This is an optimization exercise on Yosys and OpenROAD, whose aim is small area, not a production implementation. At most, simulation tests tie the RTL to the original design; equivalence was not proved. The series may have gaps, and a smaller design here may also do less where the tests do not look. For runs 13 and 14, only the layout was checked, not whether the RTL still works. In runs 9 to 14 the design's own scripts or RTL, not TritonCTS, make the clock network. The flow treats the clock pin as an ideal source. Dropping or thinning the clock tree relies on that and would not hold on a real chip. Power is estimated from default activity; no workload was simulated.

File: flow/config.mk
export PLATFORM = sky130hd
export DESIGN_NAME = elevator_controller
export DESIGN_NICKNAME = elevator_controller
export VERILOG_FILES = /design/flow/design.v
export SDC_FILE = /design/flow/constraint.sdc
export NUM_CORES = 4
export LEC_CHECK = 0
export CAP_MARGIN = 20
export CORE_MARGIN = 2
export CORE_UTILIZATION = 40
export SLEW_MARGIN = 20
File: flow/constraint.sdc
create_clock -name core_clock -period 10.0 [get_ports {clk}]
set_input_delay 2.0000 -clock core_clock [delete_from_list [all_inputs] [get_ports {clk}]]
set_output_delay 2.0000 -clock core_clock [all_outputs]
set_load 0.01 [all_outputs]
File: flow/design.v
module elevator_controller #(
  parameter N = 8,
  parameter NUM_CLK_DELAY = 1024
  )(
  input                    clk,     
  input                    rst_n,   
  input  [N-1:0]           button_up,
  input  [N-1:0]           button_down,
  input                    button_close,
  input                    button_open,
  input  [N-1:0]           button_select_floor,
  input  [N-1:0]           floor_sensor,
  input                    overweight_sensor,
  input                    fire_alert,
  output                   close_door,
  output                   open_door,
  output                   motor_up,
  output                   motor_down,
  output reg               direction_up,
  output reg               direction_down
);
  localparam CHECK = 2'b00, UP = 2'b01, DOWN = 2'b10, OPEN = 2'b11;
  localparam CW = $clog2(NUM_CLK_DELAY);
  reg  [1:0] state;
  reg  [2:0] floor_reg;
  reg  [CW-1:0] elapsed;
  reg           done;
  reg  [2:0] cf;
  integer i;
  always @(*) begin
    cf = floor_reg;
    for (i = 0; i < N; i = i + 1)
      if (floor_sensor[i]) cf = i;
  end
  wire [N-1:0] rq = button_select_floor | button_up | button_down;
  reg higher, lower;
  always @(*) begin
    higher = 1'b0;
    lower  = 1'b0;
    for (i = 0; i < N; i = i + 1) begin
      if (i > cf) higher = higher | rq[i];
      if (i < cf) lower  = lower  | rq[i];
    end
  end
  wire rq_c   = rq[cf];
  wire up_c   = button_up[cf];
  wire down_c = button_down[cf];
  wire up_floor   = ({1'b0, cf} == {1'b0, floor_reg} + 4'd1);
  wire down_floor = ({1'b0, cf} + 4'd1 == {1'b0, floor_reg});
  wire s_check = (state == CHECK);
  wire s_open  = (state == OPEN);
  assign motor_up   = (state == UP);
  assign motor_down = (state == DOWN);
  wire hold = overweight_sensor | button_open;
  assign close_door = s_open & ~hold & (button_close | done);
  assign open_door  = s_open & ~close_door;
  wire dec = s_open & ~hold & ~button_close & ~done;
  wire open_req = rq_c & (up_c ? ~direction_down : (~down_c | ~direction_up));
  wire init = s_check & ~fire_alert & open_req;
  reg [1:0] next_state;
  always @(*) begin
    case (state)
      CHECK:
        if (fire_alert | open_req)               next_state = OPEN;
        else if (higher & ~direction_down)       next_state = UP;
        else if (lower & ~higher & ~direction_up) next_state = DOWN;
        else                                     next_state = CHECK;
      UP:   next_state = up_floor   ? CHECK : UP;
      DOWN: next_state = down_floor ? CHECK : DOWN;
      default: next_state = close_door ? CHECK : OPEN;
    endcase
  end
  always @(posedge clk or negedge rst_n) begin
    if (~rst_n) begin
      state          <= CHECK;
      floor_reg      <= 3'd0;
      direction_up   <= 1'b0;
      direction_down <= 1'b0;
      done           <= 1'b1;
    end else begin
      state     <= next_state;
      floor_reg <= cf;
      if (up_floor) begin
        direction_up   <= (cf != N-1);
        direction_down <= 1'b0;
      end else if (down_floor) begin
        direction_up   <= 1'b0;
        direction_down <= (cf != 0);
      end else begin
        direction_up   <= direction_up & (up_c | higher);
        direction_down <= direction_down & (down_c | lower);
      end
      if (init)
        done <= 1'b0;
      else if (dec)
        done <= &elapsed;
    end
  end
  always @(posedge clk) begin
    if (init)
      elapsed <= {CW{1'b0}};
    else if (dec)
      elapsed <= elapsed + 1'b1;
  end
endmodule
File: flow/run.sh
#!/bin/bash
# synth_recipe.tcl (not shown) runs the flow's synth.tcl, then flattens the netlist and writes it again
# the make line also repeats each setting of config.mk as NAME=value (left out here)
make -C /OpenROAD-flow-scripts/flow DESIGN_CONFIG=/design/flow/config.mk WORK_HOME=/design/flow/orfs CLKGATE_MAP_FILE= SYNTH_SCRIPT=/design/flow/synth_recipe.tcl finish
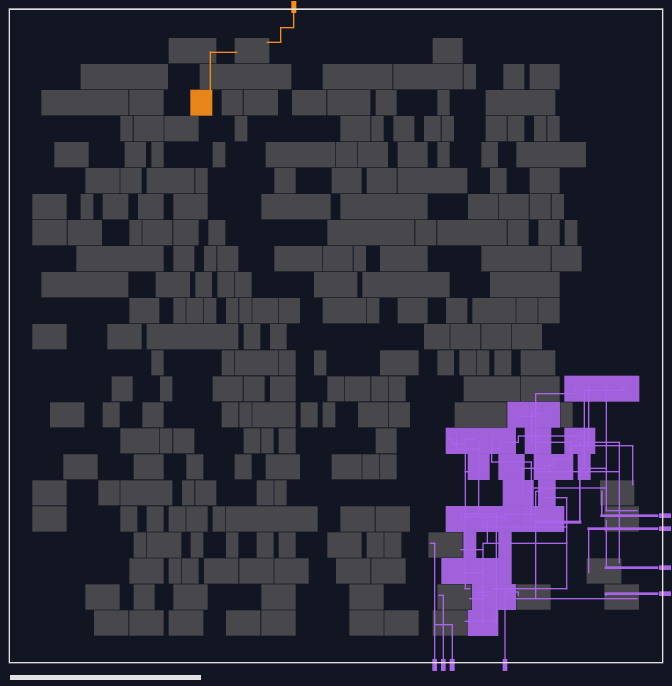
(run_1/port_trees.png)
Scale bar: 20 um.
[floor_sensor] purple | direction: input | end cells: 21 | wire: 356 um
[motor_down] orange | direction: output | end cells: 1 | wire: 13.1 um
Ports: 44
# port buffers: 43

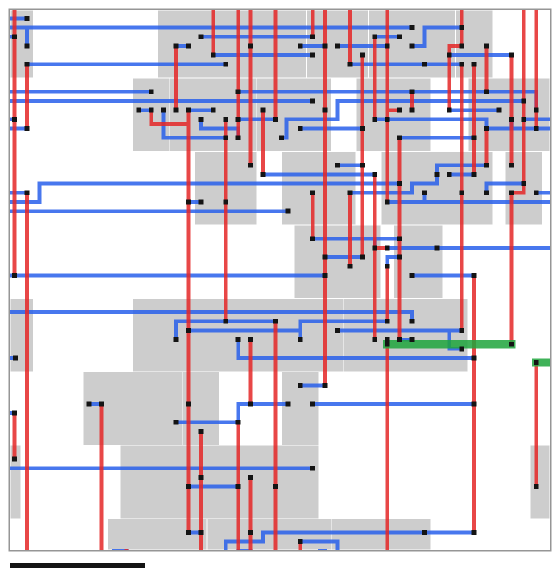
(run_1/closeup.png)
Scale bar: 5 um. Region (41, 7) to (61, 27) um. Cells in gray, sequential cells in the stronger gray; small squares are vias.
[M3] green
[M1] blue
[M2] red
cells with their middle in the window: 21
sequential cells in the window: 0
most frequent: nor2_1 (4), nor4b_1 (2)

==> results.txt, run 1 <==
top_reg_cell synth dfxtp_1; CTS Root Cell clkbuf_8; outcome finished clean; Setup crit start button_close; Post-Route M1 WL 2040 um; R2R Setup Slk 7.08 ns; fin crit period 5.49 ns; GRT overflow 0; CORE AREA 0.00397 mm^2; Resize count post-CTS 0; hold_buf cts 0; Worst R2R Start floor_reg[1]; Async SR Flop Fraction 44.4%; Data buffer area share 19.7%; sw power 0.0969 mW; Residual DRC 0; sequential power share 35.4%; Hold WS 0.526 ns; Cells after DPL 288; worst path required time 8.00 ns; post-synthesis simple-gate area fraction 27.3%; Max-area cell class multi-input gates; Sink Count 18; Sw Ratio 34.7%; layout cells sized above 1 14.5%; Pwr Total 0.279 mW; Max-slew headroom 31.0%; Logic pwr share 43.3%; clock latency (worst-skew pair) 0.25 ns; Reg-to-Reg End direction_up; Non-clk invs 14; adder-cell area share of the yosys netlist 4.56%; type of the worst min-delay path register to register; dpl ws 4.54 ns; uppermost routed layer met4; combinational power 0.121 mW; Tapcell Cnt 50; worst path arrival time 3.49 ns; Pleak 0.800 nW; Die Ht 68.2 um; post-synthesis mux area share 3.42%; Syn Area/Cell 8.36 um^2; Antenna Violating Nets Remaining 0; vias per inst 5.68; R2R depth 11; Cell Count, Final, Fillers Out 292; Final #Nets 287; fillcell total 369; met3 usage 2.63%; grt met2 use 33.6%; grt met1 use 27.2%; Bufs on Longest Clock Path 2; vias in the first global route 1617; main combinational cell family by area after synthesis compound AO/OA/AOI/OAI gates; register area share after synthesis 24.4%; antenna cells 0; met3 WL post-DR 172 um; Mapped Cells 197; CP Capture Type output pin; final non-filler cell area 0.00219 mm^2; syn nets 241; Reg clk slew, reported paths 0.07 ns; Clk pwr share 21.3%
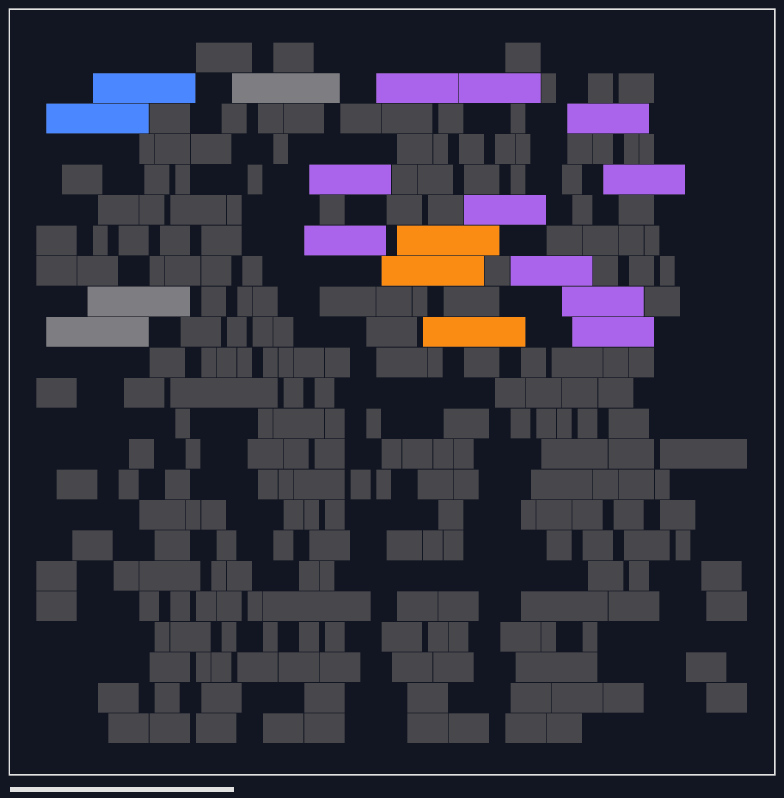
(run_1/ff_map.png)
Scale bar: 20 um. Other sequential cells in the stronger gray, the rest of the logic in the fainter gray.
[elapsed] purple | flops: 10
[floor_reg] orange | flops: 3
[state] blue | flops: 2
Storage cell area: 402 um^2
Util after Layout: 55.1%
P_seq: 0.0989 mW
Seq area share: 18.4%

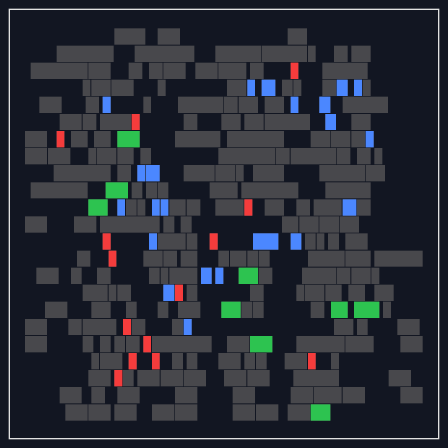
(run_1/gates.png)
[inv cells] red | cells: 14
[nand cells] blue | cells: 22
[non-inverting ao/oa cells] green | cells: 9
commonest non-fill, non-tap cell in the layout: clkdlybuf4s50_1
fraction of area in multi-input gates: 54.2%

## run 1: Yosys cell counts (2+ instances only)
cell      instances  area share (%)
nor4_4            2             2.6
a211oi_1          2            0.91
a31oi_1           2            0.76
nor2_1           18             4.1
inv_1            13             3.0
nor2_2           10             3.8
dfxtp_1          10              12
mux2i_1           3             1.8
ha_1              6             4.6
nor3_1           12             3.6
a211o_1           2             1.1
or2_1             2            0.76
nand2b_1          2            0.76
dfrtp_1           7              11
nor2b_1           3             1.1
o21ai_0          11             3.3
o22ai_1           8             3.0
nand3_1           6             1.8
xnor2_1           6             3.2
xor2_1            8             4.3
nor4b_1           3             1.6
nand2_1          12             2.7
a22oi_1           2            0.91
a21oi_1           8             2.4
## run 1: critical path, cell delays in order
cell,delay (ns)
clkdlybuf4s50_1,0.40
nor2_1,0.14
nor4_1,0.07
or2_2,0.30
inv_1,0.06
clkdlybuf4s50_1,0.52
## run 1: cells in the final DEF, fill, tap and decap left out, drive strengths merged, types with 4 or more instances in the layout
master         count
xor2               8
dfrtp              7
ha                 6
inv               14
dfxtp             10
xnor2              6
nor2              28
o22ai              8
clkdlybuf4s50     43
nor3              12
o21ai             12
a21oi              8
nand2             13
clkbuf             4
nand3              6
==> run 1 -> run 2 <==
--- a/flow/config.mk
+++ b/flow/config.mk
@@ -6,4 +6,5 @@
 export NUM_CORES = 4
 export LEC_CHECK = 0
+export ABC_AREA = 1
 export CAP_MARGIN = 20
 export CORE_MARGIN = 2
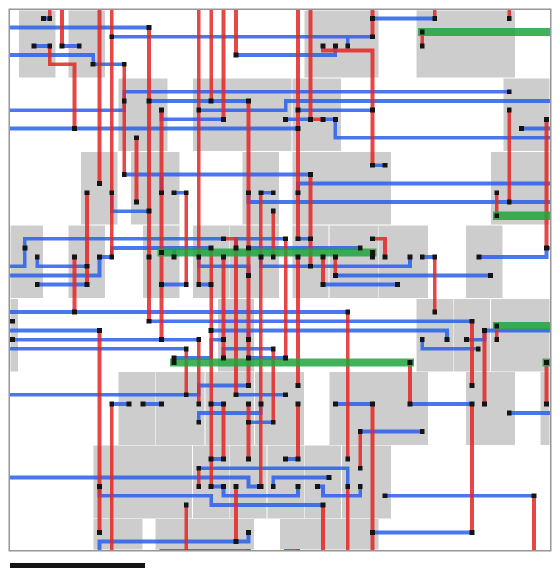
(run_2/closeup.png)
Scale bar: 5 um. Region (42, 7) to (62, 27) um. Cells in gray, sequential cells in the stronger gray; small squares are vias.
[M1] blue
[M2] red
[M3] green
cells with their middle in the window: 38
most frequent: nand2_1 (11), nand3_1 (9), clkdlybuf4s50_1 (7)
sequential cells in the window: 0

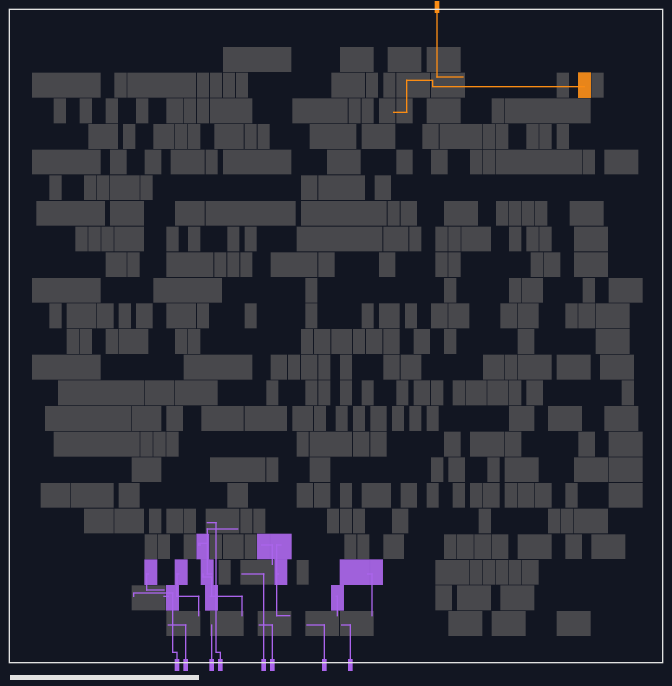
(run_2/port_trees.png)
Scale bar: 20 um.
[motor_down] orange | direction: output | end cells: 1 | wire: 34.0 um
[floor_sensor] purple | direction: input | end cells: 12 | wire: 112 um

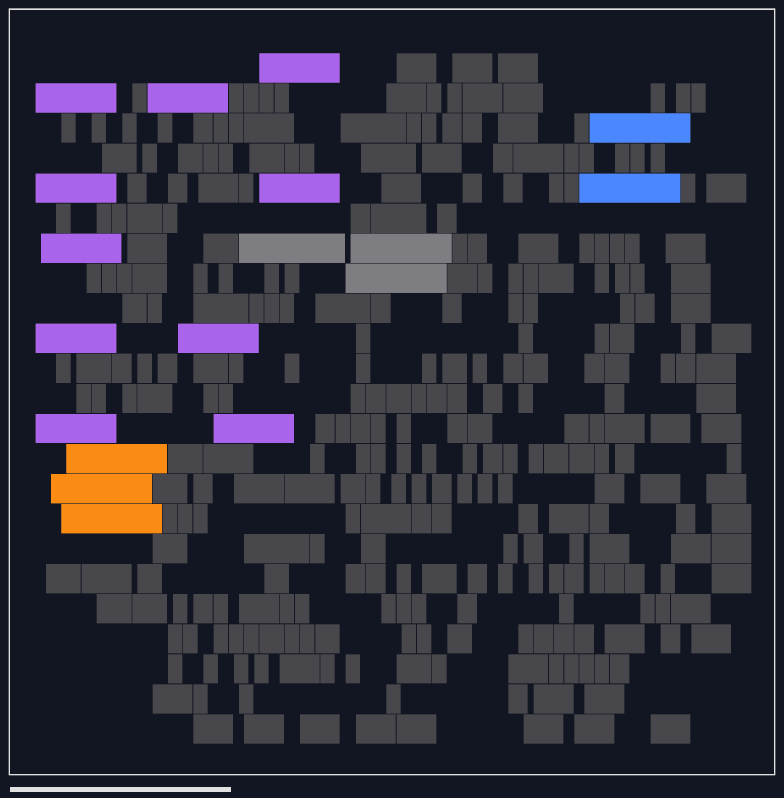
(run_2/ff_map.png)
Scale bar: 20 um. Other sequential cells in the stronger gray, the rest of the logic in the fainter gray.
[state] blue | flops: 2
[floor_reg] orange | flops: 3
[elapsed] purple | flops: 10
Util after Layout: 54.2%
P_seq: 0.115 mW
Seq area share: 18.2%

==> run 2 against run 1 <==
Against the previous run:
- sequential cell count unchanged
- utilization down 0.83 points
- design area up 0.63%
- register-to-register slack better by 0.10 ns
- clock-buffer cell count unchanged
- wire length down 5.0%
- sequential share of layout area down 0.11 points
- setup slack better by 0.078 ns
- final cell count up 25%
- largest cell class unchanged
- highest routed layer unchanged
==> results.txt, run 2 <==
register area share after synthesis 23.6% (was 24.4%); # port buffers 43 (unchanged); Hold WS 0.502 ns (was 0.526 ns); Slowest-stage cell, CP clkdlybuf4s50_1 (unchanged); Pleak 1.09 nW (was 0.800 nW); clock latency (worst-skew pair) 0.25 ns (about the same); syn nets 317 (was 241); sequential power share 36.6% (was 35.4%); combinational power 0.140 mW (was 0.121 mW); Async SR Flop Fraction 44.4% (unchanged); Final #Nets 360 (was 287); commonest non-fill, non-tap cell in the layout nand2_1 (was clkdlybuf4s50_1); worst path required time 8.00 ns (about the same); worst path arrival time 3.41 ns (was 3.49 ns); Final Wtd Congestion 0.780 (was 0.825); vias in the first global route 1587 (was 1617); Sink Count 18 (unchanged); Worst Hold End done (was elapsed[9]); Wirelength per Cell 11.1 um (was 14.6 um); GRT Total Usage 17.5% (was 20.0%); highest clock rate 185 MHz (was 182 MHz); most frequent cells in the layout nand2_1, inv_1, clkdlybuf4s50_1, nand3_1, nor2_1 (was clkdlybuf4s50_1, nor2_1, inv_1, nand2_1, nor3_1); Worst R2R Start floor_reg[0] (was floor_reg[1]); largest cells by area after synthesis nand2_1, inv_1, dfxtp_1 (was dfxtp_1, dfrtp_1, ha_1); dpl ws 4.58 ns (was 4.54 ns); met3 usage 3.34% (was 2.63%); antenna cells 0 (unchanged); Ports 44 (unchanged); Cell Count, Final, Fillers Out 365 (was 292); Die Ht 69.2 um (was 68.2 um); final setup vio count 0 (unchanged); Max-slew headroom 66.7% (was 31.0%); max cap viols 0 (unchanged); Antenna Violating Nets Remaining 0 (unchanged); grt met2 use 28.0% (was 33.6%); Bufs on Longest Clock Path 2 (unchanged); R2R depth 19 (was 11); GR peak layer met2 (unchanged); type of the worst min-delay path register to register (unchanged); Reg clk slew, reported paths 0.07 ns (about the same); Resize count post-CTS 0 (unchanged); Synth top area share 15.5% (was 12.2%); Worst Setup Start Kind input pin (unchanged); Pint 0.197 mW (was 0.182 mW); fillcell total 403 (was 369); Synth top cells by count nand2_1, inv_1, nand3_1, nor2_1, xor2_1 (was nor2_1, inv_1, nand2_1, nor3_1, o21ai_0); vias per inst 4.71 (was 5.68); sw power 0.116 mW (was 0.0969 mW); CP Capture Type output pin (unchanged); CORE AREA 0.00406 mm^2 (was 0.00397 mm^2); uppermost routed layer met4 (unchanged); Pwr Total 0.313 mW (was 0.279 mW); fin crit period 5.41 ns (was 5.49 ns); final non-filler cell area 0.00220 mm^2 (was 0.00219 mm^2); CP Cell Sequence clkdlybuf4s50_1 > nor3_2 > inv_1 > nor2_1 > nor2_1 > clkdlybuf4s50_1 (was clkdlybuf4s50_1 > nor2_1 > nor4_1 > or2_2 > inv_1 > clkdlybuf4s50_1); grt met1 use 25.0% (was 27.2%); top_reg_cell synth dfxtp_1 (unchanged); Setup crit start overweight_sensor (was button_close); row cnt 23 (unchanged); final worst-path cycle share 54.1% (was 54.9%); CTS Root Cell clkbuf_8 (unchanged); Residual DRC 0 (unchanged); most instantiated library cell after synthesis nand2_1 (was nor2_1); Mapped Cells 273 (was 197); Sw Ratio 37.1% (was 34.7%); Cells after DPL 361 (was 288); Clk pwr share 18.7% (was 21.3%); CP Depth 6 (unchanged); H-tree depth 1 (unchanged); max incr delay on CP 0.57 ns (was 0.52 ns); critical path's top delay family buffers and inverters (unchanged); crit path buf inv count 3 (unchanged); pin count of the biggest net entering global routing 20 (was 12); Synth area leader nand2_1 (was dfxtp_1); outcome finished clean (unchanged); met3 WL post-DR 176 um (was 172 um); hold_buf cts 0 (unchanged); CP Class input pin to output pin (unchanged); final hold viol count 0 (unchanged); R2R Setup Slk 7.18 ns (was 7.08 ns); Post-Route M1 WL 2110 um (was 2040 um); layout cells sized above 1 7.62% (was 14.5%); Syn Area/Cell 6.22 um^2 (was 8.36 um^2); Reg-to-Reg End state[1] (was direction_up); GRT overflow 0 (unchanged); Logic pwr share 44.7% (was 43.3%); CTS buffer count 3 (unchanged)
[run 2: cell types whose count changed in the layout (fill, tap and decap cells not counted), moves of 4 or more]
| cell | before | now |
|---|---|---|
| nand3_1 | 6 | 28 |
| o21ai_0 | 11 | 5 |
| nor2_2 | 10 | 4 |
| inv_1 | 13 | 55 |
| nand4_1 | 1 | 9 |
| nor2_1 | 18 | 22 |
| nand2_1 | 12 | 70 |
| o22ai_1 | 8 | 0 |
[run 2: kinds of logic (layout without fill, tap and decap cells)]
kind of cell	after synthesis	in the layout	synth area share, %
AO/OA/AOI/OAI	20	20	7.44
XOR/XNOR	14	14	7.22
adder cells (fa/ha/maj)	6	6	4.42
buffers and inverters	62	104	15.3
flip-flops	18	18	23.6
AND/OR/NAND/NOR	153	153	42.0
[run 2: final cells by class]
| cell class | instances | area, um^2 | share of cell area [%] |
|---|---|---|---|
| Sequential cell | 18 | 402 | 18.2 |
| Timing Repair Buffer | 43 | 430 | 19.6 |
| Clock buffer | 4 | 55.1 | 2.50 |
| Tap cell | 50 | 62.6 | 2.84 |
| Inverter | 57 | 214 | 9.72 |
| Multi-Input combinational cell | 193 | 1040 | 47.1 |
==> run 2 -> run 3 <==
--- a/flow/config.mk
+++ b/flow/config.mk
@@ -9,4 +9,6 @@
 export CAP_MARGIN = 20
 export CORE_MARGIN = 2
-export CORE_UTILIZATION = 40
+export CORE_UTILIZATION = 70
+export CTS_BUF_LIST = sky130_fd_sc_hd__clkbuf_1 sky130_fd_sc_hd__clkbuf_2
+export PLACE_DENSITY = 0.8
 export SLEW_MARGIN = 20
==> run 3 against run 2 <==
Against the previous run:
- the flow now stops in global placement
- synthesized area unchanged
- synthesized cell count stayed put
==> results.txt, run 3 <==
Starting Density 75.4% (was 41.9%); register area share after synthesis 23.6% (unchanged); Err [ERROR GPL-0301] Utilization 104.407 % exceeds 100%.; post-synth cell types 31 (unchanged); outcome did not finish (was finished clean); syn nets 317 (unchanged); Mapped Cells 273 (unchanged); Yosys reg bits 18 (unchanged); top_reg_cell synth dfxtp_1 (unchanged); Failed at global placement; largest cells by area after synthesis nand2_1, inv_1, dfxtp_1 (unchanged); Synth top area share 15.5% (unchanged); Synth area leader nand2_1 (unchanged); Ports 44 (unchanged); # port buffers 43 (unchanged); most instantiated library cell after synthesis nand2_1 (unchanged); Synth top cells by count nand2_1, inv_1, nand3_1, nor2_1, xor2_1 (unchanged); Syn Area/Cell 6.22 um^2 (unchanged); row cnt 17 (was 23); Synth Warn # 1 (unchanged); Async SR Flop Fraction 44.4% (unchanged); Die Ht 53.3 um (was 69.2 um); Die Span X 53.3 um (was 69.2 um); Mapped Area 0.00170 mm^2 (unchanged); Post-synth EDFFs 0 (unchanged)
run 3: cell families after synthesis:
logic type      Yosys count  share of synthesized area (%)
flops                    18                           23.6
xor+xnor                 14                           7.22
fa+ha+maj                 6                           4.42
buf+inv                  62                           15.3
compound gates           20                           7.44
simple gates            153                           42.0
==> run 3 -> run 4 <==
==> flow/flow/run.sh (new file) <==
#!/bin/bash
# Own layout flow: the standard ORFS flow, with three changes:
#  - synthesis maps logic with an area-oriented ABC script (flow/abc.script)
#  - port buffers use the smallest buffer cell
#  - clock tree built from small clock buffers
set -euo pipefail
W=$PWD
rm -rf "$W/scripts"
cp -r "$FLOW_HOME/scripts" "$W/scripts"
cp "$W/flow/abc.script" "$W/scripts/abc_speed.script"
CTS="-sink_clustering_enable -repair_clock_nets -buf_list {sky130_fd_sc_hd__clkbuf_2 sky130_fd_sc_hd__clkbuf_4} -root_buf sky130_fd_sc_hd__clkbuf_4 -dont_use_dummy_load"
bash standard.sh "SCRIPTS_DIR=$W/scripts" \
  "BUFFER_PORTS_ARGS=-buffer_cell sky130_fd_sc_hd__buf_1" \
  "CTS_ARGS=$CTS" finish > "$W/flow.log" 2>&1
==> flow/flow/abc.script (new file) <==
strash
&get -n
&deepsyn -T 30
&put
&get -n
&nf -R 1000
&put
==> flow/standard.sh (new file) <==
#!/bin/bash
# synth_recipe.tcl (not shown) runs the flow's synth.tcl, then flattens the netlist and writes it again
# the make line also repeats each setting of config.mk as NAME=value (left out here)
make -C /OpenROAD-flow-scripts/flow DESIGN_CONFIG=/design/flow/config.mk WORK_HOME=/design/flow/orfs CLKGATE_MAP_FILE= SYNTH_SCRIPT=/design/flow/synth_recipe.tcl "${@:-finish}"
==> flow/config.mk (replaced) <==
export PLATFORM = sky130hd
export DESIGN_NAME = elevator_controller
export DESIGN_NICKNAME = elevator_controller
export VERILOG_FILES = /design/flow/design.v
export SDC_FILE = /design/flow/constraint.sdc
export NUM_CORES = 4
export LEC_CHECK = 0
export CAP_MARGIN = 20
export CORE_MARGIN = 2
export CORE_UTILIZATION = 40
export SLEW_MARGIN = 20
removed: flow/run.sh
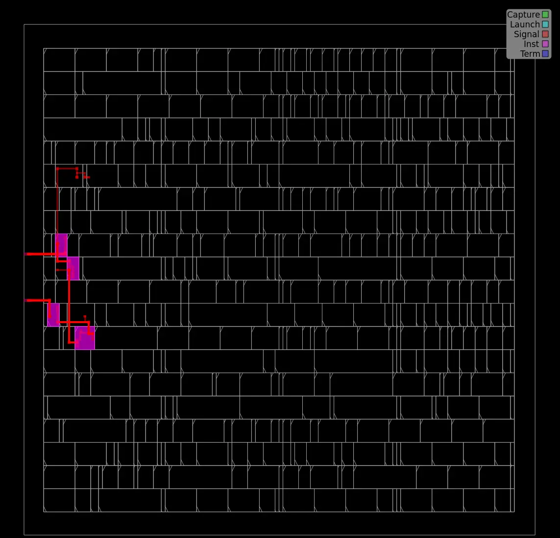
(run_4/critical_path.png)
Cell Count, Final, Fillers Out: 237
final setup TNS: 0 ns
Final WS setup: 5.29 ns
fin crit period: 4.71 ns

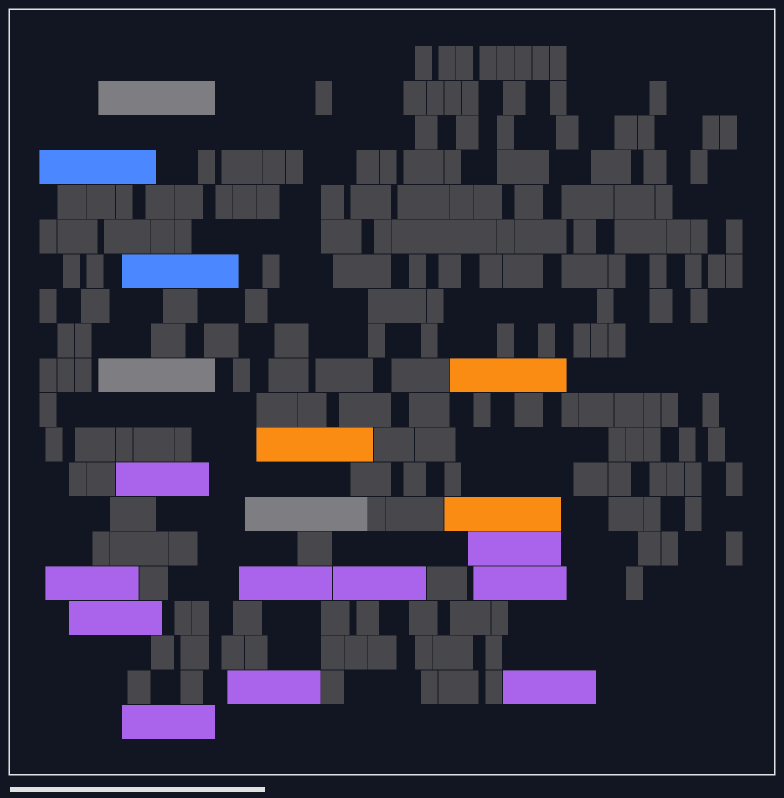
(run_4/ff_map.png)
Scale bar: 20 um. Other sequential cells in the stronger gray, the rest of the logic in the fainter gray.
[state] blue | flops: 2
[elapsed] purple | flops: 10
[floor_reg] orange | flops: 3
Seq area share: 26.9%
Util after Layout: 49.7%

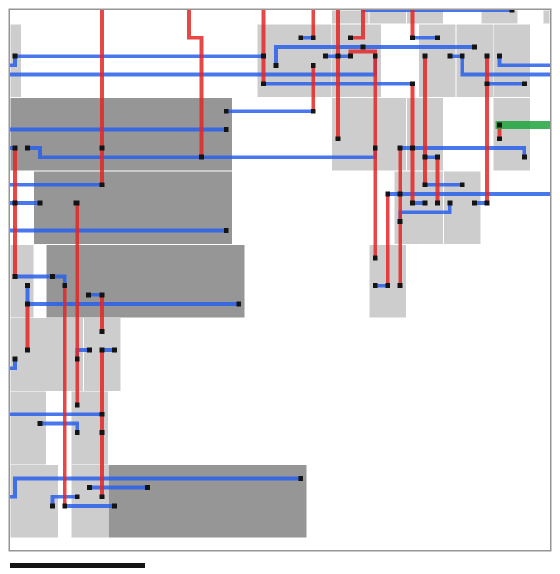
(run_4/closeup.png)
Scale bar: 5 um. Region (35, 5) to (55, 25) um. Cells in gray, sequential cells in the stronger gray; small squares are vias.
[M3] green
[M2] red
[M1] blue
sequential cells in the window: 4
most frequent: nor2_1 (7), dfxtp_1 (3)
netlist names of flops here include: elapsed (3), floor_reg (1)
cells with their middle in the window: 20

==> run 4 against run 3 <==
Against the previous run:
- now clean on timing, DRC and antenna
- synthesized area fell by 26%
- synthesized cell count fell by 43%
==> results.txt, run 4 <==
largest cells by area after synthesis dfxtp_1, dfrtp_1, nor2_1 (was nand2_1, inv_1, dfxtp_1); register area share after synthesis 32.1% (was 23.6%); hold_buf cts 0; final hold viol count 0; Wirelength per Cell 13.3 um; pin count of the biggest net entering global routing 12; Ports 44 (unchanged); GRT overflow 0; Yosys reg bits 18 (unchanged); Sw Ratio 37.1%; highest clock rate 212 MHz; Residual DRC 0; max cap viols 0; R2R Setup Slk 6.97 ns; Die Ht 59.9 um (was 53.3 um); sw power 0.0783 mW; Worst Setup Start Kind input pin; row cnt 20 (was 17); Final Wtd Congestion 0.910; Logic pwr share 37.2%; Resize count post-CTS 0; CP Class input pin to output pin; Starting Density 41.7% (was 75.4%); vias per inst 5.57; Final #Nets 250; Cells after DPL 234; sequential power share 45.9%; Die Span X 59.9 um (was 53.3 um); crit path buf inv count 2; vias in the first global route 1194; top_reg_cell synth dfxtp_1 (unchanged); final worst-path cycle share 47.1%; CP Cell Sequence buf_1 > nor4_1 > nor2_1 > buf_1; Synth area leader dfxtp_1 (was nand2_1); GRT Total Usage 18.7%; layout cells sized above 1 3.43%; Setup crit start button_open; CP Capture Type output pin; Syn Area/Cell 8.02 um^2 (was 6.22 um^2); CP Depth 4; post-synthesis simple-gate area fraction 28.2% (was 42.0%); max incr delay on CP 0.35 ns; Synth top area share 16.0% (was 15.5%); Clk pwr share 16.9%; fillcell total 307; Reg clk slew, reported paths 0.10 ns; clock latency (worst-skew pair) 0.28 ns; Worst Hold End elapsed[9]; Sink Count 18; worst path required time 8.00 ns; Bufs on Longest Clock Path 2; CTS buffer count 3; syn nets 200 (was 317); antenna cells 0; Reg-to-Reg End state[0]; combinational power 0.0785 mW; 1st-iter DRT viols 60; outcome finished clean (was did not finish); Mapped Cells 156 (was 273); Mapped Area 0.00125 mm^2 (was 0.00170 mm^2); Synth Area in Compound Gates 19.1% (was 7.44%); post-synthesis mux area share 6.20% (was 0%); adder-cell area share of the yosys netlist 6.00% (was 4.42%); post-synth cell types 37 (was 31); R2R depth 16; H-tree depth 1; Worst R2R Start floor_reg[0]; final setup vio count 0; Antenna Violating Nets Remaining 0; Slowest-stage cell, CP nor4_1; Pint 0.133 mW; CTS Root Cell clkbuf_4; critical path's top delay family simple AND/OR/NAND/NOR gates; XOR/XNOR Fraction of Synth Area 6.30% (was 7.22%); most frequent CP cell buf_1; main combinational cell family by area after synthesis simple AND/OR/NAND/NOR gates (unchanged); Pleak 0.558 nW; type of the worst min-delay path register to register
## run 4: cell types whose count changed after synthesis, sizes merged, moves of 5 or more
cell    previous run  this run
nand4             10         3
inv               57         0
clkinv             0         7
nand2             73        13
buf                5         0
and3               0         5
nand3             29         2
xor2              11         5
## run 4: layer usage
layer  vias to the layer above  routed length [um]  GRT usage, %
met3                         0                 250          4.33
met5                         -                   0             0
met4                         0                   0          3.49
met1                       592                1570          27.5
li1                        675                   -             -
met2                        52                1330          28.0
## run 4: stage by stage
step / utilization, % / worst slack [ns] / hold WS, ns / instance area [um^2] / total power, mW
floorplan: - / 4.92 / 0.478 / 1250 / 0.149
global placement: 48.9 / 5.27 / 0.497 / 1470 / 0.175
CTS: 49.7 / 5.28 / 0.527 / 1490 / 0.213
global route: 49.7 / 5.23 / 0.560 / 1490 / 0.227
detailed placement: 48.9 / 5.25 / 0.502 / 1470 / 0.176
finish: 49.7 / 5.29 / 0.522 / 1490 / 0.211
## run 4: cell type report
| type | instances | share of cell area [%] |
|---|---|---|
| multi-input cells | 131 | 55.2 |
| flip-flops and latches | 18 | 26.9 |
| well taps | 33 | 2.77 |
| clock buffers | 3 | 1.51 |
| repair buffers | 45 | 11.8 |
| inverters | 7 | 1.76 |
==> run 4 -> run 5 <==
==> flow/flow/run.sh (replaced) <==
#!/bin/bash
# Own layout flow: the standard ORFS flow (standard.sh), with these changes:
#  - synthesis maps logic with an area-oriented ABC script (flow/abc.script)
#    and without the half/full-adder extraction step
#  - port buffers use the smallest buffer cell
#  - the clock tree uses small clock buffers and no dummy loads
# Each tool's full output goes to the ORFS logs under orfs/logs; make's own
# output goes to flow.log.
set -euo pipefail
W=$PWD
rm -rf "$W/scripts"
cp -r "$FLOW_HOME/scripts" "$W/scripts"
cp "$W/flow/abc.script" "$W/scripts/abc_speed.script"
CTS="-sink_clustering_enable -repair_clock_nets -buf_list {sky130_fd_sc_hd__clkbuf_2 sky130_fd_sc_hd__clkbuf_4} -root_buf sky130_fd_sc_hd__clkbuf_4 -sink_clustering_size 30 -sink_clustering_max_diameter 200 -dont_use_dummy_load"
bash standard.sh "SCRIPTS_DIR=$W/scripts" "ADDER_MAP_FILE=" \
  "BUFFER_PORTS_ARGS=-buffer_cell sky130_fd_sc_hd__buf_1" \
  "CTS_ARGS=$CTS" finish > "$W/flow.log" 2>&1
==> flow/flow/abc.script (replaced) <==
strash
&get -n
&deepsyn -T 60
&put
&get -n
&dch -f
&nf -R 1000
&put
--- a/flow/config.mk
+++ b/flow/config.mk
@@ -9,3 +9,4 @@
 export CORE_MARGIN = 2
 export CORE_UTILIZATION = 40
+export GPL_TIMING_DRIVEN = 0
 export SLEW_MARGIN = 20
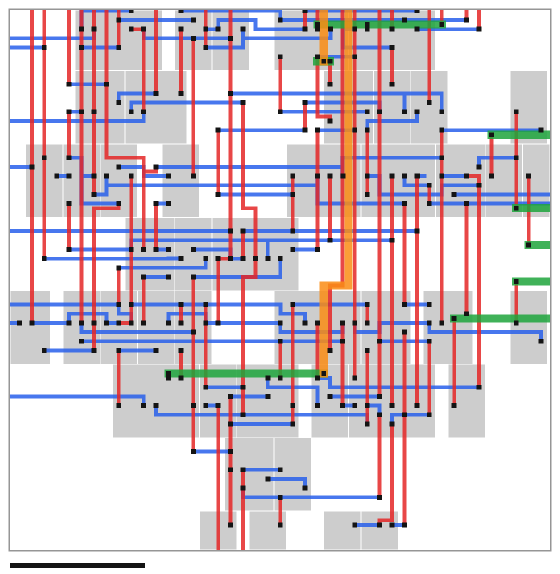
(run_5/closeup.png)
Scale bar: 5 um. Region (33, 4) to (53, 24) um. Cells in gray, sequential cells in the stronger gray; small squares are vias.
[M2] red
[M1] blue
[M4] orange
[M3] green
most frequent: buf_1 (11), nand2_1 (7), nor2_1 (6)
sequential cells in the window: 0
cells with their middle in the window: 44

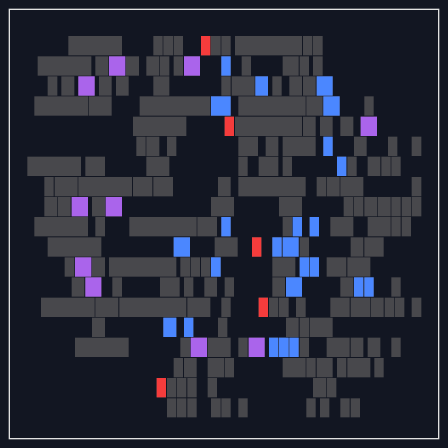
(run_5/gates.png)
[and/or cells] purple | cells: 10
[nand cells] blue | cells: 24
[inv cells] red | cells: 5
commonest non-fill, non-tap cell in the layout: buf_1
fraction of area in multi-input gates: 53.5%
Cell Count, Final, Fillers Out: 238

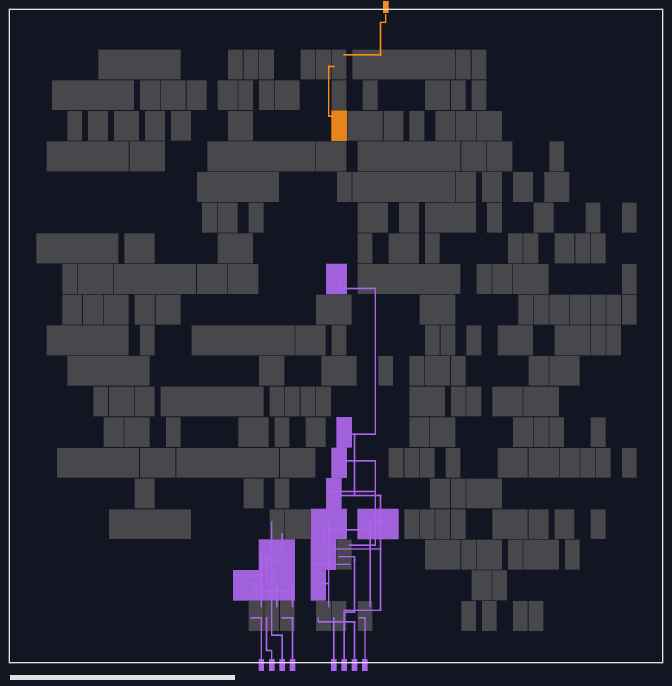
(run_5/port_trees.png)
Scale bar: 20 um.
[motor_down] orange | direction: output | end cells: 1 | wire: 12.6 um
[floor_sensor] purple | direction: input | end cells: 15 | wire: 166 um

==> run 5 against run 4 <==
Against the previous run:
- clock power down 7.0%
- critical path depth up 1
- non-clock buffer count down 1
- sequential share of layout area up 1.9 points
- clock skew about the same
- critical path type unchanged
- setup slack worse by 0.12 ns
- first-iteration DRC count up 53%
- register-to-register slack worse by 0.20 ns
- synthesized area down 7.2%
- via count up 2.5%
- die area down 6.7%
- combinational power down 14%
==> results.txt, run 5 <==
post-synth cell types 31 (was 37); Final #Nets 247 (was 250); Die Span X 57.9 um (was 59.9 um); Storage cell area 402 um^2 (unchanged); Pwr Total 0.196 mW (was 0.211 mW); grt met1 use 21.1% (was 27.5%); highest clock rate 207 MHz (was 212 MHz); final setup vio count 0 (unchanged); most frequent CP cell buf_1 (unchanged); Synth top cells by count nor2_1, nand2_1, nor3_1, a21oi_1, dfxtp_1 (was nor2_1, nor3_1, nand2_1, a21oi_1, dfxtp_1); Starting Density 42.1% (was 41.7%); Residual DRC 0 (unchanged); hold_buf cts 0 (unchanged); Synth top area share 17.2% (was 16.0%); Synth Warn # 1 (unchanged); Worst Hold End elapsed[8] (was elapsed[9]); CP Class input pin to output pin (unchanged); post-synthesis simple-gate area fraction 36.6% (was 28.2%); R2R depth 12 (was 16); area post-placement 0.00137 mm^2 (was 0.00147 mm^2); R2R Setup Slk 6.77 ns (was 6.97 ns); grt met2 use 34.6% (was 28.0%); CP Depth 5 (was 4); adder-cell area share of the yosys netlist 0% (was 6.00%); Yosys reg bits 18 (unchanged); Reg clk slew, reported paths 0.09 ns (was 0.10 ns); Final Wtd Congestion 0.855 (was 0.910); Async SR Flop Fraction 44.4% (unchanged); Synth area leader dfxtp_1 (unchanged); Antenna Violating Nets Remaining 0 (unchanged); Setup crit start button_open (unchanged); most frequent cells in the layout buf_1, nor2_1, nand2_1, nor3_1, a21oi_1 (was buf_1, nor2_1, nor3_1, nand2_1); row cnt 19 (was 20); CP Cell Sequence buf_1 > nor4_1 > or2_0 > clkinv_1 > buf_1 (was buf_1 > nor4_1 > nor2_1 > buf_1); Slowest-stage cell, CP nor4_1 (unchanged); final setup TNS 0 ns (unchanged); vias per inst 5.68 (was 5.57); worst path arrival time 2.83 ns (was 2.71 ns); met3 WL post-DR 139 um (was 250 um); syn nets 198 (was 200); CTS Root Cell clkbuf_4 (unchanged); antenna cells 0 (unchanged); Synth Area in Compound Gates 23.4% (was 19.1%); vias in the first global route 1254 (was 1194); Pleak 0.513 nW (was 0.558 nW); uppermost routed layer met4 (was met3); # port buffers 43 (unchanged); Logic pwr share 34.6% (was 37.2%); layout cells sized above 1 2.90% (was 3.43%); max cap viols 0 (unchanged); post-synthesis mux area share 0% (was 6.20%); register area share after synthesis 34.6% (was 32.1%); max incr delay on CP 0.33 ns (was 0.35 ns); Mapped Area 0.00116 mm^2 (was 0.00125 mm^2); Worst Setup Start Kind input pin (unchanged); GRT Total Usage 18.3% (was 18.7%); Mapped Cells 160 (was 156); sw power 0.0721 mW (was 0.0783 mW); most instantiated library cell after synthesis nor2_1 (unchanged); final non-filler cell area 0.00140 mm^2 (was 0.00149 mm^2); CTS buffer count 3 (unchanged); 1st-iter DRT viols 92 (was 60); final worst-path cycle share 48.3% (was 47.1%); type of the worst min-delay path register to register (unchanged); Ports 44 (unchanged); Max-slew headroom 48.5% (was 39.6%); Post-Route M1 WL 1310 um (was 1570 um); met2 wire len 1510 um (was 1330 um); Reg-to-Reg End elapsed[5] (was state[0]); Wirelength per Cell 12.7 um (was 13.3 um); outcome finished clean (unchanged); met3 usage 2.46% (was 4.33%); area occupied by multi-input gates 747 um^2 (was 823 um^2); final hold viol count 0 (unchanged); critical path's top delay family simple AND/OR/NAND/NOR gates (unchanged); Pint 0.124 mW (was 0.133 mW); fillcell total 298 (was 307); CP Capture Type output pin (unchanged); H-tree depth 1 (unchanged); Sink Count 18 (unchanged)
==> run 5: changes by cell type after synthesis, sizes merged, moves of 3 or more <==
cell    delta
nand2b     +4
a221oi     +3
xor2       -4
a21oi      +3
a22oi      +5
ha         -6
mux2       -4
nor2       +7
nand2      +3
==> run 5: cell type report <==
type | instances | share of cell area, %
multi-input combinational | 137 | 53.5
clock buffer | 3 | 1.61
tap | 31 | 2.78
inverter | 5 | 1.35
timing repair buffer | 44 | 11.9
sequential | 18 | 28.8
==> run 5: metrics by stage <==
step / cells / worst slack [ns] / utilization [%]
finish: 238 / 5.17 / 50.6
global route: 238 / 4.80 / 50.6
CTS: 238 / 5.16 / 50.6
detailed placement: 235 / 4.89 / 49.8
global placement: 234 / 4.21 / 49.4
floorplan: 160 / 5.16 / -
==> run 5: power by group through the flow <==
stage                     logic, mW  clock network, mW  registers, mW
final                        0.0677             0.0332         0.0948
after detailed placement     0.0677                  0         0.0961
after floorplan              0.0440                  0         0.0936
after global placement       0.0650                  0         0.0944
after CTS                    0.0681             0.0349         0.0945
after global routing         0.0781             0.0384         0.0961
==> run 5 -> run 6 <==
--- a/flow/design.v
+++ b/flow/design.v
@@ -55,5 +55,5 @@
   assign close_door = s_open & ~hold & (button_close | done);
   assign open_door  = s_open & ~close_door;
-  wire dec = s_open & ~hold & ~button_close & ~done;
+  wire inc = s_open & ~hold & ~button_close;
   wire open_req = rq_c & (up_c ? ~direction_down : (~down_c | ~direction_up));
   wire init = s_check & ~fire_alert & open_req;
@@ -91,8 +91,5 @@
         direction_down <= direction_down & (down_c | lower);
       end
-      if (init)
-        done <= 1'b0;
-      else if (dec)
-        done <= &elapsed;
+      done <= ~init & (done | (inc & (&elapsed)));
     end
   end
@@ -100,5 +97,5 @@
     if (init)
       elapsed <= {CW{1'b0}};
-    else if (dec)
+    else if (inc)
       elapsed <= elapsed + 1'b1;
   end
==> flow/flow/abc.script (replaced) <==
strash
&get -n
&deepsyn -T 60
&put
&get -n
&dch -f
&nf -R 1000 -p
&put
--- a/flow/config.mk
+++ b/flow/config.mk
@@ -6,7 +6,7 @@
 export NUM_CORES = 4
 export LEC_CHECK = 0
-export CAP_MARGIN = 20
+export CAP_MARGIN = 0
 export CORE_MARGIN = 2
 export CORE_UTILIZATION = 40
 export GPL_TIMING_DRIVEN = 0
-export SLEW_MARGIN = 20
+export SLEW_MARGIN = 0
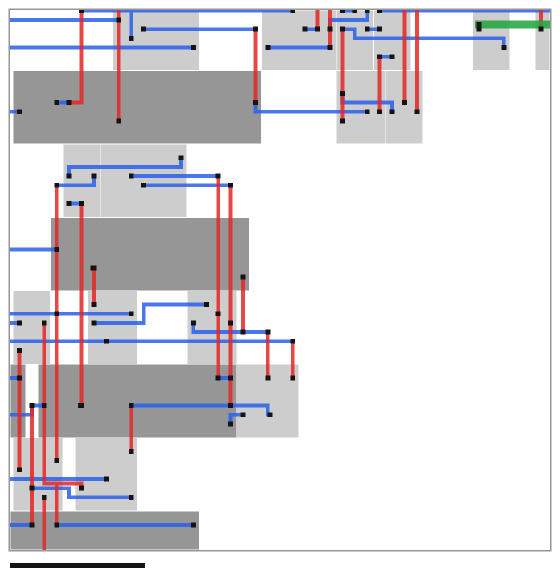
(run_6/closeup.png)
Scale bar: 5 um. Region (33, 4) to (53, 24) um. Cells in gray, sequential cells in the stronger gray; small squares are vias.
[M1] blue
[M2] red
[M3] green
sequential cells in the window: 4
cells with their middle in the window: 19
netlist names of flops here include: elapsed (3), floor_reg (1)
most frequent: nor2_1 (4), dfxtp_1 (3)

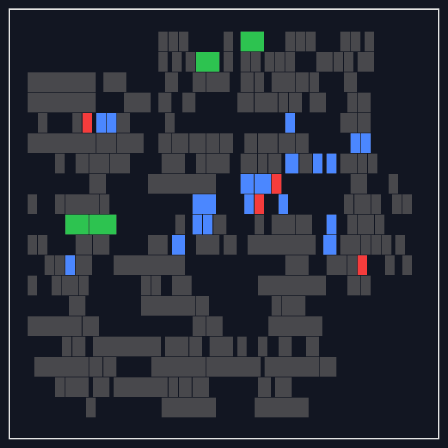
(run_6/gates.png)
[nand cells] blue | cells: 19
[non-inverting ao/oa cells] green | cells: 4
[inv cells] red | cells: 4
Cell Count, Final, Fillers Out: 227
fraction of area in multi-input gates: 53.1%

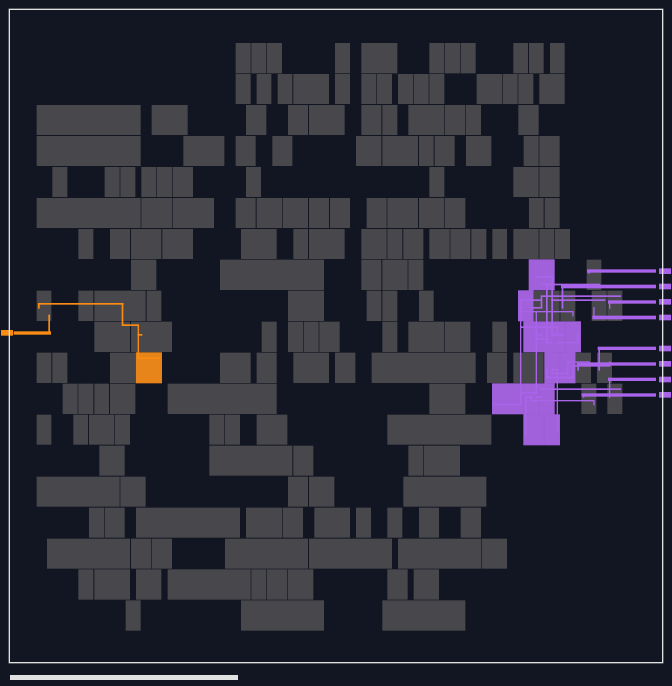
(run_6/port_trees.png)
Scale bar: 20 um.
[floor_sensor] purple | direction: input | end cells: 12 | wire: 155 um
[motor_down] orange | direction: output | end cells: 1 | wire: 20.2 um

==> run 6 against run 5 <==
Against the previous run:
- via count down 6.4%
- critical path type is now input pin to register
- register-to-register slack worse by 0.34 ns
- setup slack lost 0.30 ns
- hold slack lost 0.0030 ns
- non-clock buffer count shrank 1
- clock skew increased by 0.0062 ns
- clock power rose by 6.0%
- still clean on timing, DRC and antenna
- design area is 2.2% lower
- total power increased by 3.9%
- global-route usage is 0.51 points lower
- sequential share of layout area increased by 0.66 points
- wire length fell by 2.4%
==> results.txt, run 6 <==
final setup TNS 0 ns (unchanged); Synth area leader dfxtp_1 (unchanged); CP Class input pin to register (was input pin to output pin); combinational power 0.0726 mW (was 0.0677 mW); most instantiated library cell after synthesis nor2_1 (unchanged); final hold viol count 0 (unchanged); vias per inst 5.57 (was 5.68); highest clock rate 195 MHz (was 207 MHz); Pint 0.129 mW (was 0.124 mW); Die Span X 57.3 um (was 57.9 um); CTS Root Cell clkbuf_4 (unchanged); area post-placement 0.00134 mm^2 (was 0.00137 mm^2); clock latency (worst-skew pair) 0.29 ns (was 0.27 ns); commonest non-fill, non-tap cell in the layout buf_1 (unchanged); crit path buf inv count 2 (was 3); row cnt 19 (unchanged); Final Wtd Congestion 0.896 (was 0.855); Pwr Total 0.203 mW (was 0.196 mW); Storage cell area 402 um^2 (unchanged); Synth top area share 17.6% (was 17.2%); Max-slew headroom 33.6% (was 48.5%); Bufs on Longest Clock Path 2 (unchanged); critical path's top delay family simple AND/OR/NAND/NOR gates (unchanged); CP Capture Type register (was output pin); layout cells sized above 1 2.55% (was 2.90%); Reg clk slew, reported paths 0.10 ns (was 0.09 ns); GRT overflow 0 (unchanged); Hold WS 0.491 ns (was 0.494 ns); 1st-iter DRT viols 43 (was 92); Antenna Violating Nets Remaining 0 (unchanged); most frequent cells in the layout buf_1, nor2_1, nor3_1, nand2_1, dfxtp_1 (was buf_1, nor2_1, nand2_1, nor3_1, a21oi_1); Synth top cells by count nor2_1, nor3_1, nand2_1, dfxtp_1, a21oi_1 (was nor2_1, nand2_1, nor3_1, a21oi_1, dfxtp_1); outcome finished clean (unchanged); Async SR Flop Fraction 44.4% (unchanged); P_clk 0.0352 mW (was 0.0332 mW); Wirelength per Cell 13.0 um (was 12.7 um); CTS buffer count 3 (unchanged); final non-filler cell area 0.00136 mm^2 (was 0.00140 mm^2); Residual DRC 0 (unchanged); Resize count post-CTS 0 (unchanged); most frequent CP cell o22a_1 (was buf_1); top_reg_cell synth dfxtp_1 (unchanged); Sw Ratio 36.7% (was 36.8%); Syn Area/Cell 7.57 um^2 (was 7.26 um^2); dpl ws 4.60 ns (was 4.89 ns); final setup vio count 0 (unchanged); Final #Nets 236 (was 247); Largest Pwr Group registers (unchanged); Clk pwr share 17.3% (was 17.0%); sw power 0.0746 mW (was 0.0721 mW); vias in the first global route 1111 (was 1254); fillcell total 280 (was 298); Yosys reg bits 18 (unchanged); largest cells by area after synthesis dfxtp_1, dfrtp_1, nor2_1 (unchanged); post-synth cell types 34 (was 31); Post-synth EDFFs 0 (unchanged); P_seq 0.0955 mW (was 0.0948 mW); pin count of the biggest net entering global routing 12 (unchanged); antenna cells 0 (unchanged); CORE AREA 0.00273 mm^2 (was 0.00276 mm^2); hold_buf cts 0 (unchanged); final worst-path cycle share 51.3% (was 48.3%); Sink Count 18 (unchanged); fin crit period 5.13 ns (was 4.83 ns); H-tree depth 1 (unchanged); # port buffers 43 (unchanged); Final WS setup 4.87 ns (was 5.17 ns); max incr delay on CP 0.52 ns (was 0.33 ns); worst path arrival time 5.30 ns (was 2.83 ns); register area share after synthesis 35.4% (was 34.6%); syn nets 188 (was 198)
run 6: final cells by class:
cell class / count / share of cell area, %
clock buffers: 3 / 1.65
inverters: 4 / 1.10
repair buffers: 43 / 11.8
multi-input cells: 128 / 53.1
well taps: 31 / 2.84
flip-flops and latches: 18 / 29.4
run 6: cell families after synthesis:
group | after synthesis | share of synthesized area [%]
compound gates | 39 | 22.5
xor+xnor | 7 | 5.40
buf+inv | 4 | 1.32
flops | 18 | 35.4
mux | 1 | 0.882
simple gates | 81 | 34.5
run 6: path summary, 6_finish.rpt:
path | slack (ns) | to | cells past startpoint | start
max in group asynchronous | 8.03 | done | 1 | rst_n
max | 4.87 | state[1] | 15 | floor_sensor[2]
min reg2reg | 0.49 | elapsed[0] | 2 | elapsed[0]
min in group asynchronous | 1.62 | floor_reg[0] | 1 | rst_n
max reg2reg | 6.43 | state[1] | 13 | floor_reg[1]
min | 0.49 | elapsed[0] | 2 | elapsed[0]
run 6: metal layers:
layer | share of wire (%) | track usage [%]
met1 | 50 | 25.5
met2 | 45 | 28.6
met3 | 4.7 | 2.04
met4 | 0.37 | 4.98
met5 | 0 | 0
==> run 6 -> run 7 <==
--- a/flow/config.mk
+++ b/flow/config.mk
@@ -6,7 +6,7 @@
 export NUM_CORES = 4
 export LEC_CHECK = 0
-export CAP_MARGIN = 0
+export CAP_MARGIN = 20
 export CORE_MARGIN = 2
-export CORE_UTILIZATION = 40
+export CORE_UTILIZATION = 25
 export GPL_TIMING_DRIVEN = 0
-export SLEW_MARGIN = 0
+export SLEW_MARGIN = 20
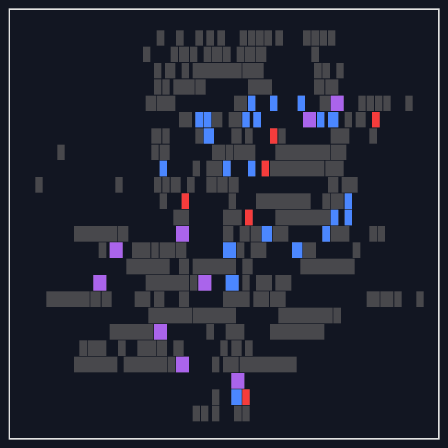
(run_7/gates.png)
[nand cells] blue | cells: 22
[inv cells] red | cells: 6
[and/or cells] purple | cells: 9
Cell Count, Final, Fillers Out: 252
fraction of area in multi-input gates: 51.2%

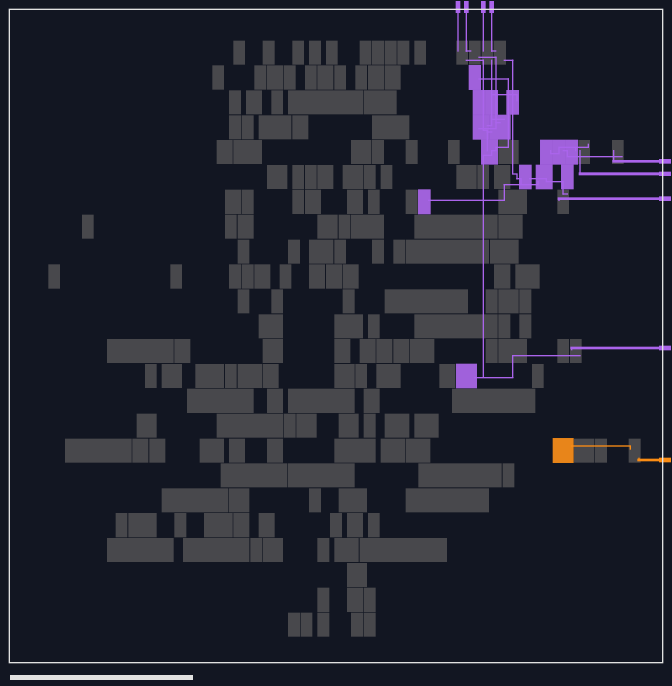
(run_7/port_trees.png)
Scale bar: 20 um.
[floor_sensor] purple | direction: input | end cells: 15 | wire: 194 um
[motor_down] orange | direction: output | end cells: 1 | wire: 9.10 um

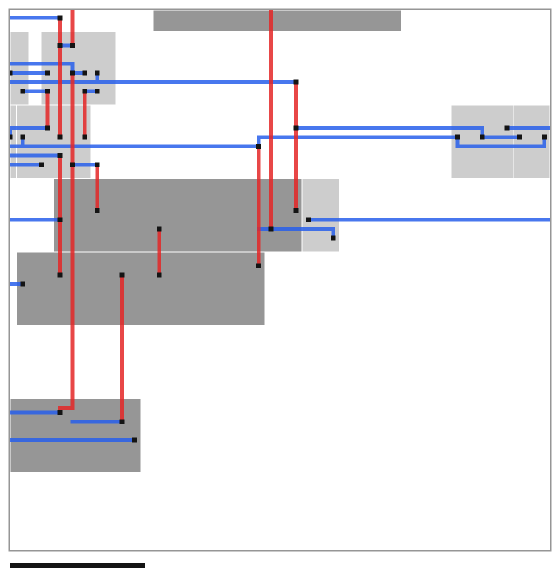
(run_7/closeup.png)
Scale bar: 5 um. Region (43, 8) to (63, 28) um. Cells in gray, sequential cells in the stronger gray; small squares are vias.
[M1] blue
[M2] red
netlist names of flops here include: state (2), done (1)
sequential cells in the window: 3
cells with their middle in the window: 8
most frequent: nor2b_1 (2), dfrtp_1 (2)

==> run 7 against run 6 <==
Against the previous run:
- still clean
- sequential cell count is the same
- register-to-register slack gained 0.21 ns
- final cell count grew 11%
- wire length grew 0.20%
- first-iteration DRC count shrank 14%
- critical path depth shrank 9
- clock-buffer cell count is the same
- maximum frequency grew 5.9%
- combinational power shrank 14%
- largest cell class unchanged
- largest power group unchanged
==> results.txt, run 7 <==
outcome finished clean (unchanged); Wirelength per Cell 11.7 um (was 13.0 um); Reg-to-Reg End elapsed[5] (was state[1]); Async SR Flop Fraction 44.4% (unchanged); # port buffers 43 (unchanged); antenna cells 0 (unchanged); Sink Count 18 (unchanged); worst path required time 8.00 ns (was 10.17 ns); H-tree depth 1 (unchanged); Final #Nets 240 (was 236); largest cells by area after synthesis dfxtp_1, dfrtp_1, nor2_1 (unchanged); row cnt 24 (was 19); Synth Warn # 1 (unchanged); area occupied by multi-input gates 714 um^2 (was 724 um^2); grt met2 use 19.7% (was 28.6%); pin count of the biggest net entering global routing 10 (was 12); dpl ws 4.85 ns (was 4.60 ns); Mapped Area 0.00113 mm^2 (about the same); Starting Density 26.0% (was 41.5%); main combinational cell family by area after synthesis simple AND/OR/NAND/NOR gates (unchanged); fin crit period 4.84 ns (was 5.13 ns); Post-synth EDFFs 0 (unchanged); Final Wtd Congestion 0.885 (was 0.896); 1st-iter DRT viols 37 (was 43); Logic pwr share 31.8% (was 35.7%); uppermost routed layer met4 (unchanged); P_seq 0.0984 mW (was 0.0955 mW); vias per inst 4.94 (was 5.57); vias in the first global route 1140 (was 1111); Syn Area/Cell 7.40 um^2 (was 7.57 um^2); R2R depth 15 (was 13); adder-cell area share of the yosys netlist 0% (unchanged); Hold WS 0.492 ns (was 0.491 ns); top_reg_cell synth dfxtp_1 (unchanged); GR peak layer met2 (unchanged); met2 wire len 1400 um (was 1310 um); hold_buf cts 0 (unchanged); CTS Root Cell clkbuf_4 (unchanged); type of the worst min-delay path register to register (unchanged); Sw Ratio 35.8% (was 36.7%); Pint 0.126 mW (was 0.129 mW); combinational power 0.0623 mW (was 0.0726 mW); most instantiated library cell after synthesis nor2_1 (unchanged); Worst Hold End elapsed[0] (unchanged); final setup vio count 0 (unchanged)
-- run 7: cell type report --
cell class / instances / area share, %
inverter: 6 / 1.61
timing repair buffer: 44 / 12.1
tap: 52 / 4.66
clock buffer: 3 / 1.61
sequential: 18 / 28.8
multi-input combinational: 129 / 51.2
-- run 7: stage by stage --
step / cell area (um^2) / power (mW) / cells / util (%)
floorplan: 1130 / 0.137 / 153 / -
global placement: 1360 / 0.160 / 248 / 31.2
detailed placement: 1370 / 0.163 / 249 / 31.5
CTS: 1400 / 0.198 / 252 / 32.0
global route: 1400 / 0.210 / 252 / 32.0
finish: 1400 / 0.196 / 252 / 32.0
-- run 7: how the worst max path moves through the flow --
stage,startpoint,cells past startpoint,end
after detailed placement,floor_sensor[0],17,elapsed[8]
after floorplan,floor_sensor[0],15,elapsed[1]
after CTS,floor_sensor[0],17,elapsed[5]
after global routing,floor_sensor[0],17,elapsed[5]
final,button_open,6,open_door
after global placement,floor_sensor[0],16,elapsed[3]
-- run 7: critical path: stages --
cell      delay, ns
buf_1          0.07
nor2_1         0.10
nand3_1        0.10
o21bai_1       0.24
and3_1         0.21
buf_1          0.12
==> run 7 -> run 8 <==
==> flow/flow/run.sh (replaced) <==
#!/bin/bash
# Own layout flow: the standard ORFS flow (standard.sh), with these changes:
#  - synthesis maps logic with an area-oriented ABC script (flow/abc.script)
#    and without the half/full-adder extraction step
#  - port buffers use the smallest buffer cell
#  - the clock tree is one clock buffer driving all flip-flops
#    (flow/post_cts.tcl collapses the tree CTS builds)
# Each tool's full output goes to the ORFS logs under orfs/logs; make's own
# output goes to flow.log.
set -euo pipefail
W=$PWD
rm -rf "$W/scripts"
cp -r "$FLOW_HOME/scripts" "$W/scripts"
cp "$W/flow/abc.script" "$W/scripts/abc_speed.script"
CTS="-sink_clustering_enable -repair_clock_nets -buf_list {sky130_fd_sc_hd__clkbuf_4} -root_buf sky130_fd_sc_hd__clkbuf_4 -dont_use_dummy_load"
bash standard.sh "SCRIPTS_DIR=$W/scripts" "ADDER_MAP_FILE=" \
  "BUFFER_PORTS_ARGS=-buffer_cell sky130_fd_sc_hd__buf_1" \
  "CTS_ARGS=$CTS" "POST_CTS_TCL=$W/flow/post_cts.tcl" \
  "POST_CTS_ROOT_CELL=sky130_fd_sc_hd__clkbuf_4" finish > "$W/flow.log" 2>&1
==> flow/flow/post_cts.tcl (new file) <==
# Collapse the clock tree that CTS built (a root buffer feeding a few leaf
# buffers) into the root buffer alone, driving every flip-flop directly.
# Every flip-flop still gets its clock through the same single buffer.
set block [ord::get_db_block]
set clk_port_net [$block findNet clk]
set root ""
foreach it [$clk_port_net getITerms] {
  if { [[$it getMTerm] getIoType] == "INPUT" } {
    set inst [$it getInst]
    if { [string match "sky130_fd_sc_hd__clkbuf_*" [[$inst getMaster] getName]] } {
      if { $root != "" } { puts "post_cts: more than one buffer on clk, leaving the tree"; set root "x" }
      if { $root == "" } { set root $inst }
    }
  }
}
if { $root != "" && $root != "x" } {
  set rnet [[$root findITerm X] getNet]
  set leaves {}
  foreach it [$rnet getITerms] {
    set inst [$it getInst]
    if { $inst == $root } { continue }
    if { [string match "sky130_fd_sc_hd__clkbuf_*" [[$inst getMaster] getName]] } {
      lappend leaves $inst
    }
  }
  foreach leaf $leaves {
    set lnet [[$leaf findITerm X] getNet]
    set sinks {}
    foreach it [$lnet getITerms] {
      if { [$it getInst] != $leaf } { lappend sinks $it }
    }
    foreach it $sinks {
      $it disconnect
      $it connect $rnet
    }
    puts "post_cts: removed [$leaf getName], moved [llength $sinks] sinks to [$rnet getName]"
    odb::dbInst_destroy $leaf
    odb::dbNet_destroy $lnet
  }
  replace_cell $root $::env(POST_CTS_ROOT_CELL)
  detailed_placement
  check_placement -verbose
  estimate_parasitics -placement
  report_clock_skew
  report_checks -path_delay min_max
}
--- a/flow/config.mk
+++ b/flow/config.mk
@@ -8,5 +8,5 @@
 export CAP_MARGIN = 20
 export CORE_MARGIN = 2
-export CORE_UTILIZATION = 25
+export CORE_UTILIZATION = 40
 export GPL_TIMING_DRIVEN = 0
 export SLEW_MARGIN = 20
==> run 8 against run 7 <==
Against the previous run:
- the flow now stops in clock tree synthesis
- synthesized cell count unchanged
- synthesized area unchanged
==> results.txt, run 8 <==
# port buffers 43 (unchanged); register area share after synthesis 35.5% (unchanged); Failed at clock tree synthesis; Die Span X 57.2 um (was 71.3 um); Post-synth EDFFs 0 (unchanged); row cnt 19 (was 24); Final Wtd Congestion 0.863 (was 0.885); Synth top area share 17.7% (unchanged); Synth top cells by count nor2_1, nor3_1, nand2_1, a21oi_1, dfxtp_1 (unchanged); post-synth cell types 30 (unchanged); largest cells by area after synthesis dfxtp_1, dfrtp_1, nor2_1 (unchanged); dpl ws 4.96 ns (was 4.85 ns); Mapped Cells 153 (unchanged); Cells after DPL 228 (was 249); Sink Count 18 (unchanged); Synth Warn # 1 (unchanged); Ports 44 (unchanged); Yosys reg bits 18 (unchanged); syn nets 191 (unchanged); Mapped Area 0.00113 mm^2 (unchanged); Starting Density 41.4% (was 26.0%); DP Wirelength 2350 um (was 2440 um); top_reg_cell synth dfxtp_1 (unchanged); Async SR Flop Fraction 44.4% (unchanged); most instantiated library cell after synthesis nor2_1 (unchanged); Err [ERROR STA-0124] instance type 'odb__dbInst' is not an instance.; Die Ht 57.2 um (was 71.3 um); Syn Area/Cell 7.40 um^2 (unchanged); outcome did not finish (was finished clean); Synth area leader dfxtp_1 (unchanged)
[run 8: power by group through the flow]
stage / Sequential (mW) / Combinational, mW / Clock (mW)
floorplan: 0.0963 / 0.0411 / 0
global placement: 0.0979 / 0.0599 / 0
detailed placement: 0.0996 / 0.0617 / 0
[run 8: how the worst min path moves through the flow]
stage | from | endpoint | slack [ns]
after floorplan | elapsed[5] | elapsed[5] | 0.46
after global placement | elapsed[9] | done | 0.47
after detailed placement | elapsed[8] | elapsed[8] | 0.48
[run 8: cells by family after synthesis]
| logic type | synth area share (%) |
|---|---|
| flip-flops | 35.5 |
| AND/OR/NAND/NOR | 33.6 |
| multiplexers | 4.75 |
| buffers and inverters | 1.99 |
| AO/OA/AOI/OAI | 20.3 |
| XOR/XNOR | 3.87 |
[run 8: stage by stage]
step / power, mW / utilization [%] / cell area [um^2]
floorplan: 0.137 / - / 1130
global placement: 0.158 / 48.7 / 1330
detailed placement: 0.161 / 49.2 / 1340
==> run 8 -> run 9 <==
--- a/flow/flow/run.sh
+++ b/flow/flow/run.sh
@@ -17,3 +17,3 @@
   "BUFFER_PORTS_ARGS=-buffer_cell sky130_fd_sc_hd__buf_1" \
   "CTS_ARGS=$CTS" "POST_CTS_TCL=$W/flow/post_cts.tcl" \
-  "POST_CTS_ROOT_CELL=sky130_fd_sc_hd__clkbuf_4" finish > "$W/flow.log" 2>&1
+  "POST_CTS_ROOT_CELL=sky130_fd_sc_hd__clkbuf_8" finish > "$W/flow.log" 2>&1
--- a/flow/flow/post_cts.tcl
+++ b/flow/flow/post_cts.tcl
@@ -38,5 +38,7 @@
     odb::dbNet_destroy $lnet
   }
-  replace_cell $root $::env(POST_CTS_ROOT_CELL)
+  if { [[$root getMaster] getName] != $::env(POST_CTS_ROOT_CELL) } {
+    replace_cell [$root getName] $::env(POST_CTS_ROOT_CELL)
+  }
   detailed_placement
   check_placement -verbose
--- a/flow/config.mk
+++ b/flow/config.mk
@@ -8,5 +8,5 @@
 export CAP_MARGIN = 20
 export CORE_MARGIN = 2
-export CORE_UTILIZATION = 40
+export CORE_UTILIZATION = 25
 export GPL_TIMING_DRIVEN = 0
 export SLEW_MARGIN = 20
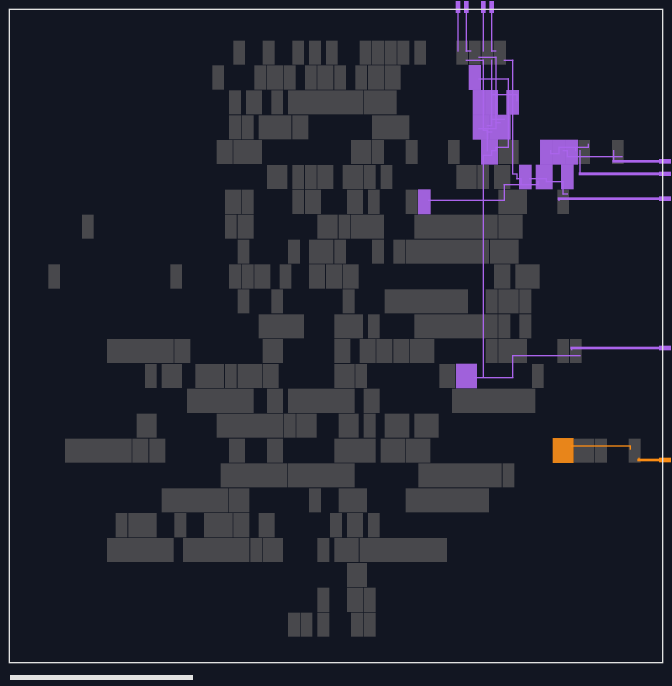
(run_9/port_trees.png)
Scale bar: 20 um.
[floor_sensor] purple | direction: input | end cells: 15 | wire: 194 um
[motor_down] orange | direction: output | end cells: 1 | wire: 9.10 um

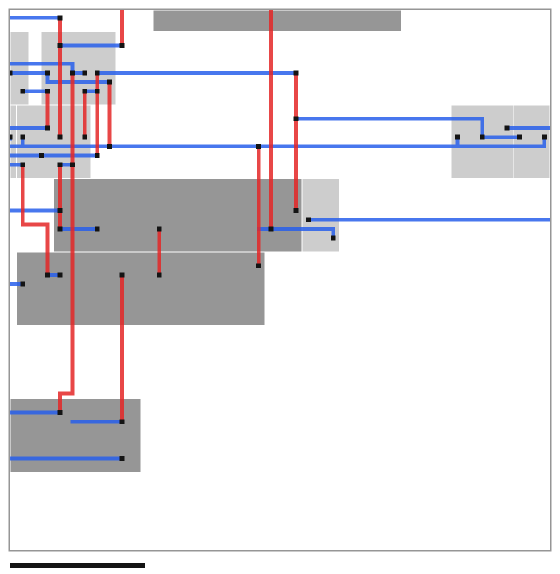
(run_9/closeup.png)
Scale bar: 5 um. Region (43, 8) to (63, 28) um. Cells in gray, sequential cells in the stronger gray; small squares are vias.
[M2] red
[M1] blue
cells with their middle in the window: 8
netlist names of flops here include: state (2), done (1)
sequential cells in the window: 3
most frequent: nor2b_1 (2), dfrtp_1 (2)

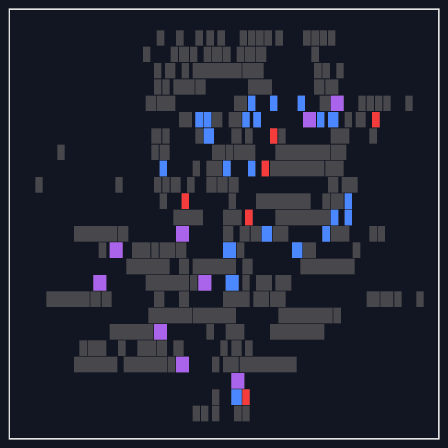
(run_9/gates.png)
[inv cells] red | cells: 6
[nand cells] blue | cells: 22
[and/or cells] purple | cells: 9
Cell Count, Final, Fillers Out: 250
fraction of area in multi-input gates: 51.5%

==> run 9 against run 8 <==
Against the previous run:
- now clean on timing, DRC and antenna
- synthesized area unchanged
- synthesized cell count unchanged
==> results.txt, run 9 <==
outcome finished clean (was did not finish); GRT Total Usage 12.8%; worst path required time 10.06 ns; ClkCell Share 0.993%; antenna cells 0; sequential power share 52.2%; Wirelength per Cell 11.8 um; Data buffer area share 12.2%; CP Capture Type register; # port buffers 43 (unchanged); most frequent cells in the layout buf_1, nor2_1, nor3_1, nand2_1; row cnt 24 (was 19); grt met1 use 18.3%; Largest Pwr Group registers; most frequent CP cell nor2_1; crit path buf inv count 4; combinational power 0.0623 mW; Worst R2R Start floor_reg[0]; Pint 0.121 mW; Yosys reg bits 18 (unchanged); Mapped Area 0.00113 mm^2 (unchanged); Final #Nets 238; Die Ht 71.3 um (was 57.2 um); Max-slew headroom 50.5%; Clk pwr share 14.7%; Cells after DPL 249 (was 228); Async SR Flop Fraction 44.4% (unchanged); vias per inst 5.02; post-synth cell types 30 (unchanged); final setup TNS 0 ns; R2R Setup Slk 6.65 ns; Reg clk slew, reported paths 0.11 ns; CP Class input pin to register; register area share after synthesis 35.5% (unchanged); Slowest-stage cell, CP nor2_1; met2 wire len 1400 um; top_reg_cell synth dfxtp_1 (unchanged); area occupied by multi-input gates 714 um^2; Synth top area share 17.7% (unchanged); Worst Hold End elapsed[0]; Final Wtd Congestion 0.885 (was 0.863); Sw Ratio 35.8%; grt met2 use 21.0%; fin crit period 4.93 ns; hold path start elapsed[0]; DP Wirelength 2440 um (was 2350 um); Worst Setup Start Kind input pin; count of non-CTS buffers in the layout 44
## run 9: worst max-delay path by stage
stage               startpoint          to  slack [ns]  cells past startpoint
3_3_place_gp   floor_sensor[0]  elapsed[3]        4.11                     16
3_5_place_dp   floor_sensor[0]  elapsed[8]        4.85                     17
5_1_grt        floor_sensor[0]  elapsed[5]        4.65                     17
6_report       floor_sensor[0]  elapsed[5]        5.07                     17
2_1_floorplan  floor_sensor[0]  elapsed[1]        5.20                     15
## run 9: logic make-up (layout without fill, tap and decap cells)
kind of cell,Yosys count,after routing,synth area share (%)
and+or+nand+nor,84,84,33.6
AOI/OAI and AO/OA,36,36,20.3
DFF,18,18,35.5
buffers and inverters,6,51,1.99
xor gates and xnor gates,5,5,3.87
muxes,4,4,4.75
## run 9: worst reg2reg max path, cell delays in order, from the launching register on
cell      delay [ns]
dfrtp_1         0.42
a21oi_1         0.13
nor2_1          0.05
nor2_1          0.09
nor2_1          0.05
nor2_1          0.34
nor2_1          0.07
nor2_1          0.39
clkinv_1        0.33
nand2_1         0.16
a21oi_1         0.10
a221oi_1        0.28
o21ai_0         0.18
nor4_2          0.36
buf_4           0.24
nor3_1          0.06
==> run 9 -> run 10 <==
--- a/flow/config.mk
+++ b/flow/config.mk
@@ -6,7 +6,7 @@
 export NUM_CORES = 4
 export LEC_CHECK = 0
-export CAP_MARGIN = 20
+export CAP_MARGIN = 0
 export CORE_MARGIN = 2
 export CORE_UTILIZATION = 25
 export GPL_TIMING_DRIVEN = 0
-export SLEW_MARGIN = 20
+export SLEW_MARGIN = 0
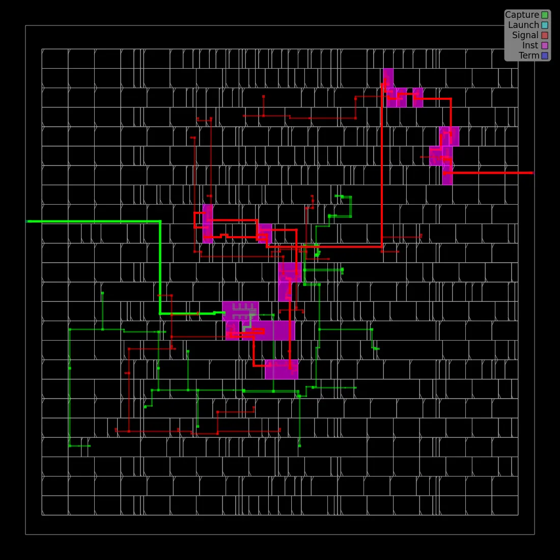
(run_10/critical_path.png)
Cell Count, Final, Fillers Out: 249
Util after Layout: 31.7%
fin crit period: 5.12 ns
Final WS setup: 4.88 ns

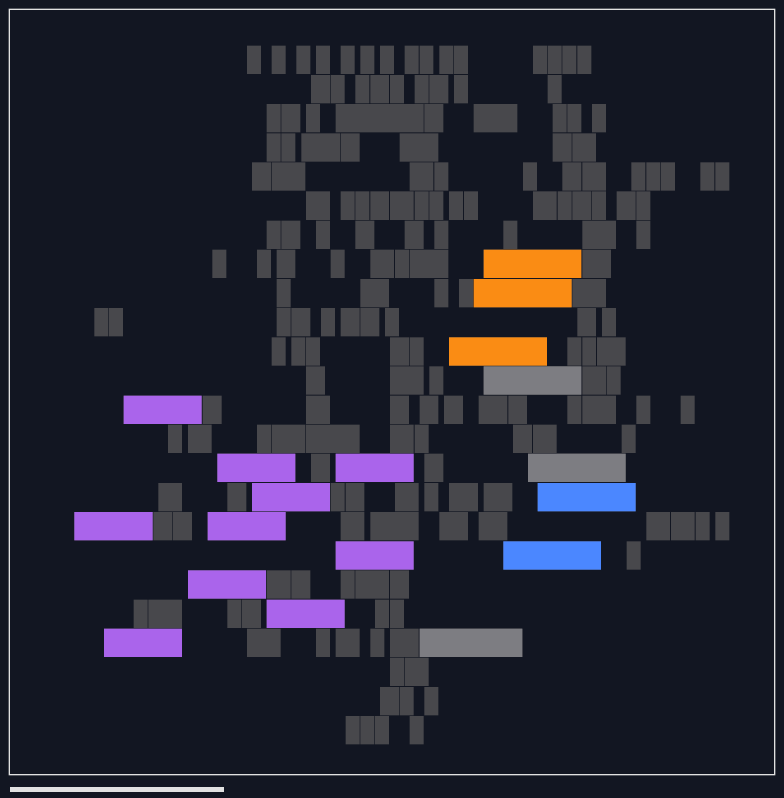
(run_10/ff_map.png)
Scale bar: 20 um. Other sequential cells in the stronger gray, the rest of the logic in the fainter gray.
[state] blue | flops: 2
[floor_reg] orange | flops: 3
[elapsed] purple | flops: 10
P_seq: 0.0982 mW
Seq area share: 29.1%

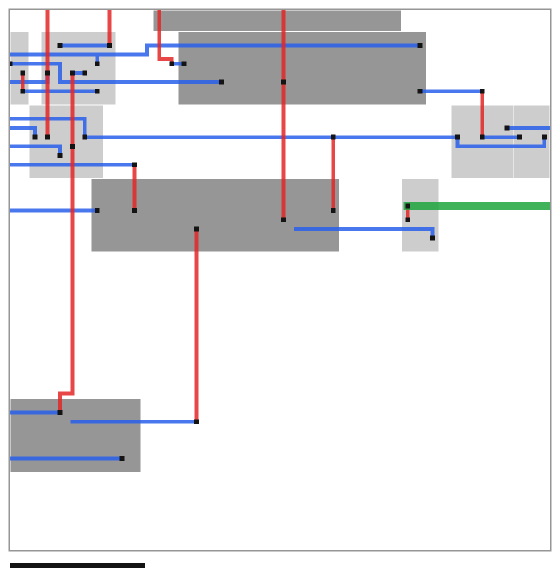
(run_10/closeup.png)
Scale bar: 5 um. Region (43, 8) to (63, 28) um. Cells in gray, sequential cells in the stronger gray; small squares are vias.
[M3] green
[M1] blue
[M2] red
most frequent: nor2b_1 (2), o211ai_1 (2), dfrtp_1 (2)
netlist names of flops here include: state (2), done (1)
sequential cells in the window: 3
cells with their middle in the window: 8

==> run 10 against run 9 <==
Against the previous run:
- sequential power barely moved
- non-clock buffer count fell by 1
- hold slack improved by 0.0016 ns
- critical path type unchanged
- sequential share of layout area rose by 0.16 points
- wire length fell by 2.0%
==> results.txt, run 10 <==
outcome finished clean (unchanged); Data buffer area share 11.7% (was 12.2%); met2 wire len 1370 um (was 1400 um); area occupied by multi-input gates 714 um^2 (unchanged); Mapped Cells 153 (unchanged); CP Capture Type register (unchanged); ClkCell Share 0.998% (was 0.993%); crit path to elapsed[7] (was elapsed[5]); Slowest-stage cell, CP nor4_2 (was nor2_1); Sink Count 18 (unchanged); Async SR Flop Fraction 44.4% (unchanged); Post-Route M1 WL 1300 um (was 1350 um); most instantiated library cell after synthesis nor2_1 (unchanged); final hold viol count 0 (unchanged); XOR/XNOR Fraction of Synth Area 3.87% (unchanged); largest cells by area after synthesis dfxtp_1, dfrtp_1, nor2_1 (unchanged); Ports 44 (unchanged); Mapped Area 0.00113 mm^2 (unchanged); met3 usage 2.67% (was 2.11%); Pleak 0.487 nW (was 0.492 nW); post-synthesis mux area share 4.75% (unchanged); CP Depth 16 (was 17); Storage cell area 402 um^2 (unchanged); fillcell total 472 (was 479); Final Wtd Congestion 0.885 (unchanged); most frequent cells in the layout buf_1, nor2_1, nor3_1, nand2_1 (unchanged); Die Span X 71.3 um (unchanged); final setup TNS 0 ns (unchanged); Multi-In Gates 129 (unchanged); max incr delay on CP 0.73 ns (was 0.39 ns); Hold WS 0.496 ns (was 0.495 ns); most frequent CP cell nor2_1 (unchanged); commonest non-fill, non-tap cell in the layout buf_1 (unchanged); Synth area leader dfxtp_1 (unchanged); Antenna Violating Nets Remaining 0 (unchanged); hold path depth 2 (unchanged); CP Cell Sequence buf_1 > clkinv_1 > a21oi_1 > nor2_1 > nor2_1 > nor2_1 > nor2_1 > nor2_1 > nor2_1 > clkinv_1 > nand2_1 > a21oi_1 > a221oi_1 > o21ai_0 > nor4_2 > nor3_1 (was buf_1 > clkinv_1 > a21oi_1 > nor2_1 > nor2_1 > nor2_1 > nor2_1 > nor2_1 > nor2_1 > clkinv_1 > nand2_1 > a21oi_1 > a221oi_1 > o21ai_0 > nor4_2 > buf_4 > nor3_1); layout cells sized above 1 2.03% (was 2.53%); Max-area cell class multi-input gates (unchanged); DP Wirelength 2430 um (was 2440 um); vias per inst 5.00 (was 5.02); highest clock rate 195 MHz (was 203 MHz); Worst Setup Start Kind input pin (unchanged); type of the worst min-delay path register to register (unchanged); Synth top area share 17.7% (unchanged); critical path's top delay family simple AND/OR/NAND/NOR gates (unchanged); CP Class input pin to register (unchanged); Syn Area/Cell 7.40 um^2 (unchanged); Synth top cells by count nor2_1, nor3_1, nand2_1, a21oi_1, dfxtp_1 (unchanged); # port buffers 43 (unchanged); Yosys reg bits 18 (unchanged); final non-filler cell area 0.00138 mm^2 (was 0.00139 mm^2); R2R Setup Slk 6.46 ns (was 6.65 ns); fraction of area in multi-input gates 51.8% (was 51.5%); Synth Area in Compound Gates 20.3% (unchanged); GRT overflow 0 (unchanged); Tapcell Cnt 52 (unchanged); Die Ht 71.3 um (unchanged); Wirelength per Cell 11.6 um (was 11.8 um); crit path buf inv count 3 (was 4); Residual DRC 0 (unchanged); hold path start elapsed[8] (was elapsed[0]); 1st-iter DRT viols 81 (was 100); count of non-CTS buffers in the layout 43 (was 44); Reg-to-Reg End elapsed[7] (was elapsed[5]); final worst-path cycle share 51.2% (was 49.3%); dpl ws 4.61 ns (was 4.85 ns); main combinational cell family by area after synthesis simple AND/OR/NAND/NOR gates (unchanged); R2R depth 14 (was 15)
run 10: worst register-to-register path, delay by kind of cell (launching register included):
kind | cells | cell delay [ns]
AND/OR/NAND/NOR | 9 | 1.97
AO/OA/AOI/OAI | 4 | 0.68
flip-flops | 1 | 0.41
buffers and inverters | 1 | 0.33
run 10: cell families (layout without fill, tap and decap cells):
logic type	count (synthesis)	in the layout
AO/OA/AOI/OAI	36	36
multiplexers	4	4
XOR/XNOR	5	5
flip-flops	18	18
AND/OR/NAND/NOR	84	84
buffers and inverters	6	50
run 10: through the flow:
| stage | power (mW) | std cells | utilization, % |
|---|---|---|---|
| 2_1_floorplan | 0.137 | 153 | - |
| 3_3_place_gp | 0.160 | 248 | 31.2 |
| 3_5_place_dp | 0.162 | 248 | 31.4 |
| 5_1_grt | 0.202 | 249 | 31.7 |
| 6_report | 0.187 | 249 | 31.7 |
run 10: power breakdown:
group / internal [mW] / leakage, nW / switching [mW] / total (mW)
clock: 0.00933 / 0.00719 / 0.0178 / 0.0271
combinational: 0.0274 / 0.310 / 0.0340 / 0.0614
sequential: 0.0836 / 0.169 / 0.0147 / 0.0982
total: 0.120 / 0.487 / 0.0664 / 0.187
==> run 10 -> run 11 <==
==> flow/flow/abc.script (replaced) <==
strash
&get -n
&deepsyn -J 300 -T 600
&put
&get -n
&dch -f
&nf -R 1000 -p -F 10 -C 32
&put
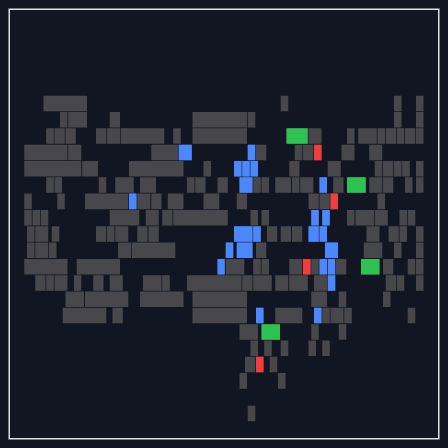
(run_11/gates.png)
[non-inverting ao/oa cells] green | cells: 4 | where: east
[inv cells] red | cells: 4
[nand cells] blue | cells: 23 | where: center
fraction of area in multi-input gates: 52.3%
Cell Count, Final, Fillers Out: 252

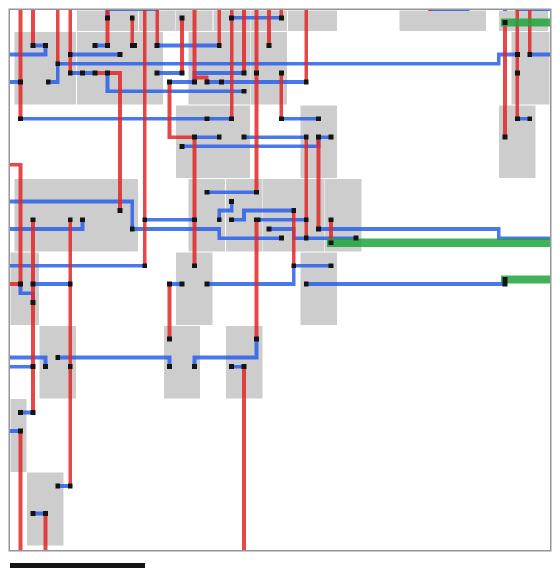
(run_11/closeup.png)
Scale bar: 5 um. Region (44, 8) to (64, 28) um. Cells in gray, sequential cells in the stronger gray; small squares are vias.
[M3] green
[M1] blue
[M2] red
cells with their middle in the window: 19
sequential cells in the window: 0
most frequent: nor2_1 (5), buf_1 (5)

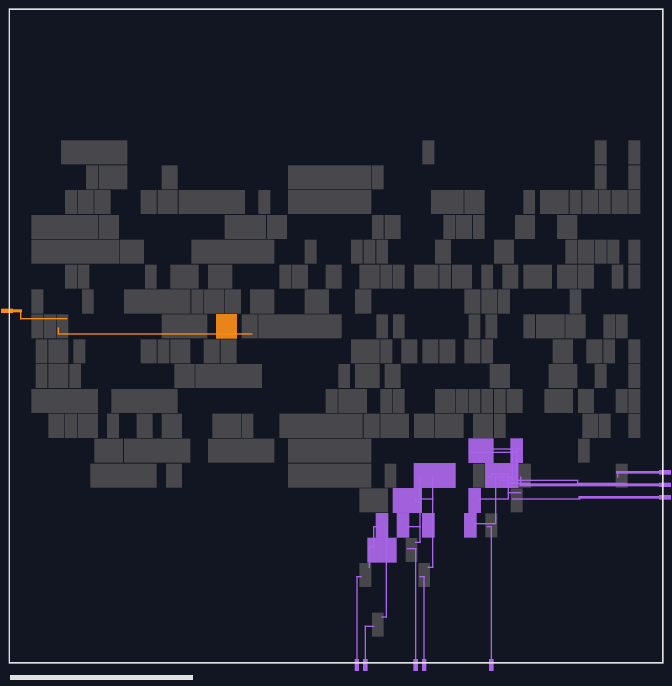
(run_11/port_trees.png)
Scale bar: 20 um.
[motor_down] orange | direction: output | end cells: 1 | wire: 28.8 um
[floor_sensor] purple | direction: input | end cells: 13 | wire: 177 um

==> run 11 against run 10 <==
Against the previous run:
- still clean
- synthesized area grew 0.11%
- setup slack gained 0.38 ns
- final cell count grew 1.2%
- hold slack is essentially flat
- utilization grew 0.32 points
- non-clock buffer count grew 1
- combinational power grew 19%
- clock skew shrank 0.0019 ns
==> results.txt, run 11 <==
Starting Density 26.0% (about the same); vias in the first global route 1103 (was 1138); syn nets 193 (was 191); max incr delay on CP 0.45 ns (was 0.73 ns); outcome finished clean (unchanged); post-synth cell types 30 (unchanged); FF+latch count 18 (unchanged); CP Cell Sequence buf_1 > clkinv_1 > a21oi_1 > nor2_1 > nor2_1 > nor2_1 > nor2_1 > o21bai_1 > nand2_1 > o221ai_1 > nor2_1 > o21ai_0 > o311a_1 > o21ai_0 > nor4_2 > buf_4 > nor3_1 (was buf_1 > clkinv_1 > a21oi_1 > nor2_1 > nor2_1 > nor2_1 > nor2_1 > nor2_1 > nor2_1 > clkinv_1 > nand2_1 > a21oi_1 > a221oi_1 > o21ai_0 > nor4_2 > nor3_1); Synth top cells by count nor2_1, nand2_1, a21oi_1, nor3_1, dfxtp_1 (was nor2_1, nor3_1, nand2_1, a21oi_1, dfxtp_1); Mapped Cells 155 (was 153); clock latency (worst-skew pair) 0.16 ns (about the same); grt met2 use 20.3% (was 21.5%); Max-slew headroom 47.1% (was 36.8%); Yosys reg bits 18 (unchanged); Worst Setup Start Kind input pin (unchanged); Final WS setup 5.26 ns (was 4.88 ns); sequential power share 49.1% (was 52.6%); Tapcell Cnt 52 (unchanged); Data buffer area share 12.1% (was 11.7%); Post-synth EDFFs 0 (unchanged); highest clock rate 211 MHz (was 195 MHz); Clk pwr share 13.8% (was 14.5%); sw power 0.0736 mW (was 0.0664 mW); area occupied by multi-input gates 728 um^2 (was 714 um^2); 1st-iter DRT viols 140 (was 81); worst path required time 10.06 ns (was 10.02 ns); critical path's top delay family compound AO/OA/AOI/OAI gates (was simple AND/OR/NAND/NOR gates); Residual DRC 0 (unchanged); Storage cell area 402 um^2 (unchanged); dpl ws 4.94 ns (was 4.61 ns); most frequent CP cell nor2_1 (unchanged); met3 usage 1.27% (was 2.67%); Logic pwr share 37.1% (was 32.9%); crit path buf inv count 3 (unchanged); layout cells sized above 1 2.50% (was 2.03%); Non-clk invs 4 (was 6); Final Wtd Congestion 0.812 (was 0.885); synth-to-layout area growth 22.8% (was 21.8%); Antenna Violating Nets Remaining 0 (unchanged); final hold viol count 0 (unchanged); ClkCell Share 0.988% (was 0.998%); Wirelength per Cell 11.8 um (was 11.6 um); Ports 44 (unchanged); Slowest-stage cell, CP o21bai_1 (was nor4_2); fillcell total 485 (was 472); P_clk 0.0272 mW (was 0.0271 mW); combinational power 0.0731 mW (was 0.0614 mW); count of non-CTS buffers in the layout 44 (was 43); Max-area cell class multi-input gates (unchanged); fin crit period 4.74 ns (was 5.12 ns); Sink Count 18 (unchanged); largest cells by area after synthesis dfxtp_1, dfrtp_1, nor2_1 (unchanged); final setup vio count 0 (unchanged); DP Wirelength 2420 um (was 2430 um); Pint 0.123 mW (was 0.120 mW); most instantiated library cell after synthesis nor2_1 (unchanged); max FFs per register 10 (unchanged); GRT Total Usage 12.6% (was 12.7%); Pleak 0.497 nW (was 0.487 nW); final worst-path cycle share 47.4% (was 51.2%); antenna cells 0 (unchanged); Final #Nets 240 (was 237); max cap viols 0 (unchanged); Synth Warn # 1 (unchanged); Die Span X 71.3 um (about the same); Hold WS 0.497 ns (was 0.496 ns); GR peak layer met2 (unchanged); Pwr Total 0.197 mW (was 0.187 mW); Reg clk slew, reported paths 0.11 ns (about the same); worst path arrival time 4.80 ns (was 5.14 ns); grt met1 use 19.1% (was 17.1%); top_reg_cell synth dfxtp_1 (unchanged); Seq area share 28.8% (was 29.1%); Largest Pwr Group registers (unchanged); Sw Ratio 37.4% (was 35.6%); P_seq 0.0966 mW (was 0.0982 mW); Multi-In Gates 133 (was 129); commonest non-fill, non-tap cell in the layout buf_1 (unchanged); vias per inst 5.07 (was 5.00); Synth area leader dfxtp_1 (unchanged); Syn Area/Cell 7.31 um^2 (was 7.40 um^2); Synth top area share 17.7% (about the same); CP Capture Type register (unchanged); row cnt 24 (unchanged); clk_buf instances 1 (unchanged); pin count of the biggest net entering global routing 19 (unchanged); GRT overflow 0 (unchanged); type of the worst min-delay path register to register (unchanged); register area share after synthesis 35.4% (was 35.5%); Async SR Flop Fraction 44.4% (unchanged); CORE AREA 0.00435 mm^2 (unchanged); most frequent cells in the layout buf_1, nor2_1, nand2_1, a21oi_1, nor3_1 (was buf_1, nor2_1, nor3_1, nand2_1); Mapped Area 0.00113 mm^2 (about the same); Die Ht 71.3 um (about the same); # port buffers 43 (unchanged); CP Class input pin to register (unchanged); final setup TNS 0 ns (unchanged)
==> run 11: cells by family (layout without fill, tap and decap cells) <==
group / count (synthesis) / count (layout) / share of synthesized area [%]
buffers and inverters: 4 / 49 / 1.32
AND/OR/NAND/NOR: 84 / 84 / 34.5
XOR/XNOR: 7 / 7 / 5.41
AO/OA/AOI/OAI: 42 / 42 / 23.3
flip-flops: 18 / 18 / 35.4
==> run 11: routing by layer <==
metal | share of wire (%) | vias to the layer above
met5 | 0 | -
met4 | 0.40 | 0
met1 | 47 | 561
li1 | - | 663
met2 | 44 | 52
met3 | 8.8 | 2
==> run 11: per-stage QoR <==
stage	cells	util, %	instance area [um^2]
2_1_floorplan	155	-	1130
3_3_place_gp	250	31.2	1360
3_5_place_dp	251	31.6	1370
5_1_grt	252	32.0	1390
6_report	252	32.0	1390
==> run 11: path summary, 6_finish.rpt <==
kind,start,to,slack (ns),depth (start not counted)
min,elapsed[0],elapsed[0],0.50,2
max reg2reg,floor_reg[0],elapsed[5],6.84,15
max,floor_sensor[0],elapsed[5],5.26,17
min in group asynchronous,rst_n,state[0],1.74,1
max in group asynchronous,rst_n,done,7.93,1
min reg2reg,elapsed[0],elapsed[0],0.50,2
==> run 11 -> run 12 <==
--- a/flow/config.mk
+++ b/flow/config.mk
@@ -7,6 +7,6 @@
 export LEC_CHECK = 0
 export CAP_MARGIN = 0
-export CORE_MARGIN = 2
-export CORE_UTILIZATION = 25
+export CORE_AREA = 2.3 2.72 59.8 59.84
+export DIE_AREA = 0 0 62 62
 export GPL_TIMING_DRIVEN = 0
 export SLEW_MARGIN = 0
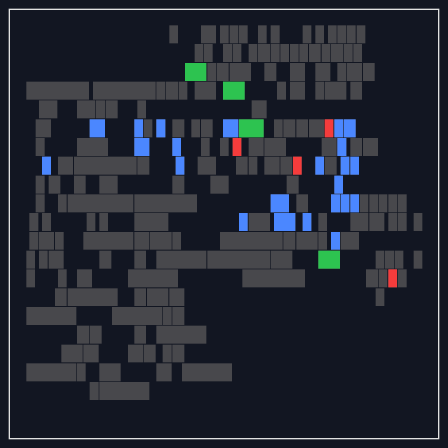
(run_12/gates.png)
[inv cells] red | cells: 4
[nand cells] blue | cells: 23
[non-inverting ao/oa cells] green | cells: 4 | where: north
Cell Count, Final, Fillers Out: 246
fraction of area in multi-input gates: 52.4%

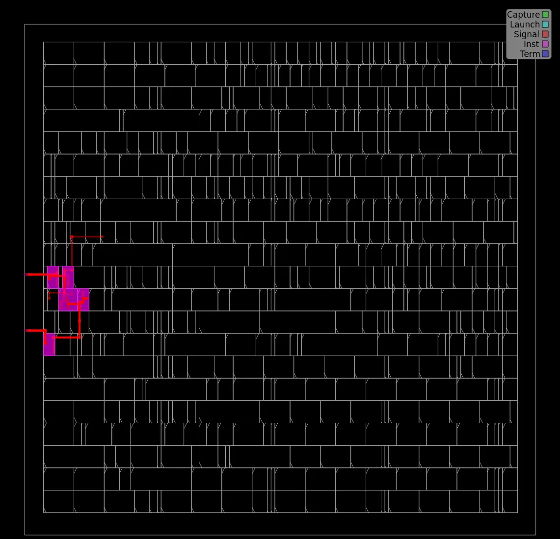
(run_12/critical_path.png)
Util after Layout: 42.0%
Final WS setup: 5.31 ns

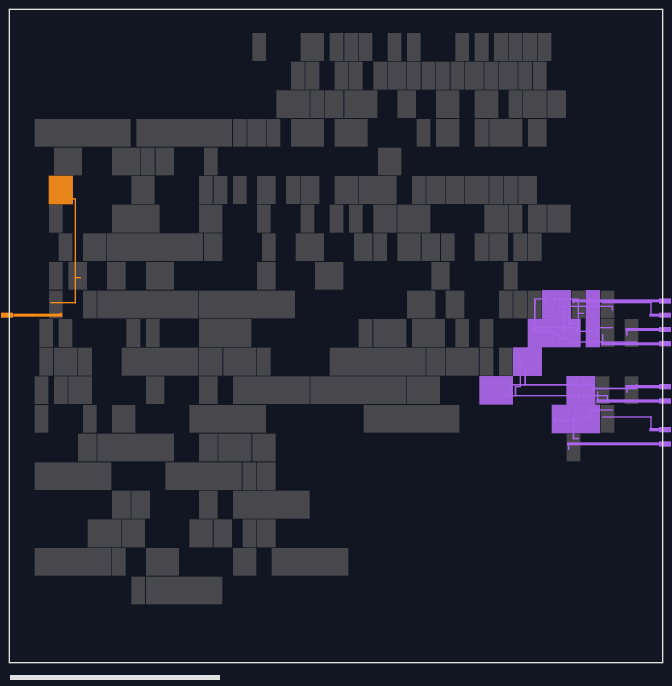
(run_12/port_trees.png)
Scale bar: 20 um.
[floor_sensor] purple | direction: input | end cells: 13 | wire: 130 um
[motor_down] orange | direction: output | end cells: 1 | wire: 17.6 um

==> run 12 against run 11 <==
Against the previous run:
- still clean
- sequential cell count did not move
- first-iteration DRC count fell by 36%
- critical path depth fell by 12
- clock-buffer cell count did not move
- register-to-register slack improved by 0.15 ns
- final cell count fell by 2.4%
- synthesized area did not move
- design area fell by 0.90%
- sequential power barely moved
- highest routed layer unchanged
==> results.txt, run 12 <==
outcome finished clean (unchanged); hold path start elapsed[5] (was elapsed[0]); FF+latch count 18 (unchanged); Mapped Cells 155 (unchanged); crit path buf inv count 2 (was 3); Worst Hold End elapsed[5] (was elapsed[0]); Synth Warn # 1 (unchanged); type of the worst min-delay path register to register (unchanged); Post-Route M1 WL 1340 um (was 1390 um); vias in the first global route 933 (was 1103); Max-area cell class multi-input gates (unchanged); dpl ws 5.24 ns (was 4.94 ns); max incr delay on CP 0.29 ns (was 0.45 ns); uppermost routed layer met4 (unchanged); CP Depth 5 (was 17); Synth area leader dfxtp_1 (unchanged); CORE AREA 0.00328 mm^2 (was 0.00435 mm^2); syn nets 193 (unchanged); vias per inst 5.19 (was 5.07); Setup crit start button_close (was floor_sensor[0]); Storage cell area 402 um^2 (unchanged); worst path required time 8.00 ns (was 10.06 ns); Tapcell Cnt 46 (was 52); layout cells sized above 1 2.00% (was 2.50%); Worst Setup Start Kind input pin (unchanged); count of non-CTS buffers in the layout 44 (unchanged); Sw Ratio 37.0% (was 37.4%); fillcell total 359 (was 485); Max-slew headroom 13.7% (was 47.1%); Data buffer area share 12.2% (was 12.1%); Synth top area share 17.7% (unchanged); pin count of the biggest net entering global routing 19 (unchanged); clock latency (worst-skew pair) 0.16 ns (about the same); grt met2 use 22.2% (was 20.3%); crit path to open_door (was elapsed[5]); R2R Setup Slk 6.99 ns (was 6.84 ns); Worst R2R Start floor_reg[0] (unchanged); grt met1 use 25.1% (was 19.1%); GR peak layer met1 (was met2); ClkCell Share 0.997% (was 0.988%); synth-to-layout area growth 21.7% (was 22.8%); met3 usage 1.24% (was 1.27%); Slowest-stage cell, CP nor4_1 (was o21bai_1); Mapped Area 0.00113 mm^2 (unchanged); Post-synth EDFFs 0 (unchanged); Seq area share 29.1% (was 28.8%); hold path depth 2 (unchanged); max FFs per register 10 (unchanged); final hold viol count 0 (unchanged); final setup vio count 0 (unchanged); post-synth cell types 30 (unchanged); Antenna Violating Nets Remaining 0 (unchanged); max cap viols 0 (unchanged); highest clock rate 213 MHz (was 211 MHz); fin crit period 4.69 ns (was 4.74 ns); Yosys reg bits 18 (unchanged); GRT Total Usage 15.2% (was 12.6%); 1st-iter DRT viols 90 (was 140); Syn Area/Cell 7.31 um^2 (unchanged); # port buffers 43 (unchanged); Reg clk slew, reported paths 0.11 ns (about the same); Starting Density 34.5% (was 26.0%); final setup TNS 0 ns (unchanged); Final Wtd Congestion 0.816 (was 0.812); critical path's top delay family simple AND/OR/NAND/NOR gates (was compound AO/OA/AOI/OAI gates); clk_buf instances 1 (unchanged); CP Class input pin to output pin (was input pin to register); met2 wire len 1140 um (was 1320 um); row cnt 21 (was 24); Logic pwr share 36.6% (was 37.1%); Pleak 0.497 nW (about the same); Synth top cells by count nor2_1, nand2_1, a21oi_1, nor3_1, dfxtp_1 (unchanged); area occupied by multi-input gates 723 um^2 (was 728 um^2); top_reg_cell synth dfxtp_1 (unchanged); Routed WL 2720 um (was 2980 um); sw power 0.0722 mW (was 0.0736 mW); met3 WL post-DR 223 um (was 261 um); Wirelength per Cell 11.1 um (was 11.8 um); Reg-to-Reg End elapsed[0] (was elapsed[5]); worst path arrival time 2.69 ns (was 4.80 ns); Die Span X 62 um (was 71.3 um); final worst-path cycle share 46.9% (was 47.4%); largest cells by area after synthesis dfxtp_1, dfrtp_1, nor2_1 (unchanged); Sink Count 18 (unchanged); Final #Nets 240 (unchanged); Multi-In Gates 133 (unchanged); most instantiated library cell after synthesis nor2_1 (unchanged); CP Capture Type output pin (was register); most frequent cells in the layout buf_1, nor2_1, nand2_1, a21oi_1, nor3_1 (unchanged); commonest non-fill, non-tap cell in the layout buf_1 (unchanged); R2R depth 15 (unchanged); Pint 0.123 mW (about the same); sequential power share 49.5% (was 49.1%); register area share after synthesis 35.4% (unchanged)
run 12: cell count changes in the layout (fill, tap and decap cells not counted):
cell	previous run	this run
o31ai_2	1	0
o31ai_1	3	4
run 12: power groups by stage:
| stage | logic, mW | clock network (mW) | registers [mW] |
|---|---|---|---|
| detailed placement | 0.0723 | 0 | 0.0983 |
| global route | 0.0810 | 0.0302 | 0.0991 |
| global placement | 0.0703 | 0 | 0.0975 |
| finish | 0.0716 | 0.0271 | 0.0967 |
| floorplan | 0.0464 | 0 | 0.0961 |
run 12: logic make-up (layout without fill, tap and decap cells):
family / after synthesis / after routing / share of synthesized area [%]
XOR/XNOR: 7 / 7 / 5.41
AO/OA/AOI/OAI: 42 / 42 / 23.3
AND/OR/NAND/NOR: 84 / 84 / 34.5
flip-flops: 18 / 18 / 35.4
buffers and inverters: 4 / 49 / 1.32
run 12: metrics by stage:
step	instances	hold WS, ns	power (mW)	area (um^2)	utilization (%)
6_report	246	0.497	0.195	1380	42.0
5_1_grt	246	0.520	0.210	1380	42.0
3_5_place_dp	245	0.482	0.171	1370	41.6
3_3_place_gp	244	0.475	0.168	1350	41.2
2_1_floorplan	155	0.465	0.143	1130	-
==> run 12 -> run 13 <==
--- a/flow/design.v
+++ b/flow/design.v
@@ -25,5 +25,6 @@
   reg  [2:0] floor_reg;
   reg  [CW-1:0] elapsed;
-  reg           done;
+  reg           running;
+  wire          done = ~running;
   reg  [2:0] cf;
   integer i;
@@ -77,5 +78,5 @@
       direction_up   <= 1'b0;
       direction_down <= 1'b0;
-      done           <= 1'b1;
+      running        <= 1'b0;
     end else begin
       state     <= next_state;
@@ -91,5 +92,5 @@
         direction_down <= direction_down & (down_c | lower);
       end
-      done <= ~init & (done | (inc & (&elapsed)));
+      running <= init | (running & ~(inc & (&elapsed)));
     end
   end
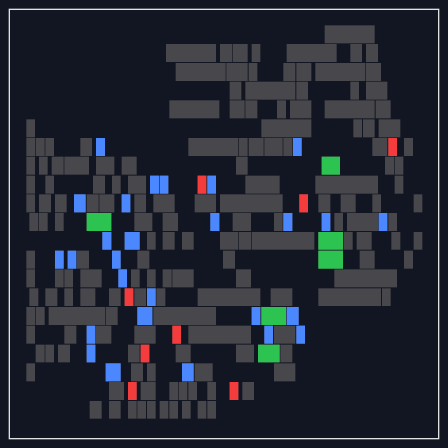
(run_13/gates.png)
[nand cells] blue | cells: 27
[inv cells] red | cells: 8
[non-inverting ao/oa cells] green | cells: 6
Cell Count, Final, Fillers Out: 247
fraction of area in multi-input gates: 53.1%

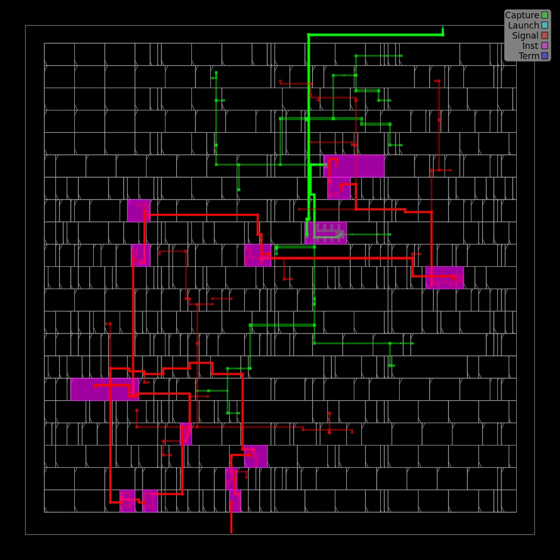
(run_13/critical_path.png)
Final WS setup: 4.05 ns
Util after Layout: 43.1%
fin crit period: 5.95 ns

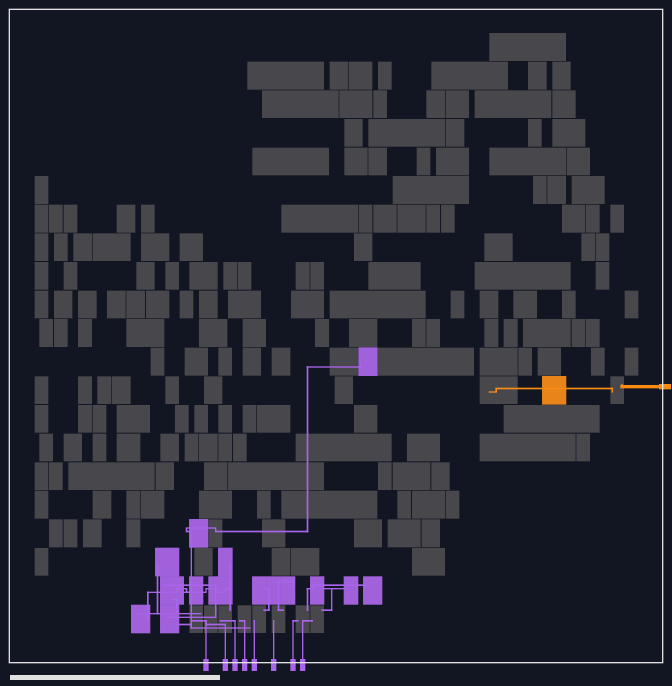
(run_13/port_trees.png)
Scale bar: 20 um.
[floor_sensor] purple | direction: input | end cells: 15 | wire: 150 um
[motor_down] orange | direction: output | end cells: 1 | wire: 15.9 um

==> run 13 against run 12 <==
Against the previous run:
- maximum frequency is 21% lower
- synthesized cell count increased by 1.3%
- sequential share of layout area shrank 0.81 points
- highest routed layer unchanged
- setup slack got worse by 1.3 ns
- combinational power fell by 2.9%
- final cell count up 0.41%
- die area did not move
- hold slack worse by 0.0046 ns
- first-iteration DRC count down 26%
- critical path type is now input pin to register
==> results.txt, run 13 <==
outcome finished clean (unchanged); Peak VDD IR 0.0000488 V (was 0.000126 V); post-synthesis simple-gate area fraction 34.7% (was 34.5%); vias in the first global route 1123 (was 933); CORE AREA 0.00328 mm^2 (unchanged); Synth top cells by count nand2_1, nor2_1, nor3_1, a21oi_1, dfxtp_1 (was nor2_1, nand2_1, a21oi_1, nor3_1, dfxtp_1); Die Ht 62 um (unchanged); GR peak layer met2 (was met1); CP Capture Type register (was output pin); GRT Total Usage 17.5% (was 15.2%); Final Wtd Congestion 0.904 (was 0.816); skew final 0.00187 ns (was 0.00146 ns); Worst Setup Start Kind input pin (unchanged); final setup vio count 0 (unchanged); Pwr Total 0.192 mW (was 0.195 mW); most frequent CP cell nor3_1; DIE AREA 0.00384 mm^2 (unchanged); Wirelength per Cell 11.8 um (was 11.1 um); top_reg_cell synth dfxtp_1 (unchanged); post-synthesis mux area share 2.77% (was 0%); Slowest-stage cell, CP nor3_1 (was nor4_1); final hold viol count 0 (unchanged); antenna cells 0 (unchanged); Synth Area in Compound Gates 23.0% (was 23.3%); Synth Warn # 1 (unchanged); Final #Nets 241 (was 240); Synth area leader dfrtp_1 (was dfxtp_1); syn nets 195 (was 193); max cap viols 0 (unchanged); Async SR Flop Fraction 44.4% (unchanged); Cells after DPL 246 (was 245); Pleak 0.482 nW (was 0.497 nW); RSZ-0062 raised after global routing false (unchanged); register area share after synthesis 34.0% (was 35.4%); first-pass GRT wire length 4790 um (was 4130 um); max incr delay on CP 0.90 ns (was 0.29 ns); vias per inst 5.36 (was 5.19); CP Class input pin to register (was input pin to output pin); worst path arrival time 5.97 ns (was 2.69 ns); Slew @ Worst Pin 1.15 ns (was 1.28 ns); Die Span X 62 um (unchanged); fillcell total 364 (was 359); synth-to-layout area growth 20.3% (was 21.7%); met2 wire len 1160 um (was 1140 um); area post-placement 0.00140 mm^2 (was 0.00137 mm^2); type of the worst min-delay path register to register (unchanged); main combinational cell family by area after synthesis simple AND/OR/NAND/NOR gates (unchanged); Post-Route M1 WL 1470 um (was 1340 um); layout cells sized above 1 1.49% (was 2.00%); via count 1325 (was 1276); Reg clk slew, reported paths 0.10 ns (was 0.11 ns); antenna violations before repair 0 (unchanged); DP Wirelength 2380 um (was 2220 um); grt met1 use 26.5% (was 25.1%); clock latency (worst-skew pair) 0.16 ns (about the same); Mapped Cells 157 (was 155); row cnt 21 (unchanged); Starting Density 35.8% (was 34.5%); Yosys reg bits 18 (unchanged); Synth top area share 17.0% (was 17.7%); commonest non-fill, non-tap cell in the layout buf_1 (unchanged); Hold WS 0.492 ns (was 0.497 ns); final worst-path cycle share 59.5% (was 46.9%); Syn Area/Cell 7.49 um^2 (was 7.31 um^2); final setup TNS 0 ns (unchanged); largest cells by area after synthesis dfrtp_1, dfxtp_1, nor3_1 (was dfxtp_1, dfrtp_1, nor2_1); Ports 44 (unchanged); Residual DRC 0 (unchanged); 1st-iter DRT viols 67 (was 90); max FFs per register 10 (unchanged); Mapped Area 0.00118 mm^2 (was 0.00113 mm^2); pin count of the biggest net entering global routing 19 (unchanged); worst-path fanout max 11 (was 3); final non-filler cell area 0.00142 mm^2 (was 0.00138 mm^2); worst path required time 10.02 ns (was 8.00 ns); adder-cell area share of the yosys netlist 0% (unchanged); met3 usage 2.28% (was 1.24%); highest clock rate 168 MHz (was 213 MHz); power per cell area 135 mW/mm^2 (was 142 mW/mm^2); Max-slew headroom 22.6% (was 13.7%); met3 WL post-DR 246 um (was 223 um); most frequent cells in the layout buf_1, nand2_1, nor2_1, nor3_1 (was buf_1, nor2_1, nand2_1, a21oi_1, nor3_1); XOR/XNOR Fraction of Synth Area 2.98% (was 5.41%); Sink Count 18 (unchanged); Post-synth EDFFs 0 (unchanged); # port buffers 43 (unchanged); Antenna Violating Nets Remaining 0 (unchanged); GRT overflow 0 (unchanged); dpl ws 3.82 ns (was 5.24 ns); grt met2 use 26.6% (was 22.2%); CP Cell Sequence buf_1 > nor2_1 > a21boi_0 > nor3_1 > nor3_1 > clkinv_1 > mux4_2 > o22ai_1 > a211oi_1 > o221ai_1 > nor4_2 > nor3b_1 (was buf_1 > nor2_1 > nor4_1 > nor2_1 > buf_1); post-synth cell types 33 (was 30); uppermost routed layer met4 (unchanged); first-pass detailed-route iteration total 4 (unchanged); Routed WL 2910 um (was 2720 um); Slew Limit Fails 0 (unchanged)
run 13: worst paths after layout:
check / cells after the start / slack (ns) / start / end
max reg2reg: 10 / 5.67 / floor_reg[1] / elapsed[9]
max in group asynchronous: 1 / 7.95 / rst_n / running
min reg2reg: 2 / 0.49 / elapsed[0] / elapsed[0]
min in group asynchronous: 1 / 1.74 / rst_n / state[1]
max: 12 / 4.05 / floor_sensor[2] / elapsed[9]
min: 2 / 0.49 / elapsed[0] / elapsed[0]
run 13: cell type report:
type	count	area (um^2)	area share [%]
Tap cell	46	57.6	4.07
Clock buffer	1	13.8	0.973
Multi-Input combinational cell	131	752	53.1
Inverter	8	30.0	2.12
Sequential cell	18	400	28.3
Timing Repair Buffer	43	161	11.4
run 13: report_power, final:
part	internal, mW	total (mW)	leakage, nW	switching, mW
Combinational	0.0299	0.0695	0.306	0.0396
Sequential	0.0847	0.0958	0.169	0.0112
Clock	0.00931	0.0265	0.00719	0.0171
Total	0.124	0.192	0.482	0.0679
run 13: critical path: cells and delay by family:
family | cells | cell delay (ns)
AO/OA/AOI/OAI | 4 | 1.29
buffers and inverters | 2 | 0.42
multiplexers | 1 | 0.31
AND/OR/NAND/NOR | 5 | 1.94
==> run 13 -> run 14 <==
--- a/flow/flow/run.sh
+++ b/flow/flow/run.sh
@@ -17,3 +17,3 @@
   "BUFFER_PORTS_ARGS=-buffer_cell sky130_fd_sc_hd__buf_1" \
   "CTS_ARGS=$CTS" "POST_CTS_TCL=$W/flow/post_cts.tcl" \
-  "POST_CTS_ROOT_CELL=sky130_fd_sc_hd__clkbuf_8" finish > "$W/flow.log" 2>&1
+  "POST_CTS_ROOT_CELL=sky130_fd_sc_hd__buf_6" finish > "$W/flow.log" 2>&1
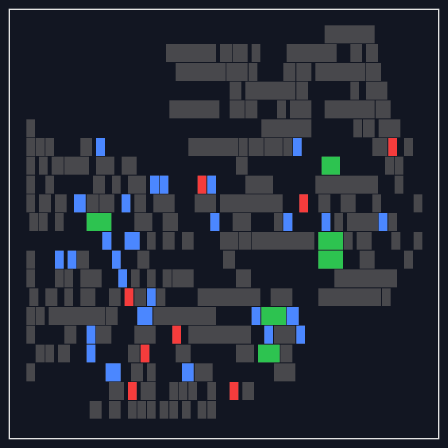
(run_14/gates.png)
[nand cells] blue | cells: 27
[non-inverting ao/oa cells] green | cells: 6
[inv cells] red | cells: 8
fraction of area in multi-input gates: 53.2%

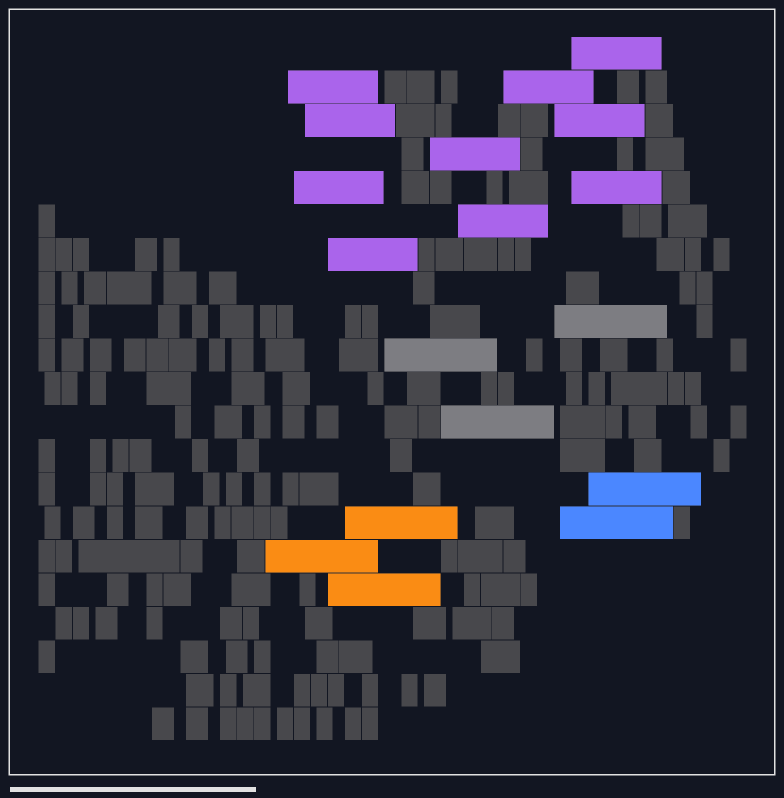
(run_14/ff_map.png)
Scale bar: 20 um. Other sequential cells in the stronger gray, the rest of the logic in the fainter gray.
[state] blue | flops: 2
[floor_reg] orange | flops: 3
[elapsed] purple | flops: 10
Storage cell area: 400 um^2
Util after Layout: 43.0%
P_seq: 0.0958 mW

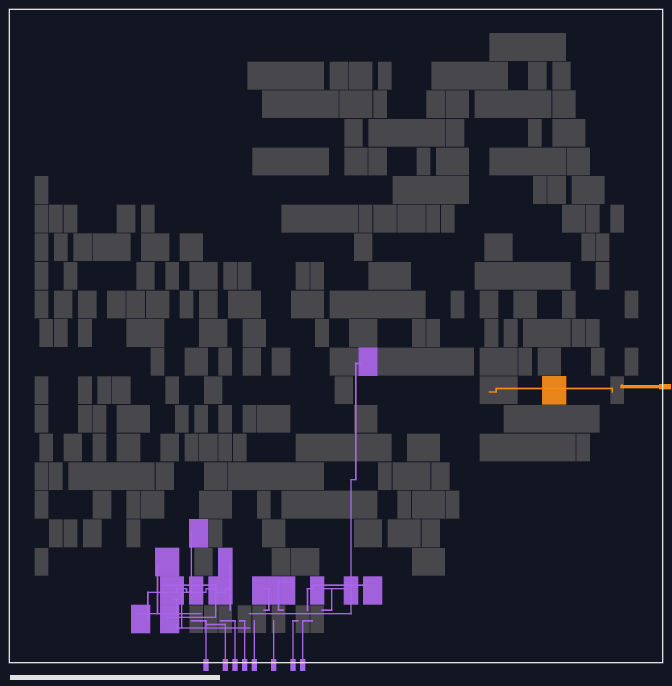
(run_14/port_trees.png)
Scale bar: 20 um.
[floor_sensor] purple | direction: input | end cells: 15 | wire: 150 um
[motor_down] orange | direction: output | end cells: 1 | wire: 15.9 um

==> run 14 against run 13 <==
Against the previous run:
- critical endpoint unchanged
- wire length is essentially flat
- synthesized area unchanged
- combinational power is essentially flat
- utilization is 0.076 points lower
- clock power fell by 5%
- still clean on timing, DRC and antenna
- die area is the same
- setup slack lost 0.034 ns
==> results.txt, run 14 <==
Worst Hold End elapsed[0] (unchanged); Max-slew headroom 23.1% (was 22.6%); Worst Setup Start Kind input pin (unchanged); antenna cells 0 (unchanged); Antenna Violating Nets Remaining 0 (unchanged); Starting Density 35.8% (unchanged); Cell Count, Final, Fillers Out 247 (unchanged); top_reg_cell synth dfxtp_1 (unchanged); Yosys reg bits 18 (unchanged); clk_buf instances 1 (unchanged); met3 WL post-DR 232 um (was 246 um); Pwr Total 0.190 mW (was 0.192 mW); Mapped Area 0.00118 mm^2 (unchanged); Setup crit start floor_sensor[2] (unchanged); Non-clk invs 8 (unchanged); # port buffers 43 (unchanged); power per cell area 135 mW/mm^2 (about the same); syn nets 195 (unchanged); commonest non-fill, non-tap cell in the layout buf_1 (unchanged); Multi-In Gates 131 (unchanged); Ports 44 (unchanged); met3 usage 1.66% (was 2.28%); Routed WL 2910 um (about the same); Sink Count 18 (unchanged); Cells after DPL 246 (unchanged); area occupied by multi-input gates 752 um^2 (unchanged); CORE AREA 0.00328 mm^2 (unchanged); Logic pwr share 36.5% (was 36.2%); Mapped Cells 157 (unchanged); FF+latch count 18 (unchanged); Reg clk slew, reported paths 0.11 ns (was 0.10 ns); Synth top area share 17.0% (unchanged); Seq area share 28.3% (about the same); final worst-path cycle share 59.9% (was 59.5%); final setup vio count 0 (unchanged); layout cells sized above 1 1.49% (unchanged); uppermost routed layer met4 (unchanged); Max-area cell class multi-input gates (unchanged); synth-to-layout area growth 20.1% (was 20.3%); outcome finished clean (unchanged); Post-Route M1 WL 1480 um (was 1470 um); GR peak layer met2 (unchanged); most frequent CP cell nor3_1 (unchanged); fillcell total 364 (unchanged); ClkCell Share 0.797% (was 0.973%); type of the worst min-delay path register to register (unchanged); DIE AREA 0.00384 mm^2 (unchanged); Pleak 0.481 nW (was 0.482 nW); Tapcell Cnt 46 (unchanged); CP Capture Type register (unchanged); Final #Nets 241 (unchanged); Synth Warn # 1 (unchanged); hold path depth 2 (unchanged); Final Wtd Congestion 0.904 (unchanged); Reg-to-Reg End elapsed[9] (unchanged); R2R depth 10 (unchanged); Data buffer area share 11.4% (about the same); Syn Area/Cell 7.49 um^2 (unchanged); final hold viol count 0 (unchanged)
run 14: cell count changes in the layout (fill, tap and decap cells not counted):
cell,delta
clkbuf_8,-1
buf_6,+1
run 14: logic make-up after synthesis:
logic type	after synthesis	share of synthesized area, %
compound gates	40	23.0
xor+xnor	4	2.98
buf+inv	8	2.55
flops	18	34.0
mux	2	2.77
simple gates	85	34.7
run 14: power by group through the flow:
| stage | Clock, mW | Combinational (mW) | Sequential [mW] |
|---|---|---|---|
| 2_1_floorplan | 0 | 0.0465 | 0.0950 |
| 3_3_place_gp | 0 | 0.0687 | 0.0963 |
| 3_5_place_dp | 0 | 0.0694 | 0.0972 |
| 5_1_grt | 0.0288 | 0.0800 | 0.0969 |
| 6_report | 0.0251 | 0.0694 | 0.0958 |
run 14: worst max-delay path by stage:
stage                       to  slack (ns)  cells past startpoint
finish              elapsed[9]        4.01                     12
global route        elapsed[8]        3.52                     12
detailed placement  elapsed[7]        3.82                     12
global placement    elapsed[6]        3.27                     12
floorplan           elapsed[9]        4.61                     11
run 14: metrics by stage:
step,setup slack [ns],hold slack (ns)
final,4.01,0.494
after detailed placement,3.82,0.473
after global placement,3.27,0.462
after floorplan,4.61,0.445
after global routing,3.52,0.508

==> notes/layouts.md <==
Pictures saved along the way, in no particular order.

Gate families picked out.
Plate I
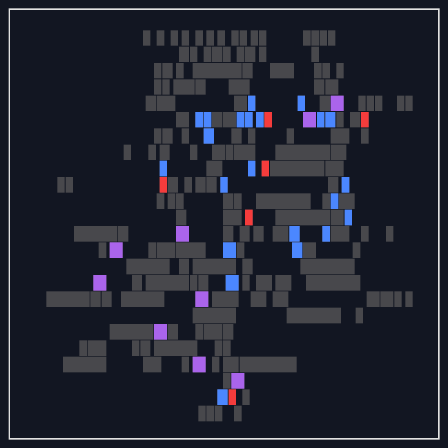
Plate II
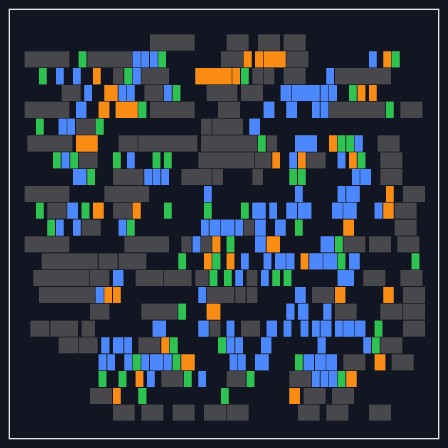
Plate III
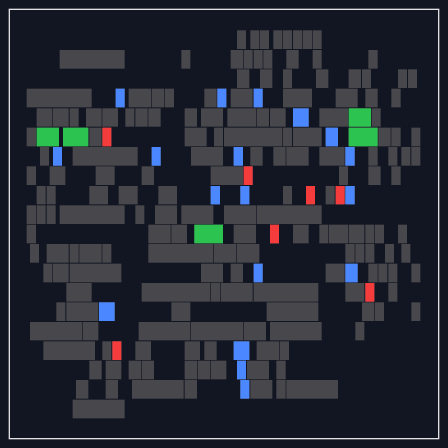
Plate II -> run 2
Plate III -> run 4
Plate I -> run 10
- most cells: Plate II

afterwards: timing with drivers on the ports:
The flow's constraints put no driver on any port. The routed layouts listed below were extracted and timed again, unchanged, in two steps.
Step 1 sets driving cells, clkbuf_16 on the clock port and buf_2 on the other inputs (assumed; they add their load-dependent delay and slew).
Step 2 also shifts input and output timing later by t, the mid clock arrival at the registers, as if the neighbouring blocks saw the same clock.
Three values: no drivers, after step 1, after step 2; two values: the first two.
| run | shift t [ns] | setup slack, ns | hold slack, ns |
|---|---|---|---|
| run 1 | 0.275 | 4.509 / 4.487 / 4.487 | 0.526 / 0.526 / 0.526 |
| run 2 | 0.274 | 4.587 / 4.558 / 4.558 | 0.502 / 0.502 / 0.502 |
| run 4 | 0.304 | 5.294 / 5.273 / 5.241 | 0.522 / 0.522 / 0.522 |
| run 5 | 0.292 | 5.170 / 5.148 / 4.922 | 0.494 / 0.494 / 0.494 |
| run 6 | 0.302 | 4.874 / 4.870 / 4.568 | 0.491 / 0.491 / 0.491 |
| run 7 | 0.305 | 5.160 / 5.140 / 4.869 | 0.492 / 0.492 / 0.492 |
| run 9 | 0.183 | 5.073 / 5.068 / 4.885 | 0.495 / 0.495 / 0.495 |
| run 10 | 0.182 | 4.876 / 4.873 / 4.691 | 0.496 / 0.496 / 0.496 |
| run 11 | 0.181 | 5.259 / 5.246 / 5.080 | 0.497 / 0.497 / 0.497 |
| run 12 | 0.180 | 5.312 / 5.290 / 5.245 | 0.497 / 0.497 / 0.497 |
| run 13 | 0.180 | 4.049 / 4.053 / 3.873 | 0.492 / 0.492 / 0.492 |
| run 14 | 0.158 | 4.015 / 4.019 / 3.861 | 0.494 / 0.494 / 0.494 |
After both steps every run listed still meets setup and hold. The setup slack of run 6, which loses most, moves by -0.004 ns with the drivers and by -0.306 ns with both steps.
